This design comes from an exercise in tuning for small area, a short achievable clock period and few clock cycles on the open sky130 flow, not from production work.
The RTL was checked by simulation tests, not by an equivalence proof against the original design.
The series may have gaps, and a smaller design here may also do less where the tests do not look.

==> design/flow/design.v <==
module FullAdder(
    input augend_i,
    input addend_i,
    input carry_i,
    output sum_o,
    output carry_o);
    assign sum_o = augend_i ^ addend_i ^ carry_i;
    assign carry_o = (augend_i & addend_i) || (addend_i & carry_i) || (carry_i & augend_i);
endmodule
module Compressor32 #(
    parameter XLEN = 49
) (
    input [XLEN - 1 : 0] A_i,
    input [XLEN - 1 : 0] B_i,
    input [XLEN - 1 : 0] C_i,
    output [XLEN - 1 : 0] Sum_o,
    output [XLEN - 1 : 0] Carry_o
);
    generate
        genvar j;
        for(j = 0; j < XLEN; j = j+1)begin
            FullAdder FA(
                .augend_i(A_i[j]),
                .addend_i(B_i[j]),
                .carry_i(C_i[j]),
                .sum_o(Sum_o[j]),
                .carry_o(Carry_o[j])
            );
        end
    endgenerate
endmodule
module Compressor42 #(
    parameter XLEN = 49
) (
    input [XLEN - 1 : 0] A_i,
    input [XLEN - 1 : 0] B_i,
    input [XLEN - 1 : 0] C_i,
    input [XLEN - 1 : 0] D_i,
    output [XLEN - 1 : 0] Sum_o,
    output [XLEN - 1 : 0] Carry_o,
    output hidden_carry_msb);
    wire [XLEN - 1: 0] top_sum;
    wire [XLEN - 1: 0] top_carry;
    Compressor32 top32(
        .A_i(A_i),
        .B_i(B_i),
        .C_i(C_i),
        .Sum_o(top_sum),
        .Carry_o(top_carry)
    );
    Compressor32 down32(
        .A_i(top_sum),
        .B_i({top_carry<<1}),
        .C_i(D_i),
        .Sum_o(Sum_o),
        .Carry_o(Carry_o)
    );
    assign hidden_carry_msb = top_carry[XLEN - 1];
endmodule
module R4Booth #(
    parameter PARM_MANT = 23
) (
    input [PARM_MANT : 0] MantA_i,  
    input [PARM_MANT : 0] MantB_i,
    output [2*PARM_MANT + 2 : 0] pp_00_o,  
    output [2*PARM_MANT + 2 : 0] pp_01_o,
    output [2*PARM_MANT + 2 : 0] pp_02_o,
    output [2*PARM_MANT + 2 : 0] pp_03_o,
    output [2*PARM_MANT + 2 : 0] pp_04_o,
    output [2*PARM_MANT + 2 : 0] pp_05_o,
    output [2*PARM_MANT + 2 : 0] pp_06_o,
    output [2*PARM_MANT + 2 : 0] pp_07_o,
    output [2*PARM_MANT + 2 : 0] pp_08_o,
    output [2*PARM_MANT + 2 : 0] pp_09_o,
    output [2*PARM_MANT + 2 : 0] pp_10_o,
    output [2*PARM_MANT + 2 : 0] pp_11_o,
    output [2*PARM_MANT + 1 : 0] pp_12_o
);
    parameter PARM_PP = ((PARM_MANT+1)+1+1)/2;  
    wire [PARM_MANT + 3 : 0] mant_B_Padding = {2'd0, MantB_i, 1'd0};
    wire [PARM_PP - 1 : 0] mul1x;  
    wire [PARM_PP - 1 : 0] mul2x;  
    wire [PARM_PP - 1 : 0] mulsign;  
    generate
        genvar j;
        for (j = 0; j < 13; j = j+1) begin
            assign mul1x[j] =  mant_B_Padding[j*2] ^ mant_B_Padding[j*2 + 1];
            assign mul2x[j] =   ((~mant_B_Padding[j*2]) & (~mant_B_Padding[j*2 + 1]) & (mant_B_Padding[j*2 + 2])) ||
                                ((mant_B_Padding[j*2]) & (mant_B_Padding[j*2+1]) & (~mant_B_Padding[j*2+2]));
            assign mulsign[j] = mant_B_Padding[j*2 + 2];
        end
    endgenerate
    reg [PARM_MANT + 1 : 0] booth_PP_tmp [PARM_PP - 1: 0];
    wire [PARM_MANT + 1 : 0] booth_PP [PARM_PP - 1: 0];
    integer idx;
    always @(*) begin
        for (idx = 0; idx < PARM_PP; idx = idx + 1) begin
            if(mul1x[idx]) booth_PP_tmp[idx] = MantA_i;
            else if(mul2x[idx]) booth_PP_tmp[idx] = MantA_i << 1;
            else booth_PP_tmp[idx] = 0;
        end
    end
    generate
        genvar k;
        for(k = 0; k < PARM_PP; k = k + 1)begin
            assign booth_PP[k] = (mulsign[k])? ~booth_PP_tmp[k] : booth_PP_tmp[k];
        end
    endgenerate 
    assign pp_00_o = {21'd0, ~mulsign[ 0],{2{mulsign[0]}},booth_PP[0]}; 
    assign pp_01_o = {21'd1, ~mulsign[ 1], booth_PP[ 1], 1'b0, mulsign[ 0]};
    assign pp_02_o = {19'd1, ~mulsign[ 2], booth_PP[ 2], 1'b0, mulsign[ 1],  2'd0};
    assign pp_03_o = {17'd1, ~mulsign[ 3], booth_PP[ 3], 1'b0, mulsign[ 2],  4'd0};
    assign pp_04_o = {15'd1, ~mulsign[ 4], booth_PP[ 4], 1'b0, mulsign[ 3],  6'd0};
    assign pp_05_o = {13'd1, ~mulsign[ 5], booth_PP[ 5], 1'b0, mulsign[ 4],  8'd0};
    assign pp_06_o = {11'd1, ~mulsign[ 6], booth_PP[ 6], 1'b0, mulsign[ 5], 10'd0};
    assign pp_07_o = { 9'd1, ~mulsign[ 7], booth_PP[ 7], 1'b0, mulsign[ 6], 12'd0};
    assign pp_08_o = { 7'd1, ~mulsign[ 8], booth_PP[ 8], 1'b0, mulsign[ 7], 14'd0};
    assign pp_09_o = { 5'd1, ~mulsign[ 9], booth_PP[ 9], 1'b0, mulsign[ 8], 16'd0};
    assign pp_10_o = { 3'd1, ~mulsign[10], booth_PP[10], 1'b0, mulsign[ 9], 18'd0};
    assign pp_11_o = { 1'd1, ~mulsign[11], booth_PP[11], 1'b0, mulsign[10], 20'd0};
    assign pp_12_o = {booth_PP[12][PARM_MANT : 0], 1'b0, mulsign[11], 22'd0};  
endmodule
module WallaceTree #(
    parameter PARM_MANT = 23
) (
    input [2*PARM_MANT + 2 : 0] pp_00_i,
    input [2*PARM_MANT + 2 : 0] pp_01_i,
    input [2*PARM_MANT + 2 : 0] pp_02_i,
    input [2*PARM_MANT + 2 : 0] pp_03_i,
    input [2*PARM_MANT + 2 : 0] pp_04_i,
    input [2*PARM_MANT + 2 : 0] pp_05_i,
    input [2*PARM_MANT + 2 : 0] pp_06_i,
    input [2*PARM_MANT + 2 : 0] pp_07_i,
    input [2*PARM_MANT + 2 : 0] pp_08_i,
    input [2*PARM_MANT + 2 : 0] pp_09_i,
    input [2*PARM_MANT + 2 : 0] pp_10_i,
    input [2*PARM_MANT + 2 : 0] pp_11_i,
    input [2*PARM_MANT + 1 : 0] pp_12_i,
    output [2*PARM_MANT + 2 : 0] wallace_sum_o,
    output [2*PARM_MANT + 2 : 0] wallace_carry_o,
    output suppression_sign_extension_o);
    wire  [2*PARM_MANT + 2 : 0] csa_sum [9 - 1: 0];
    wire  [2*PARM_MANT + 2 : 0] csa_carry [9 - 1: 0];
    wire  [2*PARM_MANT + 2 : 0] csa_shcy [9 - 1: 0];
    wire  [9 : 3] sign_extension;
    generate
        genvar i;
        for(i = 3; i < 9; i = i+1)begin
            assign sign_extension[i] = csa_carry[i][2*PARM_MANT + 2];
        end
    endgenerate
    generate
        genvar j;
        for(j = 0; j < 9; j = j+1)begin
            assign csa_shcy[j] = csa_carry[j] << 1;
        end
    endgenerate
    Compressor32 #(2*PARM_MANT + 3) LV1_0 (.A_i(pp_00_i),.B_i(pp_01_i),.C_i(pp_02_i),.Sum_o(csa_sum[0]),.Carry_o(csa_carry[0]));
    Compressor32 #(2*PARM_MANT + 3) LV1_1 (.A_i(pp_03_i),.B_i(pp_04_i),.C_i(pp_05_i),.Sum_o(csa_sum[1]),.Carry_o(csa_carry[1]));
    Compressor32 #(2*PARM_MANT + 3) LV1_2 (.A_i(pp_06_i),.B_i(pp_07_i),.C_i(pp_08_i),.Sum_o(csa_sum[2]),.Carry_o(csa_carry[2]));
    Compressor32 #(2*PARM_MANT + 3) LV1_3 (.A_i(pp_09_i),.B_i(pp_10_i),.C_i(pp_11_i),.Sum_o(csa_sum[3]),.Carry_o(csa_carry[3]));
    Compressor32 #(2*PARM_MANT + 3) LV2_0 (.A_i(csa_sum[0] ),.B_i(csa_shcy[0]),.C_i(csa_sum[1] ),.Sum_o(csa_sum[4]),.Carry_o(csa_carry[4]));
    Compressor32 #(2*PARM_MANT + 3) LV2_1 (.A_i(csa_shcy[1]),.B_i(csa_sum[2] ),.C_i(csa_shcy[2]),.Sum_o(csa_sum[5]),.Carry_o(csa_carry[5]));
    Compressor32 #(2*PARM_MANT + 3) LV2_2 (.A_i(csa_sum[3] ),.B_i(csa_shcy[3]),.C_i({1'd0, pp_12_i}),.Sum_o(csa_sum[6]),.Carry_o(csa_carry[6]));
    Compressor32 #(2*PARM_MANT + 3) LV3_0 (.A_i(csa_sum[4] ),.B_i(csa_shcy[4]),.C_i(csa_sum[5] ),.Sum_o(csa_sum[7]),.Carry_o(csa_carry[7]));
    Compressor32 #(2*PARM_MANT + 3) LV3_1 (.A_i(csa_shcy[5]),.B_i(csa_sum[6] ),.C_i(csa_shcy[6]),.Sum_o(csa_sum[8]),.Carry_o(csa_carry[8]));
    Compressor42 #(2*PARM_MANT + 3)
        LV4_Final (
            .A_i(csa_sum[7]),
            .B_i(csa_shcy[7]),
            .C_i(csa_sum[8]),
            .D_i(csa_shcy[8]),
            .Sum_o(wallace_sum_o),
            .Carry_o(wallace_carry_o),
            .hidden_carry_msb(sign_extension[9])
        );
    assign suppression_sign_extension_o = |sign_extension;
endmodule
module SpecialCaseDetector #(
    parameter PARM_XLEN         = 32,
    parameter PARM_EXP          = 8,
    parameter PARM_MANT         = 23
) (
    input [PARM_XLEN - 1 : 0] A_i,
    input [PARM_XLEN - 1 : 0] B_i,
    input [PARM_XLEN - 1 : 0] C_i,
    input A_Leadingbit_i,
    input B_Leadingbit_i,
    input C_Leadingbit_i,
    output A_Inf_o,
    output B_Inf_o,
    output C_Inf_o,
    output A_Zero_o,
    output B_Zero_o,
    output C_Zero_o,
    output A_NaN_o,
    output B_NaN_o,
    output C_NaN_o,
    output A_DeN_o,
    output B_DeN_o,
    output C_DeN_o);
    wire [PARM_EXP - 1: 0] Exp_Fullone = {PARM_EXP{1'b1}};  
    wire A_ExpZero = ~A_Leadingbit_i;
    wire B_ExpZero = ~B_Leadingbit_i;
    wire C_ExpZero = ~C_Leadingbit_i;
    wire A_ExpFull = (A_i[PARM_XLEN - 2 : PARM_MANT] == Exp_Fullone);
    wire B_ExpFull = (B_i[PARM_XLEN - 2 : PARM_MANT] == Exp_Fullone);
    wire C_ExpFull = (C_i[PARM_XLEN - 2 : PARM_MANT] == Exp_Fullone);
    wire A_MantZero = (A_i[PARM_MANT - 1 : 0] == 0);
    wire B_MantZero = (B_i[PARM_MANT - 1 : 0] == 0);
    wire C_MantZero = (C_i[PARM_MANT - 1 : 0] == 0);
    assign A_Zero_o = A_ExpZero & A_MantZero;
    assign B_Zero_o = B_ExpZero & B_MantZero;
    assign C_Zero_o = C_ExpZero & C_MantZero;
    assign A_Inf_o = A_ExpFull & A_MantZero;
    assign B_Inf_o = B_ExpFull & B_MantZero;
    assign C_Inf_o = C_ExpFull & C_MantZero;
    assign A_NaN_o = A_ExpFull & (~A_MantZero);
    assign B_NaN_o = B_ExpFull & (~B_MantZero);
    assign C_NaN_o = C_ExpFull & (~C_MantZero);
    assign A_DeN_o  = A_ExpZero & (~A_MantZero);
    assign B_DeN_o  = B_ExpZero & (~B_MantZero);
    assign C_DeN_o  = C_ExpZero & (~C_MantZero);
endmodule
module PreNormalizer #(
    parameter PARM_EXP  = 8,
    parameter PARM_MANT = 23,
    parameter PARM_BIAS = 127
) (
    input A_sign_i,
    input B_sign_i,
    input C_sign_i,
    input Sub_Sign_i,
    input [PARM_EXP - 1 : 0] A_Exp_i,
    input [PARM_EXP - 1 : 0] B_Exp_i,
    input [PARM_EXP - 1 : 0] C_Exp_i,
    input [PARM_MANT : 0] A_Mant_i,
    input Sign_flip_i, 
    input Mv_halt_i,
    input [PARM_EXP + 1 : 0] Exp_mv_i,
    input Exp_mv_sign_i,
    output Sign_aligned_o,
    output [PARM_EXP + 1: 0] Exp_aligned_o,
    output reg [74 : 0] A_Mant_aligned_o,
    output reg Mant_sticky_sht_out_o
    );
    wire [73 : 0] A_Mant_aligned;
    wire [PARM_MANT : 0] Drop_bits;
    assign {A_Mant_aligned, Drop_bits} = {A_Mant_i, 74'd0} >> (Mv_halt_i ? 0 : Exp_mv_i);
    assign Sign_aligned_o = (Exp_mv_sign_i)? A_sign_i : B_sign_i ^ C_sign_i;
    assign Exp_aligned_o = (Exp_mv_sign_i)? A_Exp_i : (B_Exp_i + C_Exp_i - PARM_BIAS + 27);  
    always @(*) begin
        if(Exp_mv_sign_i)
            A_Mant_aligned_o = (A_Mant_i << 50);
        else if(~Mv_halt_i)
            A_Mant_aligned_o = {Sub_Sign_i, {74{Sub_Sign_i}}^A_Mant_aligned};
        else 
            A_Mant_aligned_o = 0;
    end
    wire [PARM_MANT : 0] A_Mant_2compelemnt = (~A_Mant_i) + 1;  
    wire [PARM_MANT : 0] Drop_bits_2complement = (~Drop_bits) + 1;  
    always @(*) begin
        if(Sub_Sign_i & (~Sign_flip_i))
            Mant_sticky_sht_out_o = (Mv_halt_i)? (|A_Mant_2compelemnt) : (|Drop_bits_2complement);
        else
            Mant_sticky_sht_out_o = (Mv_halt_i)? (|A_Mant_i) : (|Drop_bits);
    end
endmodule
module EACAdder #(
    parameter PARM_MANT = 23
) (
    input [2*PARM_MANT + 1 : 0] CSA_sum_i,
    input [2*PARM_MANT + 1 : 0] CSA_carry_i,
    input Carry_postcor_i,
    input Sub_Sign_i,
    input A_Zero_i,    
    output [2*PARM_MANT + 1 : 0] low_sum_o,
    output low_carry_o,
    output [2*PARM_MANT + 1 : 0] low_sum_inv_o,
    output low_carry_inv_o);
    wire end_round_carry = Sub_Sign_i & (~A_Zero_i);
    assign {low_carry_o, low_sum_o} =  CSA_sum_i + {Carry_postcor_i, CSA_carry_i[2*PARM_MANT : 0], end_round_carry};
    assign {low_carry_inv_o, low_sum_inv_o} = 2'b10 + {1'b1, ~CSA_sum_i} + {~Carry_postcor_i, ~CSA_carry_i[2*PARM_MANT : 0], ~end_round_carry};
endmodule
module MSBIncrementer #(
    parameter PARM_MANT = 23
) (
    input low_carry_i,
    input low_carry_inv_i,
    input [PARM_MANT + 3 : 0]   A_Mant_aligned_high_i, 
    output [PARM_MANT + 3 : 0]  high_sum_o,
    output [PARM_MANT + 3 : 0]  high_sum_inv_o
);
    wire high_carry;         
    wire high_carry_inv;     
    assign {high_carry, high_sum_o} = (low_carry_i)? A_Mant_aligned_high_i + 1 : A_Mant_aligned_high_i;
    assign {high_carry_inv, high_sum_inv_o} = (low_carry_inv_i)? ~A_Mant_aligned_high_i : ~A_Mant_aligned_high_i - 1;
endmodule
module ZeroDetector_Base #(
    parameter XLEN = 8
) (
    input [XLEN - 1: 0] base_data_i,
    output zero_o );
    assign zero_o = (base_data_i == 0);
endmodule
module ZeroDetector_Group #(
    parameter XLEN = 2
) (
    input [XLEN - 1 : 0] group_data_i,
    output group_zero_o );
    assign group_zero_o = &group_data_i;
endmodule
module LeadingOneDetector_Top #(
    parameter X_LEN = 74,
    parameter PARM_SHIFTZERO = $clog2(X_LEN)
) (
    input  [X_LEN - 1 : 0] data_i,
    output reg [PARM_SHIFTZERO - 1 : 0] shift_num_o,
    output allzero_o );
    wire [7:0] base_zeros;
    generate
        genvar i;
        for(i = 0; i < 8; i = i+1)begin
            ZeroDetector_Base #(8) lzd_base(
                .base_data_i(data_i[(72 - i*8) -: 8]),
                .zero_o(base_zeros[i])
            );
        end
    endgenerate
    wire [3:0] lv1_zeros;
    generate
        genvar j;
        for (j = 0; j < 4; j = j+1) begin
            ZeroDetector_Group #(2) lzd_grouplv1(
                .group_data_i(base_zeros[j*2 +:2]),
                .group_zero_o(lv1_zeros[j])
            );
        end
    endgenerate
    wire [1:0] lv2_zeros;
    ZeroDetector_Group #(2) lzd_grouplv2_0(
        .group_data_i(lv1_zeros[1:0]),
        .group_zero_o(lv2_zeros[0])
    );
    ZeroDetector_Group #(2) lzd_grouplv2_1(
        .group_data_i(lv1_zeros[3:2]),
        .group_zero_o(lv2_zeros[1])
    );
    wire lv3_zeros;
    ZeroDetector_Group #(2) lzd_grouplv3(
        .group_data_i(lv2_zeros),
        .group_zero_o(lv3_zeros)
    );
    wire left_zero = (data_i[8:0] == 9'd0);
    assign allzero_o = lv3_zeros & left_zero;
    always @(*) begin
        if(lv3_zeros)begin
            if(data_i[8])  shift_num_o = 64;
            else if(data_i[7]) shift_num_o = 65;
            else if(data_i[6]) shift_num_o = 66;
            else if(data_i[5]) shift_num_o = 67;
            else if(data_i[4]) shift_num_o = 68;
            else if(data_i[3]) shift_num_o = 69;
            else if(data_i[2]) shift_num_o = 70;
            else if(data_i[1]) shift_num_o = 71;
            else shift_num_o = 72;  
        end
        else begin  
            if(lv2_zeros[0])begin  
                if(lv1_zeros[2])begin  
                    if(base_zeros[6])begin  
                        if(data_i[16]) shift_num_o = 56;
                        else if(data_i[15]) shift_num_o = 57;
                        else if(data_i[14]) shift_num_o = 58;
                        else if(data_i[13]) shift_num_o = 59;
                        else if(data_i[12]) shift_num_o = 60;
                        else if(data_i[11]) shift_num_o = 61;
                        else if(data_i[10]) shift_num_o = 62;
                        else  shift_num_o = 63;  
                    end
                    else begin  
                        if(data_i[24]) shift_num_o = 48;
                        else if(data_i[23]) shift_num_o = 49;
                        else if(data_i[22]) shift_num_o = 50;
                        else if(data_i[21]) shift_num_o = 51;
                        else if(data_i[20]) shift_num_o = 52;
                        else if(data_i[19]) shift_num_o = 53;
                        else if(data_i[18]) shift_num_o = 54;
                        else  shift_num_o = 55;  
                    end
                end
                else begin  
                    if(base_zeros[4])begin  
                        if(data_i[32]) shift_num_o = 40;
                        else if(data_i[31]) shift_num_o = 41;
                        else if(data_i[30]) shift_num_o = 42;
                        else if(data_i[29]) shift_num_o = 43;
                        else if(data_i[28]) shift_num_o = 44;
                        else if(data_i[27]) shift_num_o = 45;
                        else if(data_i[26]) shift_num_o = 46;
                        else  shift_num_o = 47;  
                    end
                    else begin  
                        if(data_i[40]) shift_num_o = 32;
                        else if(data_i[39]) shift_num_o = 33;
                        else if(data_i[38]) shift_num_o = 34;
                        else if(data_i[37]) shift_num_o = 35;
                        else if(data_i[36]) shift_num_o = 36;
                        else if(data_i[35]) shift_num_o = 37;
                        else if(data_i[34]) shift_num_o = 38;
                        else  shift_num_o = 39;  
                    end
                end
            end
            else begin  
                if(lv1_zeros[0])begin   
                    if(base_zeros[2])begin  
                        if(data_i[48]) shift_num_o = 24;
                        else if(data_i[47]) shift_num_o = 25;
                        else if(data_i[46]) shift_num_o = 26;
                        else if(data_i[45]) shift_num_o = 27;
                        else if(data_i[44]) shift_num_o = 28;
                        else if(data_i[43]) shift_num_o = 29;
                        else if(data_i[42]) shift_num_o = 30;
                        else shift_num_o = 31;  
                    end
                    else begin  
                        if(data_i[56]) shift_num_o = 16;
                        else if(data_i[55]) shift_num_o = 17;
                        else if(data_i[54]) shift_num_o = 18;
                        else if(data_i[53]) shift_num_o = 19;
                        else if(data_i[52]) shift_num_o = 20;
                        else if(data_i[51]) shift_num_o = 21;
                        else if(data_i[50]) shift_num_o = 22;
                        else shift_num_o = 23;  
                    end
                end
                else begin  
                    if(base_zeros[0])begin  
                        if(data_i[64]) shift_num_o = 8;
                        else if(data_i[63]) shift_num_o = 9;
                        else if(data_i[62]) shift_num_o = 10;
                        else if(data_i[61]) shift_num_o = 11;
                        else if(data_i[60]) shift_num_o = 12;
                        else if(data_i[59]) shift_num_o = 13;
                        else if(data_i[58]) shift_num_o = 14;
                        else shift_num_o = 15;  
                    end
                    else begin  
                        if(data_i[72]) shift_num_o = 0;
                        else if(data_i[71]) shift_num_o = 1;
                        else if(data_i[70]) shift_num_o = 2;
                        else if(data_i[69]) shift_num_o = 3;
                        else if(data_i[68]) shift_num_o = 4;
                        else if(data_i[67]) shift_num_o = 5;
                        else if(data_i[66]) shift_num_o = 6;
                        else shift_num_o = 7;  
                    end
                end
            end
        end
    end
endmodule
module Normalizer#(
    parameter PARM_EXP              = 8,
    parameter PARM_MANT             = 23,
    parameter PARM_LEADONE_WIDTH    = 7
) (
    input [3*PARM_MANT + 4 : 0]Mant_i,
    input [PARM_EXP + 1 : 0]Exp_i,
    input [PARM_LEADONE_WIDTH - 1 : 0] Shift_num_i,
    input Exp_mv_sign_i,
    output [3*PARM_MANT + 4 : 0] Mant_norm_o,
    output reg [PARM_EXP + 1 : 0] Exp_norm_o,
    output [PARM_EXP + 1 : 0] Exp_norm_mone_o,
    output [PARM_EXP + 1 : 0] Exp_max_rs_o,
    output [3*PARM_MANT + 6 : 0] Rs_Mant_o
    );
    wire [PARM_LEADONE_WIDTH - 1 : 0] Shift_num = (Exp_mv_sign_i | Mant_i[3*PARM_MANT + 4])? 0 : Shift_num_i;  
    reg [PARM_EXP : 0] norm_amt;
    always @(*) begin
        if(Exp_i[PARM_EXP + 1]) 
            norm_amt = 0;  
        else if(Exp_i > Shift_num) 
            norm_amt = Shift_num;  
        else 
            norm_amt =  Exp_i[PARM_EXP : 0] - 1;  
    end
    assign Mant_norm_o = Mant_i << norm_amt;
    always @(*) begin
        if(Exp_i[PARM_EXP + 1]) 
            Exp_norm_o = 0;  
        else if(Exp_i > Shift_num) 
            Exp_norm_o = Exp_i - Shift_num;  
        else 
            Exp_norm_o = 1;  
    end
    assign Exp_norm_mone_o = Exp_i - Shift_num - 1;
    assign Exp_max_rs_o = Exp_i[PARM_EXP : 0] + 74;
    wire [PARM_EXP + 1 : 0] Rs_count = (~Exp_i + 1) + 1;  
    assign Rs_Mant_o = {Mant_i, 2'd0} >> Rs_count;
endmodule
module Rounder #(
    parameter PARM_EXP              = 8,
    parameter PARM_MANT             = 23
) (
    input [PARM_EXP + 1 : 0]Exp_i,
    input Sign_i,
    input Allzero_i,
    input Exp_mv_sign_i,
    input Sub_Sign_i,
    input [PARM_EXP - 1 : 0] A_Exp_raw_i,
    input [PARM_MANT : 0] A_Mant_i,
    input A_Sign_i,
    input B_Sign_i,
    input C_Sign_i,
    input A_DeN_i,
    input A_Inf_i,
    input B_Inf_i,
    input C_Inf_i,
    input A_Zero_i,
    input B_Zero_i,
    input C_Zero_i,
    input A_NaN_i,
    input B_NaN_i,
    input C_NaN_i,
    input Mant_sticky_sht_out_i,
    input Minus_sticky_bit_i,
    input [3*PARM_MANT + 4 : 0] Mant_norm_i,
    input [PARM_EXP + 1 : 0] Exp_norm_i,
    input [PARM_EXP + 1 : 0] Exp_norm_mone_i,
    input [PARM_EXP + 1 : 0] Exp_max_rs_i,
    input [3*PARM_MANT + 6 : 0] Rs_Mant_i,
    output reg Sign_result_o,
    output reg [PARM_EXP - 1 : 0] Exp_result_o,
    output reg [PARM_MANT - 1 : 0] Mant_result_o);
    reg [2*PARM_MANT + 1 : 0] Mant_sticky_changed;
    always @(*) begin
        if(Exp_norm_i[PARM_EXP + 1]) 
            Mant_sticky_changed = Rs_Mant_i [2*PARM_MANT + 3 : 2];
        else if(Exp_norm_i == 0) 
            Mant_sticky_changed = Mant_norm_i[2*PARM_MANT + 2 : 1];
        else if(Mant_norm_i[3*PARM_MANT + 4]) 
            Mant_sticky_changed = Mant_norm_i[2*PARM_MANT + 1 : 0];
        else 
            Mant_sticky_changed = {Mant_norm_i[2*PARM_MANT : 0], 1'b0};
    end
    wire Sticky_one = (|Mant_sticky_changed) || Mant_sticky_sht_out_i || Minus_sticky_bit_i;
    reg Mant_sticky;
    reg [PARM_MANT : 0] Mant_result_norm;  
    reg [PARM_EXP - 1 : 0] Exp_result_norm;  
    reg [1 : 0] Mant_lower;
    always @(*) begin
        Mant_result_norm = 0;
        Exp_result_norm = 0;
        Mant_lower = 2'b00;
        Sign_result_o = 1'b0;
        Mant_sticky = 1'b0;
        if(A_Inf_i | B_Inf_i | C_Inf_i)begin
            Exp_result_norm = 8'b1111_1111;
            if(A_Inf_i) Sign_result_o = A_Sign_i;
            else Sign_result_o = B_Sign_i ^ C_Sign_i; 
        end
        else if(B_Zero_i | C_Zero_i)begin 
            Mant_result_norm = A_Mant_i;
            Exp_result_norm = A_Exp_raw_i;
            Sign_result_o = A_Sign_i;
        end
        else if(Exp_mv_sign_i)begin
            Mant_result_norm = A_Mant_i;
            Exp_result_norm = A_Exp_raw_i;
            Sign_result_o = A_Sign_i;
            Mant_sticky = Sticky_one;
        end
        else if(Allzero_i)begin
            Sign_result_o = Sign_i;
        end
        else if(Exp_i[PARM_EXP + 1])begin 
            if(~Exp_max_rs_i[PARM_EXP + 1])begin
                Sign_result_o = Sign_i;
            end
            else begin 
                Mant_result_norm = {1'b0, Rs_Mant_i[3*PARM_MANT + 6 : 2*PARM_MANT + 6]};
                Mant_lower = Rs_Mant_i[2*PARM_MANT + 5 : 2*PARM_MANT + 4];
                Sign_result_o = Sign_i;
                Mant_sticky = Sticky_one;
            end
        end
        else if(Exp_norm_i[PARM_EXP - 1 : 0] == 8'b1111_1111)begin
            if(Mant_norm_i[3*PARM_MANT + 4] || (Mant_norm_i[3*PARM_MANT + 4 : 2*PARM_MANT + 4] == 0))begin 
                Sign_result_o = Sign_i;
            end
            else begin 
                Exp_result_norm = 8'b1111_1110;  
                Sign_result_o = Sign_i;
                Mant_result_norm  = Mant_norm_i [3*PARM_MANT + 2 : 2*PARM_MANT + 3];
                Mant_lower = Mant_norm_i[2*PARM_MANT + 2 : 2*PARM_MANT + 1];
                Mant_sticky = Sticky_one;
            end
        end
        else if(Exp_norm_i[PARM_EXP])begin 
            Sign_result_o = Sign_i;
        end
        else if(Exp_norm_i == 10'd0)begin 
            Mant_result_norm = {1'b0, Mant_norm_i[3*PARM_MANT + 4 : 2*PARM_MANT + 5]};
            Mant_lower = Mant_norm_i[2*PARM_MANT + 4 : 2*PARM_MANT + 3];
            Sign_result_o = Sign_i;
            Mant_sticky = Sticky_one;
        end
        else if(Exp_norm_i == 10'd1)begin
            if(Mant_norm_i[3*PARM_MANT + 4])begin 
                Mant_result_norm = Mant_norm_i[3*PARM_MANT + 4 : 2*PARM_MANT + 4];
                Exp_result_norm = 1;
                Mant_lower = Mant_norm_i[2*PARM_MANT + 3 : 2*PARM_MANT + 2];
                Sign_result_o = Sign_i;
                Mant_sticky = Sticky_one;
            end
            else begin 
                Mant_result_norm = Mant_norm_i[3*PARM_MANT + 4: 2*PARM_MANT + 4];
                Mant_lower = Mant_norm_i[2*PARM_MANT + 3 : 2*PARM_MANT + 2];
                Sign_result_o = Sign_i;
                Mant_sticky = Sticky_one;
            end
        end
        else if(~Mant_norm_i[3*PARM_MANT + 4])begin 
            Mant_result_norm = Mant_norm_i[3*PARM_MANT + 3 : 2*PARM_MANT + 3];
            Exp_result_norm = Exp_norm_mone_i[PARM_EXP - 1 : 0];
            Mant_lower = Mant_norm_i[2*PARM_MANT + 2 : 2*PARM_MANT + 1];
            Sign_result_o = Sign_i;
            Mant_sticky = Sticky_one;
        end
        else begin 
            Mant_result_norm = Mant_norm_i[3*PARM_MANT + 4 : 2*PARM_MANT + 4];
            Exp_result_norm = Exp_norm_i[PARM_EXP - 1 : 0];
            Mant_lower = Mant_norm_i[2*PARM_MANT + 3 : 2*PARM_MANT + 2];
            Sign_result_o = Sign_i;
            Mant_sticky = Sticky_one;
        end
    end
    wire GRSbits = (|Mant_lower) || Mant_sticky; 
    reg Mant_roundup;
    always @(*) begin
        Mant_roundup = GRSbits & (~Sign_i);  
    end
    wire [PARM_MANT + 1 : 0] Mant_upper_rounded = Mant_result_norm + Mant_roundup;
    wire Mant_renormalize = Mant_upper_rounded[PARM_MANT + 1];
    always @(*) begin
        if(Mant_renormalize)
            Mant_result_o = Mant_upper_rounded[PARM_MANT : 1];
        else 
            Mant_result_o = Mant_upper_rounded[PARM_MANT - 1 : 0];
    end
    always@(*)begin
        Exp_result_o = Exp_result_norm + Mant_renormalize;
    end
endmodule
module MAC32_top #(
    parameter PARM_XLEN     = 32,
    parameter PARM_EXP      = 8,
    parameter PARM_MANT     = 23,
    parameter PARM_BIAS     = 127
) (
    input clk,
    input rst_n,
    input [PARM_XLEN - 1 : 0] A_i,
    input [PARM_XLEN - 1 : 0] B_i,
    input [PARM_XLEN - 1 : 0] C_i,
    output reg [PARM_XLEN - 1 : 0] Result  
    );
    parameter PARM_LEADONE_WIDTH = 7;
    parameter PARM_EXP_ONE      = 8'h01; 
    wire A_Leadingbit = | A_i[PARM_XLEN - 2 : PARM_MANT]; 
    wire B_Leadingbit = | B_i[PARM_XLEN - 2 : PARM_MANT];
    wire C_Leadingbit = | C_i[PARM_XLEN - 2 : PARM_MANT];
    wire A_Inf, B_Inf, C_Inf;
    wire A_Zero, B_Zero, C_Zero;
    wire A_NaN, B_NaN, C_NaN;
    wire A_DeN, B_DeN, C_DeN;
    wire [PARM_XLEN - 1 : 0] Result_o;
    always @(posedge clk or negedge rst_n) begin
        if (!rst_n) begin
            Result <= 0;
        end else begin
            Result <= Result_o;
        end
    end
    SpecialCaseDetector #(
        .PARM_XLEN(PARM_XLEN),
        .PARM_EXP(PARM_EXP),
        .PARM_MANT(PARM_MANT)
    ) SpecialCaseDetector (
        .A_i(A_i),
        .B_i(B_i),
        .C_i(C_i),
        .A_Leadingbit_i(A_Leadingbit),
        .B_Leadingbit_i(B_Leadingbit),
        .C_Leadingbit_i(C_Leadingbit),
        .A_Inf_o(A_Inf),
        .B_Inf_o(B_Inf),
        .C_Inf_o(C_Inf),
        .A_Zero_o(A_Zero),
        .B_Zero_o(B_Zero),
        .C_Zero_o(C_Zero),
        .A_NaN_o(A_NaN),
        .B_NaN_o(B_NaN),
        .C_NaN_o(C_NaN),
        .A_DeN_o(A_DeN),
        .B_DeN_o(B_DeN),
        .C_DeN_o(C_DeN)
    );
    wire A_Sign = A_i[PARM_XLEN - 1];
    wire B_Sign = B_i[PARM_XLEN - 1];
    wire C_Sign = C_i[PARM_XLEN - 1];
    wire Sub_Sign = A_Sign ^ B_Sign ^ C_Sign;  
    wire [PARM_EXP - 1: 0] A_Exp = A_DeN ? PARM_EXP_ONE : A_i[PARM_XLEN - 2 : PARM_MANT];
    wire [PARM_EXP - 1: 0] B_Exp = B_DeN ? PARM_EXP_ONE : B_i[PARM_XLEN - 2 : PARM_MANT];
    wire [PARM_EXP - 1: 0] C_Exp = C_DeN ? PARM_EXP_ONE : C_i[PARM_XLEN - 2 : PARM_MANT];
    wire [PARM_MANT : 0] A_Mant = {A_Leadingbit, A_i[PARM_MANT - 1 : 0]};
    wire [PARM_MANT : 0] B_Mant = {B_Leadingbit, B_i[PARM_MANT - 1 : 0]};
    wire [PARM_MANT : 0] C_Mant = {C_Leadingbit, C_i[PARM_MANT - 1 : 0]};
    wire [2*PARM_MANT + 2 : 0] booth_PP [12 - 1: 0];
    wire [2*PARM_MANT + 1 : 0] booth_PP_13;
    R4Booth #(
        .PARM_MANT(PARM_MANT)
    ) R4Booth (
        .MantA_i(B_Mant),
        .MantB_i(C_Mant),
        .pp_00_o(booth_PP[ 0]),
        .pp_01_o(booth_PP[ 1]),
        .pp_02_o(booth_PP[ 2]),
        .pp_03_o(booth_PP[ 3]),
        .pp_04_o(booth_PP[ 4]),
        .pp_05_o(booth_PP[ 5]),
        .pp_06_o(booth_PP[ 6]),
        .pp_07_o(booth_PP[ 7]),
        .pp_08_o(booth_PP[ 8]),
        .pp_09_o(booth_PP[ 9]),
        .pp_10_o(booth_PP[10]),
        .pp_11_o(booth_PP[11]),
        .pp_12_o(booth_PP_13)
    );
    wire [2*PARM_MANT + 2 : 0] Wallace_sum;
    wire [2*PARM_MANT + 2 : 0] Wallace_carry;
    wire Wallace_suppression_sign_extension;
    WallaceTree #(
        .PARM_MANT(PARM_MANT)
    ) WallaceTree (
        .pp_00_i(booth_PP[ 0]),
        .pp_01_i(booth_PP[ 1]),
        .pp_02_i(booth_PP[ 2]),
        .pp_03_i(booth_PP[ 3]),
        .pp_04_i(booth_PP[ 4]),
        .pp_05_i(booth_PP[ 5]),
        .pp_06_i(booth_PP[ 6]),
        .pp_07_i(booth_PP[ 7]),
        .pp_08_i(booth_PP[ 8]),
        .pp_09_i(booth_PP[ 9]),
        .pp_10_i(booth_PP[10]),
        .pp_11_i(booth_PP[11]),
        .pp_12_i(booth_PP_13),
        .wallace_sum_o(Wallace_sum),
        .wallace_carry_o(Wallace_carry),
        .suppression_sign_extension_o(Wallace_suppression_sign_extension)
    );
    wire Sign_aligned;
    wire Exp_mv_sign;
    wire Mv_halt;
    wire [PARM_EXP + 1 : 0] Exp_mv = 27 - A_Exp + B_Exp + C_Exp - PARM_BIAS; 
    wire [PARM_EXP + 1 : 0] Exp_mv_neg = -27 + A_Exp - B_Exp - C_Exp + PARM_BIAS;
    assign Exp_mv_sign = Exp_mv[PARM_EXP + 1];
    assign Mv_halt = ((~Exp_mv_sign) & (Exp_mv[PARM_EXP : 0] > 73)) || A_Zero; 
    wire SignFlip_ADD_PRN;
    wire [3*PARM_MANT + 5 : 0] A_Mant_aligned;
    wire [PARM_MANT + 3 : 0] A_Mant_aligned_high = A_Mant_aligned[3*PARM_MANT + 5 : 2*PARM_MANT + 2];
    wire [2*PARM_MANT + 1 : 0] A_Mant_aligned_low = A_Mant_aligned[2*PARM_MANT + 1 : 0];
    wire signed [PARM_EXP + 1 : 0] Exp_aligned;
    wire Mant_sticky_sht_out;
    PreNormalizer #(
        .PARM_EXP(PARM_EXP),
        .PARM_MANT(PARM_MANT),
        .PARM_BIAS(PARM_BIAS)
    ) PreNormalizer (
        .A_sign_i(A_Sign),
        .B_sign_i(B_Sign),
        .C_sign_i(C_Sign),
        .Sub_Sign_i(Sub_Sign),
        .A_Exp_i(A_Exp),
        .B_Exp_i(B_Exp),
        .C_Exp_i(C_Exp),
        .A_Mant_i(A_Mant),
        .Sign_flip_i(SignFlip_ADD_PRN), 
        .Mv_halt_i(Mv_halt),
        .Exp_mv_i(Exp_mv),
        .Exp_mv_sign_i(Exp_mv_sign),
        .A_Mant_aligned_o(A_Mant_aligned),
        .Exp_aligned_o(Exp_aligned),
        .Sign_aligned_o(Sign_aligned),
        .Mant_sticky_sht_out_o(Mant_sticky_sht_out)
    );
    wire [2*PARM_MANT + 2 : 0] Wallace_sum_adjusted;
    wire [2*PARM_MANT + 2 : 0] Wallace_carry_adjusted;
    assign Wallace_sum_adjusted = (Exp_mv_sign) ? 0 : Wallace_sum;
    assign Wallace_carry_adjusted = (Exp_mv_sign) ? 0 : Wallace_carry;
    wire [2*PARM_MANT + 1 : 0] CSA_sum;
    wire [2*PARM_MANT + 1 : 0] CSA_carry;
    Compressor32 #(
        .XLEN(2*PARM_MANT + 2)
    ) CarrySaveAdder (
        .A_i(A_Mant_aligned_low),
        .B_i(Wallace_sum_adjusted[2*PARM_MANT + 1 : 0]),
        .C_i({Wallace_carry_adjusted[2*PARM_MANT : 0], 1'b0}),
        .Sum_o(CSA_sum),
        .Carry_o(CSA_carry)
    );
    reg [73 : 0] PosSum;
    wire Minus_sticky_bit;
    wire Adder_sign;
    wire wallace_msb_G = Wallace_sum_adjusted[2*PARM_MANT + 2] & Wallace_carry_adjusted[2*PARM_MANT + 1];
    wire adder_Correlated_sign = Wallace_suppression_sign_extension | Wallace_carry_adjusted[2*PARM_MANT + 2] | wallace_msb_G;
    wire Carry_postcor = (~Exp_mv_sign) & ((~adder_Correlated_sign) ^ CSA_carry[2*PARM_MANT + 1]);
    wire [2*PARM_MANT + 1 : 0] low_sum;
    wire low_carry;
    wire [2*PARM_MANT + 1 : 0] low_sum_inv;
    wire low_carry_inv;
    EACAdder #(
        .PARM_MANT(PARM_MANT)
    ) EACAdder (
        .CSA_sum_i(CSA_sum),
        .CSA_carry_i(CSA_carry),
        .Carry_postcor_i(Carry_postcor),
        .Sub_Sign_i(Sub_Sign),
        .A_Zero_i(A_Zero),
        .low_sum_o(low_sum),
        .low_carry_o(low_carry),
        .low_sum_inv_o(low_sum_inv),
        .low_carry_inv_o(low_carry_inv)
    );
    wire [PARM_MANT + 3 : 0] high_sum;
    wire [PARM_MANT + 3 : 0] high_sum_inv;
    MSBIncrementer #(
        .PARM_MANT(PARM_MANT)
    ) MSBIncrementer (
        .low_carry_i(low_carry),
        .low_carry_inv_i(low_carry_inv),
        .A_Mant_aligned_high_i(A_Mant_aligned_high), 
        .high_sum_o(high_sum),
        .high_sum_inv_o(high_sum_inv)
    );
    wire bc_not_strange = ~(B_Inf | C_Inf | B_Zero | C_Zero | B_NaN | C_NaN);
    wire [3*PARM_MANT + 4 : 0] sub_minus = {{A_Mant_aligned_high[PARM_MANT+2 : 0], 1'b0} - bc_not_strange, 47'd0};
    assign SignFlip_ADD_PRN = high_sum[PARM_MANT + 3];
    assign Adder_sign = Exp_mv_sign ? Sign_aligned : (SignFlip_ADD_PRN ^ Sign_aligned);
    always @(*) begin
        if (Mv_halt)
            PosSum = {{26'd0}, low_sum};  
        else if (Exp_mv_sign)
            PosSum = Sub_Sign ? sub_minus : {A_Mant_aligned_high[PARM_MANT+2 : 0], 48'd0};  
        else if (SignFlip_ADD_PRN)
            PosSum = {high_sum_inv[PARM_MANT + 2 : 0], low_sum_inv};  
        else
            PosSum = {high_sum[PARM_MANT + 2 : 0], low_sum};  
    end
    assign Minus_sticky_bit = Exp_mv_sign && (bc_not_strange);
    wire [PARM_LEADONE_WIDTH - 1 : 0] shift_num;
    wire allzero;
    LeadingOneDetector_Top #(
        .X_LEN(74)
    ) LeadingOneDetector (
        .data_i(PosSum),
        .shift_num_o(shift_num),
        .allzero_o(allzero)
    );
    wire [3*PARM_MANT + 4 : 0] Mant_norm;
    wire [PARM_EXP + 1 : 0] Exp_norm;
    wire [PARM_EXP + 1 : 0] Exp_norm_mone;
    wire [PARM_EXP + 1 : 0] Exp_max_rs;
    wire [3*PARM_MANT + 6 : 0] Rs_Mant;
    Normalizer #(
        .PARM_EXP(PARM_EXP),
        .PARM_MANT(PARM_MANT),
        .PARM_LEADONE_WIDTH(PARM_LEADONE_WIDTH)
    ) Normalizer (
        .Mant_i(PosSum),
        .Exp_i(Exp_aligned),
        .Shift_num_i(shift_num),
        .Exp_mv_sign_i(Exp_mv_sign),
        .Mant_norm_o(Mant_norm),
        .Exp_norm_o(Exp_norm),
        .Exp_norm_mone_o(Exp_norm_mone),
        .Exp_max_rs_o(Exp_max_rs),
        .Rs_Mant_o(Rs_Mant)
    );
    wire Sign_result;
    wire [PARM_EXP - 1 : 0] Exp_result;
    wire [PARM_MANT - 1 : 0] Mant_result;
    assign Result_o = {Sign_result, Exp_result, Mant_result};
    Rounder #(
        .PARM_EXP(PARM_EXP),          
        .PARM_MANT(PARM_MANT)
    ) Rounder (
        .Exp_i(Exp_aligned),
        .Sign_i(Adder_sign),
        .Allzero_i(allzero),
        .Exp_mv_sign_i(Exp_mv_sign),
        .Sub_Sign_i(Sub_Sign),
        .A_Exp_raw_i(A_i[PARM_XLEN - 2 : PARM_MANT]),
        .A_Mant_i(A_Mant),
        .A_Sign_i(A_Sign),
        .B_Sign_i(B_Sign),
        .C_Sign_i(C_Sign),
        .A_DeN_i(A_DeN),
        .A_Inf_i(A_Inf),
        .B_Inf_i(B_Inf),
        .C_Inf_i(C_Inf),
        .A_Zero_i(A_Zero),
        .B_Zero_i(B_Zero),
        .C_Zero_i(C_Zero),
        .A_NaN_i(A_NaN),
        .B_NaN_i(B_NaN),
        .C_NaN_i(C_NaN),
        .Mant_sticky_sht_out_i(Mant_sticky_sht_out),
        .Minus_sticky_bit_i(Minus_sticky_bit),
        .Mant_norm_i(Mant_norm),
        .Exp_norm_i(Exp_norm),
        .Exp_norm_mone_i(Exp_norm_mone),
        .Exp_max_rs_i(Exp_max_rs),
        .Rs_Mant_i(Rs_Mant),
        .Sign_result_o(Sign_result),
        .Exp_result_o(Exp_result),
        .Mant_result_o(Mant_result)
    );
endmodule
module DotProductEngine #(
    parameter DATA_WIDTH = 32,
    parameter ADDR_WIDTH = 10
)(
    input wire clk,
    input wire rst_n,
    input wire start,
    input wire [ADDR_WIDTH-1:0] vec_length,
    input wire [DATA_WIDTH-1:0] patch_data,
    input wire [DATA_WIDTH-1:0] filter_data,
    output reg done,
    output reg [DATA_WIDTH-1:0] result,
    output reg [ADDR_WIDTH-1:0] patch_addr,
    output reg [ADDR_WIDTH-1:0] filter_addr
);
    reg [1:0] state, next_state;
    parameter IDLE = 2'b00;
    parameter RUN  = 2'b01;
    parameter WAIT_RESULT = 2'b10;
    parameter DONE = 2'b11;
    reg [ADDR_WIDTH-1:0] counter;
    reg [DATA_WIDTH-1:0] acc;
    wire [DATA_WIDTH-1:0] mac_result;
    MAC32_top u_mac (
        .clk(clk),
        .rst_n(rst_n),
        .A_i(acc),
        .B_i(patch_data),
        .C_i(filter_data),
        .Result(mac_result)
    );
    always @(posedge clk or negedge rst_n) begin
        if (!rst_n)
            state <= IDLE;
        else
            state <= next_state;
    end
    always @(*) begin
        case (state)
            IDLE: next_state = (start) ? RUN : IDLE;
            RUN: next_state = WAIT_RESULT;
            WAIT_RESULT: next_state = (counter == vec_length) ? DONE : RUN;
            DONE: next_state = IDLE;
            default: next_state = IDLE;
        endcase
    end
    always @(posedge clk or negedge rst_n) begin
        if (!rst_n) begin
            counter <= 0;
            acc <= 0;
            patch_addr <= 0;
            filter_addr <= 0;
            done <= 0;
            result <= 0;
        end else begin
            case (state)
                IDLE: begin
                    counter <= 0;
                    acc <= 32'b0;
                    patch_addr <= 0;
                    filter_addr <= 0;
                    done <= 0;
                end
                RUN: begin
                    patch_addr <= patch_addr + 1;
                    filter_addr <= filter_addr + 1;
                    counter <= counter + 1;
                end
                WAIT_RESULT: begin
                    acc <= mac_result;   
                end
                DONE: begin
                    result <= acc;
                    done <= 1;
                end
            endcase
        end
    end
endmodule
`timescale 1ns/1ps
module MatrixMulEngine #(
    parameter MAX_M = 4,
    parameter MAX_K = 4,
    parameter MAX_N = 4,
    parameter ADDR_M_BITS = $clog2(MAX_M),
    parameter ADDR_K_BITS = $clog2(MAX_K),
    parameter ADDR_N_BITS = $clog2(MAX_N),
    parameter ADDR_A_BITS = $clog2(MAX_M * MAX_K),
    parameter ADDR_B_BITS = $clog2(MAX_K * MAX_N),
    parameter ADDR_C_BITS = $clog2(MAX_M * MAX_N),
    parameter ADDR_WIDTH = $clog2((MAX_M > MAX_K ? (MAX_M > MAX_N ? MAX_M : MAX_N) : (MAX_K > MAX_N ? MAX_K : MAX_N)))
)(
    input wire clk,
    input wire rst_n,
    input wire start,
    output reg done,
    input [ADDR_M_BITS:0] M_val,
    input [ADDR_K_BITS:0] K_val,
    input [ADDR_N_BITS:0] N_val,
    input  wire [32*MAX_M*MAX_K-1:0] matrix_A,
    input  wire [32*MAX_K*MAX_N-1:0] matrix_B,
    output reg  [32*MAX_M*MAX_N-1:0] matrix_C
);
    reg [1:0] state;
    localparam IDLE = 2'b00,
               WAIT_DPE = 2'b01,
               STORE = 2'b10;
    integer i;
    reg [ADDR_M_BITS-1:0] row_idx;
    reg [ADDR_N_BITS-1:0] col_idx;
    reg  dpe_start;
    wire dpe_done;
    wire [31:0] dpe_result;
    wire [ADDR_WIDTH-1:0] dpe_patch_addr, dpe_filter_addr;
    wire [31:0] dpe_patch_data, dpe_filter_data;
    wire [ADDR_A_BITS-1:0] a_index = row_idx * K_val + dpe_patch_addr;
    wire [ADDR_B_BITS-1:0] b_index = dpe_filter_addr * N_val + col_idx;
    wire [ADDR_C_BITS-1:0] c_index = row_idx * N_val + col_idx;
    wire [ADDR_WIDTH-1:0] vec_len_ext = K_val;
    DotProductEngine #(
        .ADDR_WIDTH(ADDR_WIDTH)
    ) dpe_inst (
        .clk(clk),
        .rst_n(rst_n),
        .start(dpe_start),
        .vec_length(vec_len_ext),
        .patch_data(dpe_patch_data),
        .filter_data(dpe_filter_data),
        .done(dpe_done),
        .result(dpe_result),
        .patch_addr(dpe_patch_addr),
        .filter_addr(dpe_filter_addr)
    );
    assign dpe_patch_data  = matrix_A[a_index*32 +: 32];
    assign dpe_filter_data = matrix_B[b_index*32 +: 32];
    always @(posedge clk) begin
        if (rst_n && state == STORE)
            matrix_C[c_index*32 +: 32] <= dpe_result;
    end
    always @(posedge clk or negedge rst_n) begin
        if (!rst_n) begin
            state <= IDLE;
            row_idx <= 0;
            col_idx <= 0;
            dpe_start <= 0;
            done <= 0;
        end else begin
            case (state)
                IDLE: begin
                    done <= 0;
                    if (start) begin
                        row_idx <= 0;
                        col_idx <= 0;
                        dpe_start <= 1;
                        state <= WAIT_DPE;
                    end
                end
                WAIT_DPE: begin
                    dpe_start <= 0;
                    if (dpe_done) begin
                        state <= STORE;
                    end
                end
                STORE: begin
                    if (col_idx < N_val - 1) begin
                        col_idx <= col_idx + 1;
                        dpe_start <= 1;
                        state <= WAIT_DPE;
                    end else if (row_idx < M_val - 1) begin
                        row_idx <= row_idx + 1;
                        col_idx <= 0;
                        dpe_start <= 1;
                        state <= WAIT_DPE;
                    end else begin
                        done <= 1;
                        state <= IDLE;
                    end
                end
            endcase
        end
    end
endmodule
==> design/flow/run.sh <==
#!/bin/bash
# synth_recipe.tcl (not shown) runs the flow's synth.tcl, then flattens the netlist and writes it again
# the make line also repeats each setting of config.mk as NAME=value (left out here)
make -C /OpenROAD-flow-scripts/flow DESIGN_CONFIG=/design/flow/config.mk WORK_HOME=/design/flow/orfs CLKGATE_MAP_FILE= SYNTH_SCRIPT=/design/flow/synth_recipe.tcl finish
==> design/flow/config.mk <==
export PLATFORM = sky130hd
export DESIGN_NAME = MatrixMulEngine
export DESIGN_NICKNAME = MatrixMulEngine
export VERILOG_FILES = /design/flow/design.v
export SDC_FILE = /design/flow/constraint.sdc
export NUM_CORES = 4
export LEC_CHECK = 0
export CAP_MARGIN = 20
export CORE_MARGIN = 2
export CORE_UTILIZATION = 35
export SLEW_MARGIN = 20
==> design/flow/constraint.sdc <==
create_clock -name core_clock -period 33.0 [get_ports {clk}]
set_input_delay 6.6000 -clock core_clock [delete_from_list [all_inputs] [get_ports {clk}]]
set_output_delay 6.6000 -clock core_clock [all_outputs]
set_load 0.01 [all_outputs]
**Run 1: cell area per tile**

24 x 24 tiles, from white (low) to dark blue (high), 0 to 100% covered.
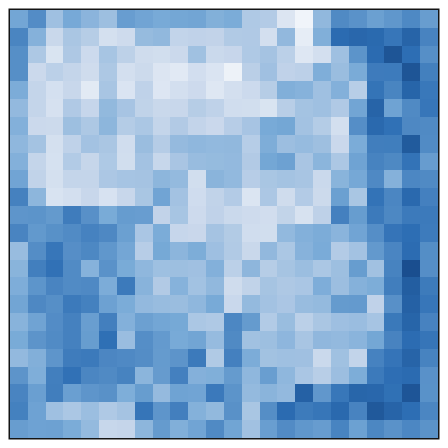
fullest tile: 88%
tiles over 75% full: 5.2%
mean over tiles: 46%
Initial Utilization: 0.352
core area: 233,000 sq um
Core Util, Final: 0.498

**Run 1: routing congestion**

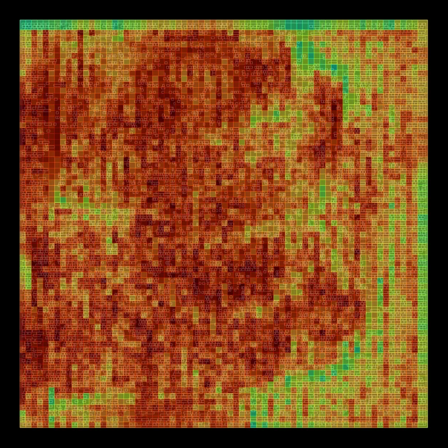
WL/cell: 38.8 um
most crowded layer after global routing: met2
met2 Use GR: 0.674
met3 usage: 0.149

**Run 1: supply network**

Drawn at 1 px/um. Pins as bars on the die edge.
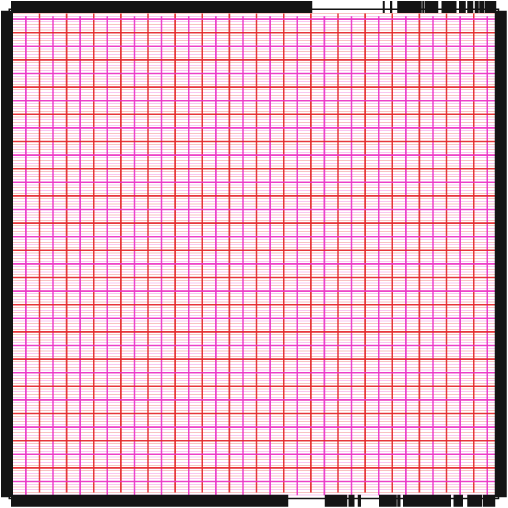
legend:
  red:
    net: VDD
  magenta:
    net: VSS
signal pins: 1,549
rows: 177
met5 straps: 35
met4 straps: 35

**Run 1: the clock tree on the layout**

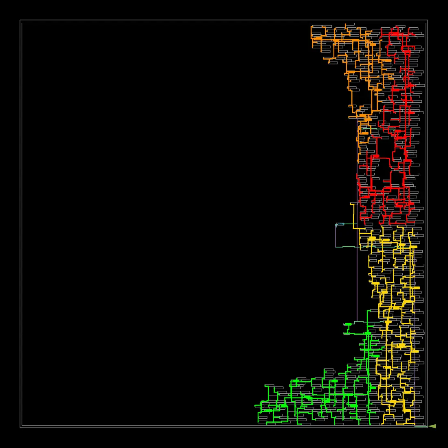
CTS Buf Count: 53
H-tree depth: 2
clk root buf: clkbuf_16
num sequential: 625

==> impl_metrics.json, run 1 <==
{
  "status": "timing/DRC/antenna clean",
  "worstMarginPinSlew_ps": 1320,
  "crit_type": "input pin to register",
  "synth_most_common_cell": "nand2_1",
  "buf_share": 0.257,
  "preCtsSetupSlack_ps": 299,
  "final_common_cell": "buf_4",
  "insertion_delay_ps": 650,
  "nMultiInputCombCells": 6970,
  "die_h_um": 488,
  "hold_start": "dpe_inst.u_mac.Result[1]",
  "clock_sinks": 625,
  "fin_cells": 15200,
  "ys_ff_latch": 625,
  "inverters": 510,
  "fin_skew_ps": 50.8,
  "netlist_instances": 8841,
  "drc_errors": 0,
  "taps": 3132,
  "max_cap_viol_count": 0,
  "synth_top_area_frac": 0.188,
  "seq_share": 0.157,
  "die_area_sq_um": 238000,
  "vias": 94800,
  "regArea_sq_um": 18200,
  "dp_hpwl_mm": 496,
  "syn_avg_cell_area_sq_um": 9.27,
  "slowest_stage": "ha_4",
  "clk_path_buf_depth": 3,
  "fin_ws_ps": 990,
  "ant_nets": 0,
  "grt_usage": 0.478,
  "hold_slack_ps": 418,
  "synth_edf_count": 512,
  "rsz0062_at_grt": "false",
  "cp_num_cells": 110,
  "r2r_slack_ps": 6950,
  "die_w_um": 488,
  "ys_warn_count": 10
}
Testbench counts for the RTL of run 1, summed over its fixed seeds: cycles 10,704.
## run 1: tightest hold or removal path: stages (launching register included)
cell	delay (ps)
dfrtp_1	320
nand2_1	50
o21ai_0	60
## run 1: worst min-delay path by stage
stage	to	cells after the start
2_1_floorplan	dpe_inst.acc[12]	2
3_3_place_gp	dpe_inst.acc[5]	2
3_5_place_dp	dpe_inst.acc[1]	2
4_1_cts	dpe_inst.acc[1]	2
5_1_grt	dpe_inst.acc[6]	2
6_report	dpe_inst.acc[1]	2
## run 1: metal layers
layer | wire [um] | GRT usage
met1 | 212000 | 0.560
met2 | 243000 | 0.674
met3 | 66500 | 0.149
met4 | 69200 | 0.483
met5 | 411 | 0.0131
## run 1: kinds of logic (layout without fill, tap and decap cells)
kind of cell               after synthesis  after routing  synth area share
and+or+nand+nor                       2409           2409             0.143
muxes                                 1090           1090             0.191
adders and majority gates              634            634             0.126
other                                    0            555                 0
xor gates and xnor gates               511            511            0.0557
DFF                                    625            625             0.222
buffers and inverters                 1246           3953            0.0633
AOI/OAI and AO/OA                     2326           2326             0.199
**Run 1: wiring by layer**

Drawn at 1 px/um. Two of the layers only.
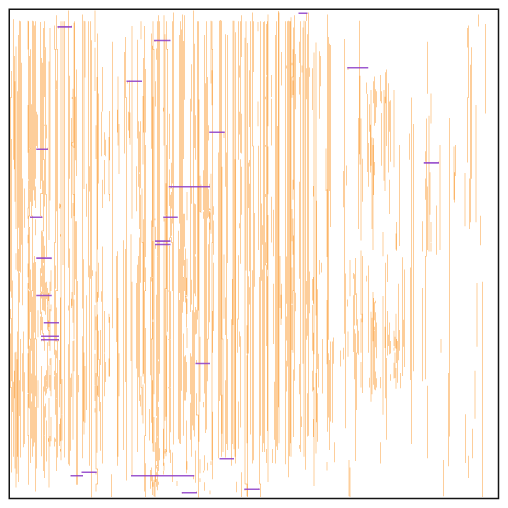

==> inputs of run 2 (changes only) <==
--- a/design/flow/design.v
+++ b/design/flow/design.v
@@ -932,2 +932,194 @@
 endmodule
+module FMAPipe (
+    input clk,
+    input [31:0] b_i,           
+    input [31:0] c_i,           
+    input acc_zero_i,           
+    output [31:0] result_o      
+);
+    localparam PARM_XLEN = 32, PARM_EXP = 8, PARM_MANT = 23, PARM_BIAS = 127;
+    localparam PARM_EXP_ONE = 8'h01;
+    reg [31:0] B_i, C_i;
+    always @(posedge clk) begin
+        B_i <= b_i;
+        C_i <= c_i;
+    end
+    wire B_Leadingbit = | B_i[PARM_XLEN - 2 : PARM_MANT];
+    wire C_Leadingbit = | C_i[PARM_XLEN - 2 : PARM_MANT];
+    wire B_ExpFull = (B_i[30:23] == 8'hff);
+    wire C_ExpFull = (C_i[30:23] == 8'hff);
+    wire B_MantZero = (B_i[22:0] == 0);
+    wire C_MantZero = (C_i[22:0] == 0);
+    wire B_Zero = ~B_Leadingbit & B_MantZero;
+    wire C_Zero = ~C_Leadingbit & C_MantZero;
+    wire B_Inf = B_ExpFull & B_MantZero;
+    wire C_Inf = C_ExpFull & C_MantZero;
+    wire B_NaN = B_ExpFull & ~B_MantZero;
+    wire C_NaN = C_ExpFull & ~C_MantZero;
+    wire B_DeN = ~B_Leadingbit & ~B_MantZero;
+    wire C_DeN = ~C_Leadingbit & ~C_MantZero;
+    wire [PARM_EXP - 1: 0] B_Exp = B_DeN ? PARM_EXP_ONE : B_i[PARM_XLEN - 2 : PARM_MANT];
+    wire [PARM_EXP - 1: 0] C_Exp = C_DeN ? PARM_EXP_ONE : C_i[PARM_XLEN - 2 : PARM_MANT];
+    wire [PARM_MANT : 0] B_Mant = {B_Leadingbit, B_i[PARM_MANT - 1 : 0]};
+    wire [PARM_MANT : 0] C_Mant = {C_Leadingbit, C_i[PARM_MANT - 1 : 0]};
+    wire [2*PARM_MANT + 2 : 0] booth_PP [12 - 1: 0];
+    wire [2*PARM_MANT + 1 : 0] booth_PP_13;
+    R4Booth #(.PARM_MANT(PARM_MANT)) R4Booth (
+        .MantA_i(B_Mant), .MantB_i(C_Mant),
+        .pp_00_o(booth_PP[ 0]), .pp_01_o(booth_PP[ 1]), .pp_02_o(booth_PP[ 2]),
+        .pp_03_o(booth_PP[ 3]), .pp_04_o(booth_PP[ 4]), .pp_05_o(booth_PP[ 5]),
+        .pp_06_o(booth_PP[ 6]), .pp_07_o(booth_PP[ 7]), .pp_08_o(booth_PP[ 8]),
+        .pp_09_o(booth_PP[ 9]), .pp_10_o(booth_PP[10]), .pp_11_o(booth_PP[11]),
+        .pp_12_o(booth_PP_13)
+    );
+    wire [2*PARM_MANT + 2 : 0] Wallace_sum_d, Wallace_carry_d;
+    wire Wallace_supp_d;
+    WallaceTree #(.PARM_MANT(PARM_MANT)) WallaceTree (
+        .pp_00_i(booth_PP[ 0]), .pp_01_i(booth_PP[ 1]), .pp_02_i(booth_PP[ 2]),
+        .pp_03_i(booth_PP[ 3]), .pp_04_i(booth_PP[ 4]), .pp_05_i(booth_PP[ 5]),
+        .pp_06_i(booth_PP[ 6]), .pp_07_i(booth_PP[ 7]), .pp_08_i(booth_PP[ 8]),
+        .pp_09_i(booth_PP[ 9]), .pp_10_i(booth_PP[10]), .pp_11_i(booth_PP[11]),
+        .pp_12_i(booth_PP_13),
+        .wallace_sum_o(Wallace_sum_d), .wallace_carry_o(Wallace_carry_d),
+        .suppression_sign_extension_o(Wallace_supp_d)
+    );
+    wire [PARM_EXP + 1 : 0] BC_Exp_d = B_Exp + C_Exp - PARM_BIAS + 27;
+    reg [2*PARM_MANT + 2 : 0] Wallace_sum, Wallace_carry;
+    reg Wallace_suppression_sign_extension;
+    reg [PARM_EXP + 1 : 0] BC_Exp;
+    reg BC_Sign, BC_Inf, BC_Zero, bc_not_strange;
+    always @(posedge clk) begin
+        Wallace_sum <= Wallace_sum_d;
+        Wallace_carry <= Wallace_carry_d;
+        Wallace_suppression_sign_extension <= Wallace_supp_d;
+        BC_Exp <= BC_Exp_d;
+        BC_Sign <= B_i[31] ^ C_i[31];
+        BC_Inf <= B_Inf | C_Inf;
+        BC_Zero <= B_Zero | C_Zero;
+        bc_not_strange <= ~(B_Inf | C_Inf | B_Zero | C_Zero | B_NaN | C_NaN);
+    end
+    reg [31:0] acc_q;
+    wire [31:0] A_i = acc_zero_i ? 32'd0 : acc_q;
+    wire A_Leadingbit = | A_i[PARM_XLEN - 2 : PARM_MANT];
+    wire A_ExpFull = (A_i[30:23] == 8'hff);
+    wire A_MantZero = (A_i[22:0] == 0);
+    wire A_Zero = ~A_Leadingbit & A_MantZero;
+    wire A_Inf = A_ExpFull & A_MantZero;
+    wire A_DeN = ~A_Leadingbit & ~A_MantZero;
+    wire A_Sign = A_i[PARM_XLEN - 1];
+    wire Sub_Sign = A_Sign ^ BC_Sign;
+    wire [PARM_EXP - 1: 0] A_Exp = A_DeN ? PARM_EXP_ONE : A_i[PARM_XLEN - 2 : PARM_MANT];
+    wire [PARM_MANT : 0] A_Mant = {A_Leadingbit, A_i[PARM_MANT - 1 : 0]};
+    wire [PARM_EXP + 1 : 0] Exp_mv = BC_Exp - A_Exp;
+    wire Exp_mv_sign = Exp_mv[PARM_EXP + 1];
+    wire Mv_halt = ((~Exp_mv_sign) & (Exp_mv[PARM_EXP : 0] > 73)) || A_Zero;
+    wire SignFlip_ADD_PRN;
+    wire Sign_aligned;
+    wire [3*PARM_MANT + 5 : 0] A_Mant_aligned;
+    wire [PARM_MANT + 3 : 0] A_Mant_aligned_high = A_Mant_aligned[3*PARM_MANT + 5 : 2*PARM_MANT + 2];
+    wire [2*PARM_MANT + 1 : 0] A_Mant_aligned_low = A_Mant_aligned[2*PARM_MANT + 1 : 0];
+    wire [PARM_EXP + 1 : 0] Exp_aligned_pn;
+    wire Mant_sticky_sht_out;
+    PreNormalizer #(.PARM_EXP(PARM_EXP), .PARM_MANT(PARM_MANT), .PARM_BIAS(PARM_BIAS)) PreNormalizer (
+        .A_sign_i(A_Sign), .B_sign_i(BC_Sign), .C_sign_i(1'b0), .Sub_Sign_i(Sub_Sign),
+        .A_Exp_i(A_Exp), .B_Exp_i(8'd0), .C_Exp_i(8'd0), .A_Mant_i(A_Mant),
+        .Sign_flip_i(SignFlip_ADD_PRN), .Mv_halt_i(Mv_halt), .Exp_mv_i(Exp_mv), .Exp_mv_sign_i(Exp_mv_sign),
+        .A_Mant_aligned_o(A_Mant_aligned), .Exp_aligned_o(Exp_aligned_pn),
+        .Sign_aligned_o(Sign_aligned), .Mant_sticky_sht_out_o(Mant_sticky_sht_out)
+    );
+    wire [PARM_EXP + 1 : 0] Exp_aligned = Exp_mv_sign ? {2'b00, A_Exp} : BC_Exp;
+    wire [2*PARM_MANT + 2 : 0] Wallace_sum_adjusted = Exp_mv_sign ? 0 : Wallace_sum;
+    wire [2*PARM_MANT + 2 : 0] Wallace_carry_adjusted = Exp_mv_sign ? 0 : Wallace_carry;
+    wire [2*PARM_MANT + 1 : 0] CSA_sum, CSA_carry;
+    Compressor32 #(.XLEN(2*PARM_MANT + 2)) CarrySaveAdder (
+        .A_i(A_Mant_aligned_low),
+        .B_i(Wallace_sum_adjusted[2*PARM_MANT + 1 : 0]),
+        .C_i({Wallace_carry_adjusted[2*PARM_MANT : 0], 1'b0}),
+        .Sum_o(CSA_sum), .Carry_o(CSA_carry)
+    );
+    wire wallace_msb_G = Wallace_sum_adjusted[2*PARM_MANT + 2] & Wallace_carry_adjusted[2*PARM_MANT + 1];
+    wire adder_Correlated_sign = Wallace_suppression_sign_extension | Wallace_carry_adjusted[2*PARM_MANT + 2] | wallace_msb_G;
+    wire Carry_postcor = (~Exp_mv_sign) & ((~adder_Correlated_sign) ^ CSA_carry[2*PARM_MANT + 1]);
+    wire [2*PARM_MANT + 1 : 0] low_sum, low_sum_inv;
+    wire low_carry, low_carry_inv;
+    EACAdder #(.PARM_MANT(PARM_MANT)) EACAdder (
+        .CSA_sum_i(CSA_sum), .CSA_carry_i(CSA_carry), .Carry_postcor_i(Carry_postcor),
+        .Sub_Sign_i(Sub_Sign), .A_Zero_i(A_Zero),
+        .low_sum_o(low_sum), .low_carry_o(low_carry),
+        .low_sum_inv_o(low_sum_inv), .low_carry_inv_o(low_carry_inv)
+    );
+    wire [PARM_MANT + 3 : 0] high_sum, high_sum_inv;
+    MSBIncrementer #(.PARM_MANT(PARM_MANT)) MSBIncrementer (
+        .low_carry_i(low_carry), .low_carry_inv_i(low_carry_inv),
+        .A_Mant_aligned_high_i(A_Mant_aligned_high),
+        .high_sum_o(high_sum), .high_sum_inv_o(high_sum_inv)
+    );
+    wire [3*PARM_MANT + 4 : 0] sub_minus = {{A_Mant_aligned_high[PARM_MANT+2 : 0], 1'b0} - bc_not_strange, 47'd0};
+    assign SignFlip_ADD_PRN = high_sum[PARM_MANT + 3];
+    wire Adder_sign = Exp_mv_sign ? Sign_aligned : (SignFlip_ADD_PRN ^ Sign_aligned);
+    reg [73 : 0] PosSum_d;
+    always @(*) begin
+        if (Mv_halt)
+            PosSum_d = {{26'd0}, low_sum};
+        else if (Exp_mv_sign)
+            PosSum_d = Sub_Sign ? sub_minus : {A_Mant_aligned_high[PARM_MANT+2 : 0], 48'd0};
+        else if (SignFlip_ADD_PRN)
+            PosSum_d = {high_sum_inv[PARM_MANT + 2 : 0], low_sum_inv};
+        else
+            PosSum_d = {high_sum[PARM_MANT + 2 : 0], low_sum};
+    end
+    wire Minus_sticky_bit_d = Exp_mv_sign && bc_not_strange;
+    reg [73:0] PosSum;
+    reg [PARM_EXP + 1 : 0] Exp_aligned_q;
+    reg Adder_sign_q, Exp_mv_sign_q, A_Sign_q, A_Inf_q, BC_Inf_q, BC_Zero_q, BC_Sign_q;
+    reg Mant_sticky_sht_out_q, Minus_sticky_bit_q;
+    reg [PARM_EXP - 1 : 0] A_Exp_raw_q;
+    reg [PARM_MANT : 0] A_Mant_q;
+    always @(posedge clk) begin
+        PosSum <= PosSum_d;
+        Exp_aligned_q <= Exp_aligned;
+        Adder_sign_q <= Adder_sign;
+        Exp_mv_sign_q <= Exp_mv_sign;
+        A_Sign_q <= A_Sign;
+        A_Inf_q <= A_Inf;
+        BC_Inf_q <= BC_Inf;
+        BC_Zero_q <= BC_Zero;
+        BC_Sign_q <= BC_Sign;
+        Mant_sticky_sht_out_q <= Mant_sticky_sht_out;
+        Minus_sticky_bit_q <= Minus_sticky_bit_d;
+        A_Exp_raw_q <= A_i[PARM_XLEN - 2 : PARM_MANT];
+        A_Mant_q <= A_Mant;
+    end
+    wire [6 : 0] shift_num;
+    wire allzero;
+    LeadingOneDetector_Top #(.X_LEN(74)) LeadingOneDetector (
+        .data_i(PosSum), .shift_num_o(shift_num), .allzero_o(allzero)
+    );
+    wire [3*PARM_MANT + 4 : 0] Mant_norm;
+    wire [PARM_EXP + 1 : 0] Exp_norm, Exp_norm_mone, Exp_max_rs;
+    wire [3*PARM_MANT + 6 : 0] Rs_Mant;
+    Normalizer #(.PARM_EXP(PARM_EXP), .PARM_MANT(PARM_MANT), .PARM_LEADONE_WIDTH(7)) Normalizer (
+        .Mant_i(PosSum), .Exp_i(Exp_aligned_q), .Shift_num_i(shift_num), .Exp_mv_sign_i(Exp_mv_sign_q),
+        .Mant_norm_o(Mant_norm), .Exp_norm_o(Exp_norm), .Exp_norm_mone_o(Exp_norm_mone),
+        .Exp_max_rs_o(Exp_max_rs), .Rs_Mant_o(Rs_Mant)
+    );
+    wire Sign_result;
+    wire [PARM_EXP - 1 : 0] Exp_result;
+    wire [PARM_MANT - 1 : 0] Mant_result;
+    Rounder #(.PARM_EXP(PARM_EXP), .PARM_MANT(PARM_MANT)) Rounder (
+        .Exp_i(Exp_aligned_q), .Sign_i(Adder_sign_q), .Allzero_i(allzero), .Exp_mv_sign_i(Exp_mv_sign_q),
+        .Sub_Sign_i(1'b0), .A_Exp_raw_i(A_Exp_raw_q), .A_Mant_i(A_Mant_q),
+        .A_Sign_i(A_Sign_q), .B_Sign_i(BC_Sign_q), .C_Sign_i(1'b0),
+        .A_DeN_i(1'b0), .A_Inf_i(A_Inf_q), .B_Inf_i(BC_Inf_q), .C_Inf_i(1'b0),
+        .A_Zero_i(1'b0), .B_Zero_i(BC_Zero_q), .C_Zero_i(1'b0),
+        .A_NaN_i(1'b0), .B_NaN_i(1'b0), .C_NaN_i(1'b0),
+        .Mant_sticky_sht_out_i(Mant_sticky_sht_out_q), .Minus_sticky_bit_i(Minus_sticky_bit_q),
+        .Mant_norm_i(Mant_norm), .Exp_norm_i(Exp_norm), .Exp_norm_mone_i(Exp_norm_mone),
+        .Exp_max_rs_i(Exp_max_rs), .Rs_Mant_i(Rs_Mant),
+        .Sign_result_o(Sign_result), .Exp_result_o(Exp_result), .Mant_result_o(Mant_result)
+    );
+    assign result_o = {Sign_result, Exp_result, Mant_result};
+    always @(posedge clk)
+        acc_q <= result_o;
+endmodule
 module DotProductEngine #(
@@ -1015,10 +1207,3 @@
     parameter MAX_K = 4,
-    parameter MAX_N = 4,
-    parameter ADDR_M_BITS = $clog2(MAX_M),
-    parameter ADDR_K_BITS = $clog2(MAX_K),
-    parameter ADDR_N_BITS = $clog2(MAX_N),
-    parameter ADDR_A_BITS = $clog2(MAX_M * MAX_K),
-    parameter ADDR_B_BITS = $clog2(MAX_K * MAX_N),
-    parameter ADDR_C_BITS = $clog2(MAX_M * MAX_N),
-    parameter ADDR_WIDTH = $clog2((MAX_M > MAX_K ? (MAX_M > MAX_N ? MAX_M : MAX_N) : (MAX_K > MAX_N ? MAX_K : MAX_N)))
+    parameter MAX_N = 4
 )(
@@ -1028,5 +1213,5 @@
     output reg done,
-    input [ADDR_M_BITS:0] M_val,
-    input [ADDR_K_BITS:0] K_val,
-    input [ADDR_N_BITS:0] N_val,
+    input [2:0] M_val,
+    input [2:0] K_val,
+    input [2:0] N_val,
     input  wire [32*MAX_M*MAX_K-1:0] matrix_A,
@@ -1035,80 +1220,93 @@
 );
-    reg [1:0] state;
-    localparam IDLE = 2'b00,
-               WAIT_DPE = 2'b01,
-               STORE = 2'b10;
-    integer i;
-    reg [ADDR_M_BITS-1:0] row_idx;
-    reg [ADDR_N_BITS-1:0] col_idx;
-    reg  dpe_start;
-    wire dpe_done;
-    wire [31:0] dpe_result;
-    wire [ADDR_WIDTH-1:0] dpe_patch_addr, dpe_filter_addr;
-    wire [31:0] dpe_patch_data, dpe_filter_data;
-    wire [ADDR_A_BITS-1:0] a_index = row_idx * K_val + dpe_patch_addr;
-    wire [ADDR_B_BITS-1:0] b_index = dpe_filter_addr * N_val + col_idx;
-    wire [ADDR_C_BITS-1:0] c_index = row_idx * N_val + col_idx;
-    wire [ADDR_WIDTH-1:0] vec_len_ext = K_val;
-    DotProductEngine #(
-        .ADDR_WIDTH(ADDR_WIDTH)
-    ) dpe_inst (
-        .clk(clk),
-        .rst_n(rst_n),
-        .start(dpe_start),
-        .vec_length(vec_len_ext),
-        .patch_data(dpe_patch_data),
-        .filter_data(dpe_filter_data),
-        .done(dpe_done),
-        .result(dpe_result),
-        .patch_addr(dpe_patch_addr),
-        .filter_addr(dpe_filter_addr)
-    );
-    assign dpe_patch_data  = matrix_A[a_index*32 +: 32];
-    assign dpe_filter_data = matrix_B[b_index*32 +: 32];
-    always @(posedge clk) begin
-        if (rst_n && state == STORE)
-            matrix_C[c_index*32 +: 32] <= dpe_result;
-    end
+    reg       busy;
+    reg       slot;               
+    reg [1:0] k;
+    reg [3:0] kN;                 
+    reg [1:0] i0, j0, i1, j1;     
+    reg [3:0] e0;                 
+    wire issue = start | busy;
+    wire [4:0] E = M_val * N_val;
+    wire last_k = ({1'b0, k} == K_val - 3'd1);
+    wire last_pair = ({1'b0, e0} + 5'd2 >= E);
+    wire [1:0] ic = slot ? i1 : i0;
+    wire [1:0] jc = slot ? j1 : j0;
+    wire       n0_wrap = ({1'b0, j0} == N_val - 3'd1);
+    wire [1:0] n0_i = n0_wrap ? i0 + 2'd1 : i0;
+    wire [1:0] n0_j = n0_wrap ? 2'd0 : j0 + 2'd1;
+    wire       n1_wrap = ({1'b0, j1} == N_val - 3'd1);
+    wire [1:0] n1_i = n1_wrap ? i1 + 2'd1 : i1;
+    wire [1:0] n1_j = n1_wrap ? 2'd0 : j1 + 2'd1;
+    wire [3:0] a_idx = ic * K_val[2:0] + k;
+    wire [3:0] b_idx = kN + jc;
     always @(posedge clk or negedge rst_n) begin
         if (!rst_n) begin
-            state <= IDLE;
-            row_idx <= 0;
-            col_idx <= 0;
-            dpe_start <= 0;
-            done <= 0;
-        end else begin
-            case (state)
-                IDLE: begin
-                    done <= 0;
-                    if (start) begin
-                        row_idx <= 0;
-                        col_idx <= 0;
-                        dpe_start <= 1;
-                        state <= WAIT_DPE;
-                    end
-                end
-                WAIT_DPE: begin
-                    dpe_start <= 0;
-                    if (dpe_done) begin
-                        state <= STORE;
-                    end
-                end
-                STORE: begin
-                    if (col_idx < N_val - 1) begin
-                        col_idx <= col_idx + 1;
-                        dpe_start <= 1;
-                        state <= WAIT_DPE;
-                    end else if (row_idx < M_val - 1) begin
-                        row_idx <= row_idx + 1;
-                        col_idx <= 0;
-                        dpe_start <= 1;
-                        state <= WAIT_DPE;
+            busy <= 1'b0;
+            slot <= 1'b0;
+            k <= 2'd0;
+            kN <= 4'd0;
+            i0 <= 2'd0; j0 <= 2'd0;
+            i1 <= 2'd0; j1 <= 2'd0;
+            e0 <= 4'd0;
+        end else if (issue) begin
+            busy <= 1'b1;
+            if (!slot) begin
+                slot <= 1'b1;
+                i1 <= n0_i;
+                j1 <= n0_j;
+            end else begin
+                slot <= 1'b0;
+                if (!last_k) begin
+                    k <= k + 2'd1;
+                    kN <= kN + {1'b0, N_val};
+                end else begin
+                    k <= 2'd0;
+                    kN <= 4'd0;
+                    if (last_pair) begin
+                        busy <= 1'b0;
+                        i0 <= 2'd0; j0 <= 2'd0;
+                        e0 <= 4'd0;
                     end else begin
-                        done <= 1;
-                        state <= IDLE;
+                        i0 <= n1_i;
+                        j0 <= n1_j;
+                        e0 <= e0 + 4'd2;
                     end
                 end
-            endcase
+            end
         end
     end
+    reg       v0, v1, v2;
+    reg       f0, f1;
+    reg       l0, l1, l2;
+    reg [3:0] x0, x1, x2;
+    always @(posedge clk or negedge rst_n) begin
+        if (!rst_n) begin
+            v0 <= 1'b0; v1 <= 1'b0; v2 <= 1'b0;
+            l0 <= 1'b0; l1 <= 1'b0; l2 <= 1'b0;
+            done <= 1'b0;
+        end else begin
+            v0 <= issue;
+            l0 <= issue & slot & last_k & last_pair;
+            v1 <= v0; l1 <= l0;
+            v2 <= v1; l2 <= l1;
+            done <= v2 & l2;
+        end
+    end
+    always @(posedge clk) begin
+        f0 <= (k == 2'd0);
+        x0 <= e0 + {3'd0, slot};
+        f1 <= f0; x1 <= x0;
+        x2 <= x1;
+    end
+    wire [31:0] result;
+    FMAPipe u_fma (
+        .clk(clk),
+        .b_i(matrix_A[a_idx*32 +: 32]),
+        .c_i(matrix_B[b_idx*32 +: 32]),
+        .acc_zero_i(f1),
+        .result_o(result)
+    );
+    always @(posedge clk) begin
+        if (v2)
+            matrix_C[x2*32 +: 32] <= result;
+    end
 endmodule
**Run 2: wiring by layer**

Drawn at 1 px/um. Two of the layers only.
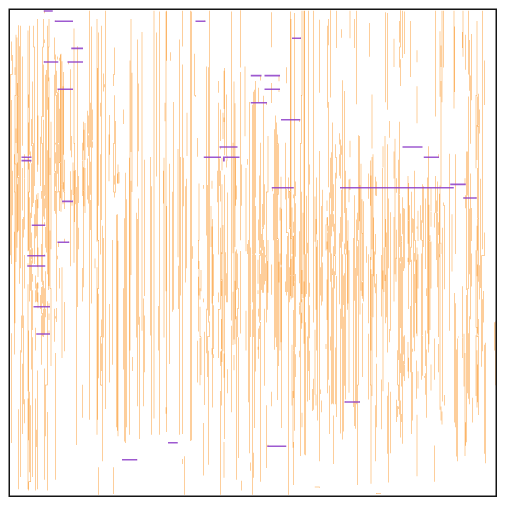
legend:
  purple:
    layer: M5
    wire_length: 561 um
  orange:
    layer: M4
    wire_length: 60.3 mm

**Run 2: supply network**

Drawn at 1 px/um. Pins as bars on the die edge.
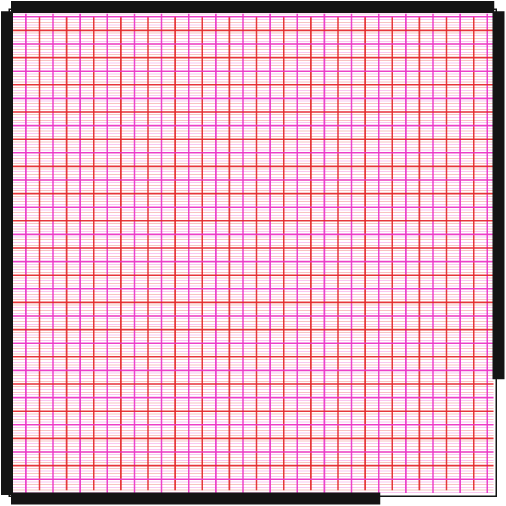
legend:
  red:
    net: VDD
  magenta:
    net: VSS
met1 rails: 177
rows: 176

==> impl_metrics.json, run 2 <==
{
  "status": "timing/DRC/antenna clean",
  "start_util": 0.352,
  "synth_most_common_cell": "nand2_1",
  "synth_top_family_by_area": "compound AO/OA/AOI/OAI gates",
  "grt_pass1_vias": 81800,
  "synth_mux_area_frac": 0.138,
  "seq_share": 0.219,
  "die_w_um": 486,
  "antenna_found_initial": 191,
  "cts-root-buf": "clkbuf_16",
  "max_cap_viol_count": 0,
  "buf_share": 0.170,
  "syn_avg_cell_area_sq_um": 9.09,
  "worstMarginPinSlew_ps": 1310,
  "core_sq_um": 230000,
  "taps": 3026,
  "end_kind": "register",
  "fin_ws_ps": 16690,
  "ys_warn_count": 9,
  "fin_skew_ps": 91.0,
  "ys_seq_area_frac": 0.282,
  "regArea_sq_um": 22900,
  "synth_edf_count": 512,
  "yosys.area_share.simple": 0.149,
  "crit_type": "register to register",
  "netlist_instances": 8931,
  "vias": 86500,
  "synth_compound_area_frac": 0.192,
  "ant_nets": 0,
  "ys_ff_latch": 881,
  "final_common_cell": "clkdlybuf4s50_1",
  "grt_pass1_wl_mm": 734,
  "nMultiInputCombCells": 6798,
  "insertion_delay_ps": 860,
  "synthXorXnorAreaFrac": 0.0551,
  "synth_top_area_frac": 0.189,
  "drc_errors": 0,
  "synth_area_sq_um": 81100,
  "synthAdderAreaFrac": 0.124,
  "die_h_um": 486,
  "clk_path_buf_depth": 3,
  "inverters": 509,
  "drive_gt1_frac": 0.114,
  "slowest_stage": "o32ai_1"
}
Testbench counts for the RTL of run 2, summed over its fixed seeds: cycles 3,684.
**Run 2: routing congestion**

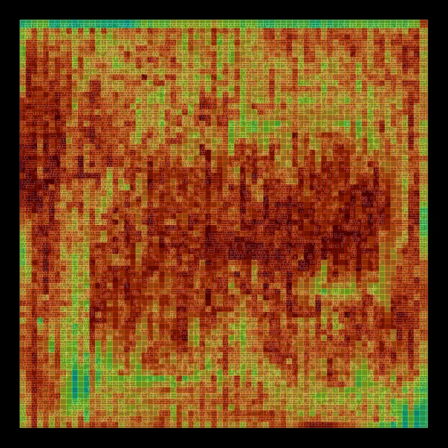
met2 Use GR: 0.688
grt met1 use: 0.506
WL/cell: 41.0 um

**Run 2: the clock tree on the layout**

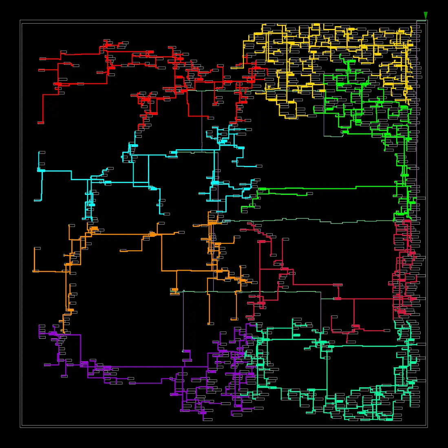
num sequential: 881
clk sinks: 881
H-tree depth: 3
CTS Buf Count: 104

-- run 2: cell types whose count changed in the layout (fill, tap and decap cells not counted), moves of 66 or more --
cell,change
buf_4,-1437
mux2_2,-505
nand2_1,+461
dfxtp_1,+341
diode_2,-297
o21ai_0,+291
nor2_1,-170
o21ai_1,+89
dfrtp_1,-87
a21oi_1,-66
-- run 2: worst paths after layout --
kind,slack (ps),endpoint,startpoint,cells after the start
worst max-delay path,16690,u_fma.PosSum[25],u_fma.acc_q[17],46
worst min-delay path,330,x2[0],x1[0],0
worst max register to register,16690,u_fma.PosSum[25],u_fma.acc_q[17],46
worst min register to register,330,x2[0],x1[0],0
max in group asynchronous,26180,v2,rst_n,2
min in group asynchronous,6320,done,rst_n,2
-- run 2: stage by stage --
step                       util  cell area (sq um)  cells
after floorplan               -              81100   8931
after global placement    0.436             100000  13100
after detailed placement  0.436             100000  13100
after CTS                 0.451             104000  13300
after global routing      0.453             104000  13400
final                     0.454             105000  13500
-- run 2: metal layers --
layer / vias up / GRT usage / wire length [um]
met4: 70 / 0.419 / 60300
met3: 1686 / 0.144 / 60500
met1: 43000 / 0.506 / 189000
met2: 6395 / 0.688 / 244000
met5: - / 0.000408 / 560
li1: 35300 / - / -
**Run 2: cell area per tile**

24 x 24 tiles, from white (low) to dark blue (high), 0 to 100% covered.
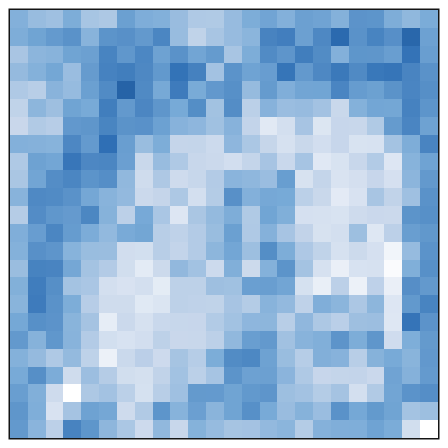

## Run 3: large edit since run 2, in outline
design/flow/design.v: 1312 -> 1380 lines; modules unchanged: 16
  FMAPipe: edited, 192 -> 235 lines
  MatrixMulEngine: edited, 108 -> 133 lines
==> module MatrixMulEngine as of run 3 <==
module MatrixMulEngine #(
    parameter MAX_M = 4,
    parameter MAX_K = 4,
    parameter MAX_N = 4
)(
    input wire clk,
    input wire rst_n,
    input wire start,
    output reg done,
    input [2:0] M_val,
    input [2:0] K_val,
    input [2:0] N_val,
    input  wire [32*MAX_M*MAX_K-1:0] matrix_A,
    input  wire [32*MAX_K*MAX_N-1:0] matrix_B,
    output reg  [32*MAX_M*MAX_N-1:0] matrix_C
);
    reg       busy;
    reg [1:0] slot;               
    reg [1:0] k;
    reg [3:0] kN;                 
    reg [1:0] ic, jc;             
    reg [1:0] ig, jg;             
    reg [3:0] e0;                 
    reg [3:0] a_idx, b_idx;       
    reg [2:0] Kq, Nq;
    reg [4:0] Eq;                 
    wire issue = start | busy;
    wire last_k = ({1'b0, k} == Kq - 3'd1);
    wire last_group = ({1'b0, e0} + 5'd4 >= Eq);
    wire       n_wrap = ({1'b0, jc} == Nq - 3'd1);
    wire [1:0] n_i = n_wrap ? ic + 2'd1 : ic;
    wire [1:0] n_j = n_wrap ? 2'd0 : jc + 2'd1;
    function [3:0] a_index(input [1:0] i, input [2:0] kk, input [2:0] K);
        a_index = i * K + {1'b0, kk};
    endfunction
    always @(posedge clk or negedge rst_n) begin
        if (!rst_n) begin
            busy <= 1'b0;
            slot <= 2'd0;
            k <= 2'd0;
            kN <= 4'd0;
            ic <= 2'd0; jc <= 2'd0;
            ig <= 2'd0; jg <= 2'd0;
            e0 <= 4'd0;
            a_idx <= 4'd0; b_idx <= 4'd0;
            Kq <= 3'd1; Nq <= 3'd1; Eq <= 5'd1;
        end else if (start) begin
            busy <= 1'b1;
            slot <= 2'd1;
            Kq <= K_val; Nq <= N_val; Eq <= M_val * N_val;
            if (N_val == 3'd1) begin
                ic <= 2'd1; jc <= 2'd0;
                a_idx <= {1'b0, K_val}; b_idx <= 4'd0;
            end else begin
                ic <= 2'd0; jc <= 2'd1;
                a_idx <= 4'd0; b_idx <= 4'd1;
            end
        end else if (busy) begin
            slot <= slot + 2'd1;
            if (slot != 2'd3) begin
                ic <= n_i;
                jc <= n_j;
                a_idx <= a_index(n_i, {1'b0, k}, Kq);
                b_idx <= kN + {2'd0, n_j};
            end else if (!last_k) begin
                k <= k + 2'd1;
                kN <= kN + {1'b0, Nq};
                ic <= ig;
                jc <= jg;
                a_idx <= a_index(ig, {1'b0, k} + 3'd1, Kq);
                b_idx <= kN + {1'b0, Nq} + {2'd0, jg};
            end else begin
                k <= 2'd0;
                kN <= 4'd0;
                if (last_group) begin
                    busy <= 1'b0;
                    ic <= 2'd0; jc <= 2'd0;
                    ig <= 2'd0; jg <= 2'd0;
                    e0 <= 4'd0;
                    a_idx <= 4'd0; b_idx <= 4'd0;
                end else begin
                    ic <= n_i; jc <= n_j;
                    ig <= n_i; jg <= n_j;
                    e0 <= e0 + 4'd4;
                    a_idx <= a_index(n_i, 3'd0, Kq);
                    b_idx <= {2'd0, n_j};
                end
            end
        end
    end
    reg       v0, v1, v2, v3;
    reg       l0, l1, l2, l3;
    reg       f0;
    reg [3:0] x0, x1, x2, x3;
    always @(posedge clk or negedge rst_n) begin
        if (!rst_n) begin
            v0 <= 1'b0; v1 <= 1'b0; v2 <= 1'b0; v3 <= 1'b0;
            l0 <= 1'b0; l1 <= 1'b0; l2 <= 1'b0; l3 <= 1'b0;
            done <= 1'b0;
        end else begin
            v0 <= issue;
            l0 <= issue & (slot == 2'd3) & last_k & last_group;
            v1 <= v0; l1 <= l0;
            v2 <= v1; l2 <= l1;
            v3 <= v2; l3 <= l2;
            done <= v3 & l3;
        end
    end
    always @(posedge clk) begin
        f0 <= (k == 2'd0);
        x0 <= e0 + {2'd0, slot};
        x1 <= x0; x2 <= x1; x3 <= x2;
    end
    reg  [31:0] op_a, op_b;       
    wire [31:0] result;
    reg  [31:0] acc;              
    always @(posedge clk) begin
        op_a <= matrix_A[a_idx*32 +: 32];
        op_b <= matrix_B[b_idx*32 +: 32];
        acc <= result;
    end
    FMAPipe u_fma (
        .clk(clk),
        .a_i(f0 ? 32'd0 : acc),
        .b_i(op_a),
        .c_i(op_b),
        .result_o(result)
    );
    always @(posedge clk) begin
        if (v3)
            matrix_C[x3*32 +: 32] <= result;
    end
endmodule
**Run 3: cell area per tile**

24 x 24 tiles, from white (low) to dark blue (high), 0 to 100% covered.
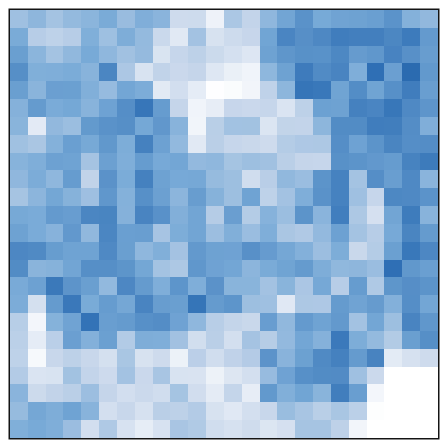
fullest tile: 76%
nearly empty tiles: 2.6%
mean over tiles: 43%
densest ninth of the die: upper right

**Run 3: routing congestion**

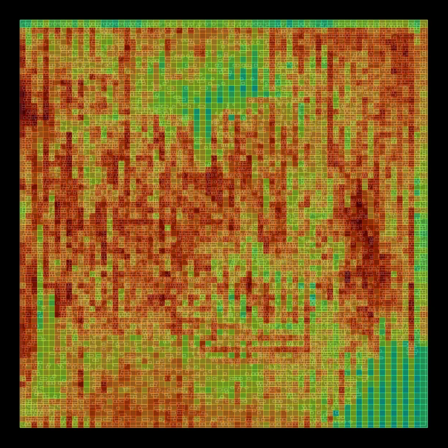
met3 usage: 0.0748
met2 Use GR: 0.591
total global-route track usage: 0.372

**Run 3: supply network**

Drawn at 1 px/um. Pins as bars on the die edge.
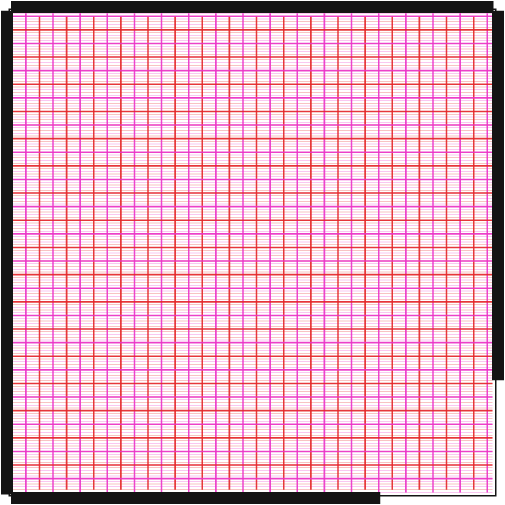
legend:
  magenta:
    net: VSS
  red:
    net: VDD
met4 straps: 35
met1 rails: 177
signal pins: 1,549
met5 straps: 35
rows: 176

**Run 3: sequential cells grouped by signal name**

Drawn at 1 px/um. Other sequential cells in the stronger grey, the rest of the logic in the fainter grey.
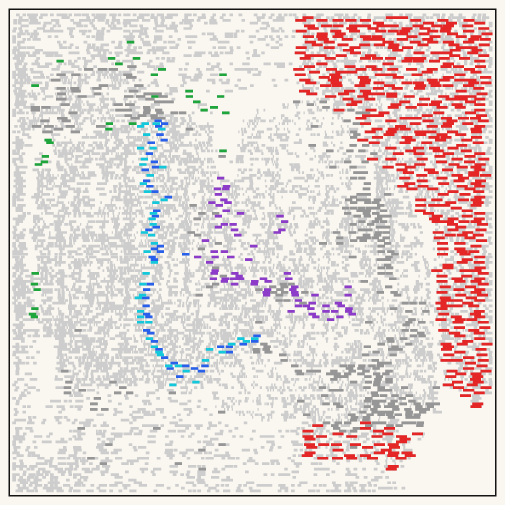
legend:
  cyan:
    netlist_name: `u_fma.p1_CSA_carry`
    placed_flops: 47
  purple:
    netlist_name: `u_fma.p2_PosSum`
    placed_flops: 74
    where: centre
  red:
    netlist_name: `matrix_C`
    placed_flops: 512
  green:
    netlist_name: `op_a`
    placed_flops: 32
  blue:
    netlist_name: `u_fma.p1_CSA_sum`
    placed_flops: 48
not coloured: 373
FF/Latch Area: 27,100 sq um
sequential share of cell area: 0.259

==> impl_metrics.json, run 3 <==
{
  "status": "timing/DRC/antenna clean",
  "route.met2.wl_mm": 206,
  "route.met3.wl_mm": 36.0,
  "hold_depth": 0,
  "ys_seq_area_frac": 0.335,
  "drc_errors": 0,
  "reg2reg_to": "u_fma.p3_or_46_1",
  "max_cap_viol_count": 0,
  "final_util": 0.455,
  "clock_sinks": 1086,
  "drive_gt1_frac": 0.103,
  "final_common_cell": "clkdlybuf4s50_1",
  "synth_most_common_cell": "nand2_1",
  "drt-met1-wl_mm": 174,
  "dpl_cell_area_sq_um": 99700,
  "end_kind": "register",
  "fin_ws_ps": 23890,
  "ys_ff_latch": 1086,
  "ant_nets": 0,
  "top_usage_layer": "met2",
  "fin_cells": 12700,
  "antenna_found_initial": 140,
  "cts-root-buf": "clkbuf_16",
  "synth_area_sq_um": 81000,
  "top_layer": "met5",
  "hold_start": "u_fma.p1_Exp_aligned[4]",
  "insertion_delay_ps": 830,
  "cp-endpoint": "u_fma.p3_or_46_1",
  "avgRoutedWirePerCell_um": 35.7,
  "placed_cells_incl_taps": 12300,
  "timing.rr.start": "u_fma.p2_PosSum[33]",
  "die_h_um": 485,
  "htreeDepth": 4,
  "cts-buffers-inserted": 132,
  "slowest_stage": "a222oi_1",
  "vias": 75100
}
Testbench counts for the RTL of run 3, summed over its fixed seeds: cycles 3,772.
==> run 3: cell count changes after synthesis, sizes merged, moves of 34 or more <==
| cell | previous run | this run |
|---|---|---|
| a22o | 30 | 303 |
| clkbuf | 597 | 523 |
| dfxtp | 343 | 527 |
| inv | 504 | 609 |
| mux2i | 207 | 241 |
| nand2 | 1237 | 847 |
| nand3 | 216 | 96 |
| nor3 | 175 | 74 |
| o211ai | 79 | 28 |
| o21ai | 764 | 328 |
| o22ai | 131 | 87 |
| xor2 | 110 | 159 |
==> run 3: cells by family (layout without fill, tap and decap cells) <==
family          after synthesis  in the layout  share of synthesized area
xor+xnor                    577            577                     0.0624
buf+inv                    1260           2590                     0.0593
fa+ha+maj                   648            648                      0.130
other cells                   0            169                          0
mux                         672            672                      0.136
simple gates               1932           1932                      0.109
compound gates             1977           1977                      0.169
flops                      1086           1086                      0.335
==> run 3: cell type report <==
cell class | count | area (sq um)
Antenna cell | 169 | 423
Clock buffer | 170 | 3580
Clock inverter | 73 | 980
Fill cell | 21800 | 125000
Inverter | 614 | 2300
Multi-Input combinational cell | 5806 | 49500
Sequential cell | 1086 | 27100
Tap cell | 3026 | 3790
Timing Repair Buffer | 1733 | 16900

[afterwards: timing with drivers on the ports]
In the flow no input, the clock included, has a driving cell. The finished layouts below were timed again as built, in two steps. Step 1: set_driving_cell puts a clkbuf_16 on clk and a buf_2 on each other input, an assumption about the parent block. Step 2, shift: input delay + t, output delay - t, t = (earliest + latest rising clock arrival at the registers) / 2. This alone moves slack from input paths to output paths. Three values: ideal, step 1, step 2; two values: the first two.
run	shift t [ns]	setup WS [ns]	clock arrival spread, ns
run 1	0.720	0.990 / 1.042 / 0.322	0.052 / 0.052
run 2	0.935	16.686 / 16.686 / 16.686	0.091 / 0.091
run 3	0.898	23.894 / 23.894 / 23.894	0.079 / 0.080
After both steps setup and hold are still met in every run listed. For run 1, which loses most, drivers alone change the setup slack by +0.052 ns; drivers and shift together by -0.668 ns.
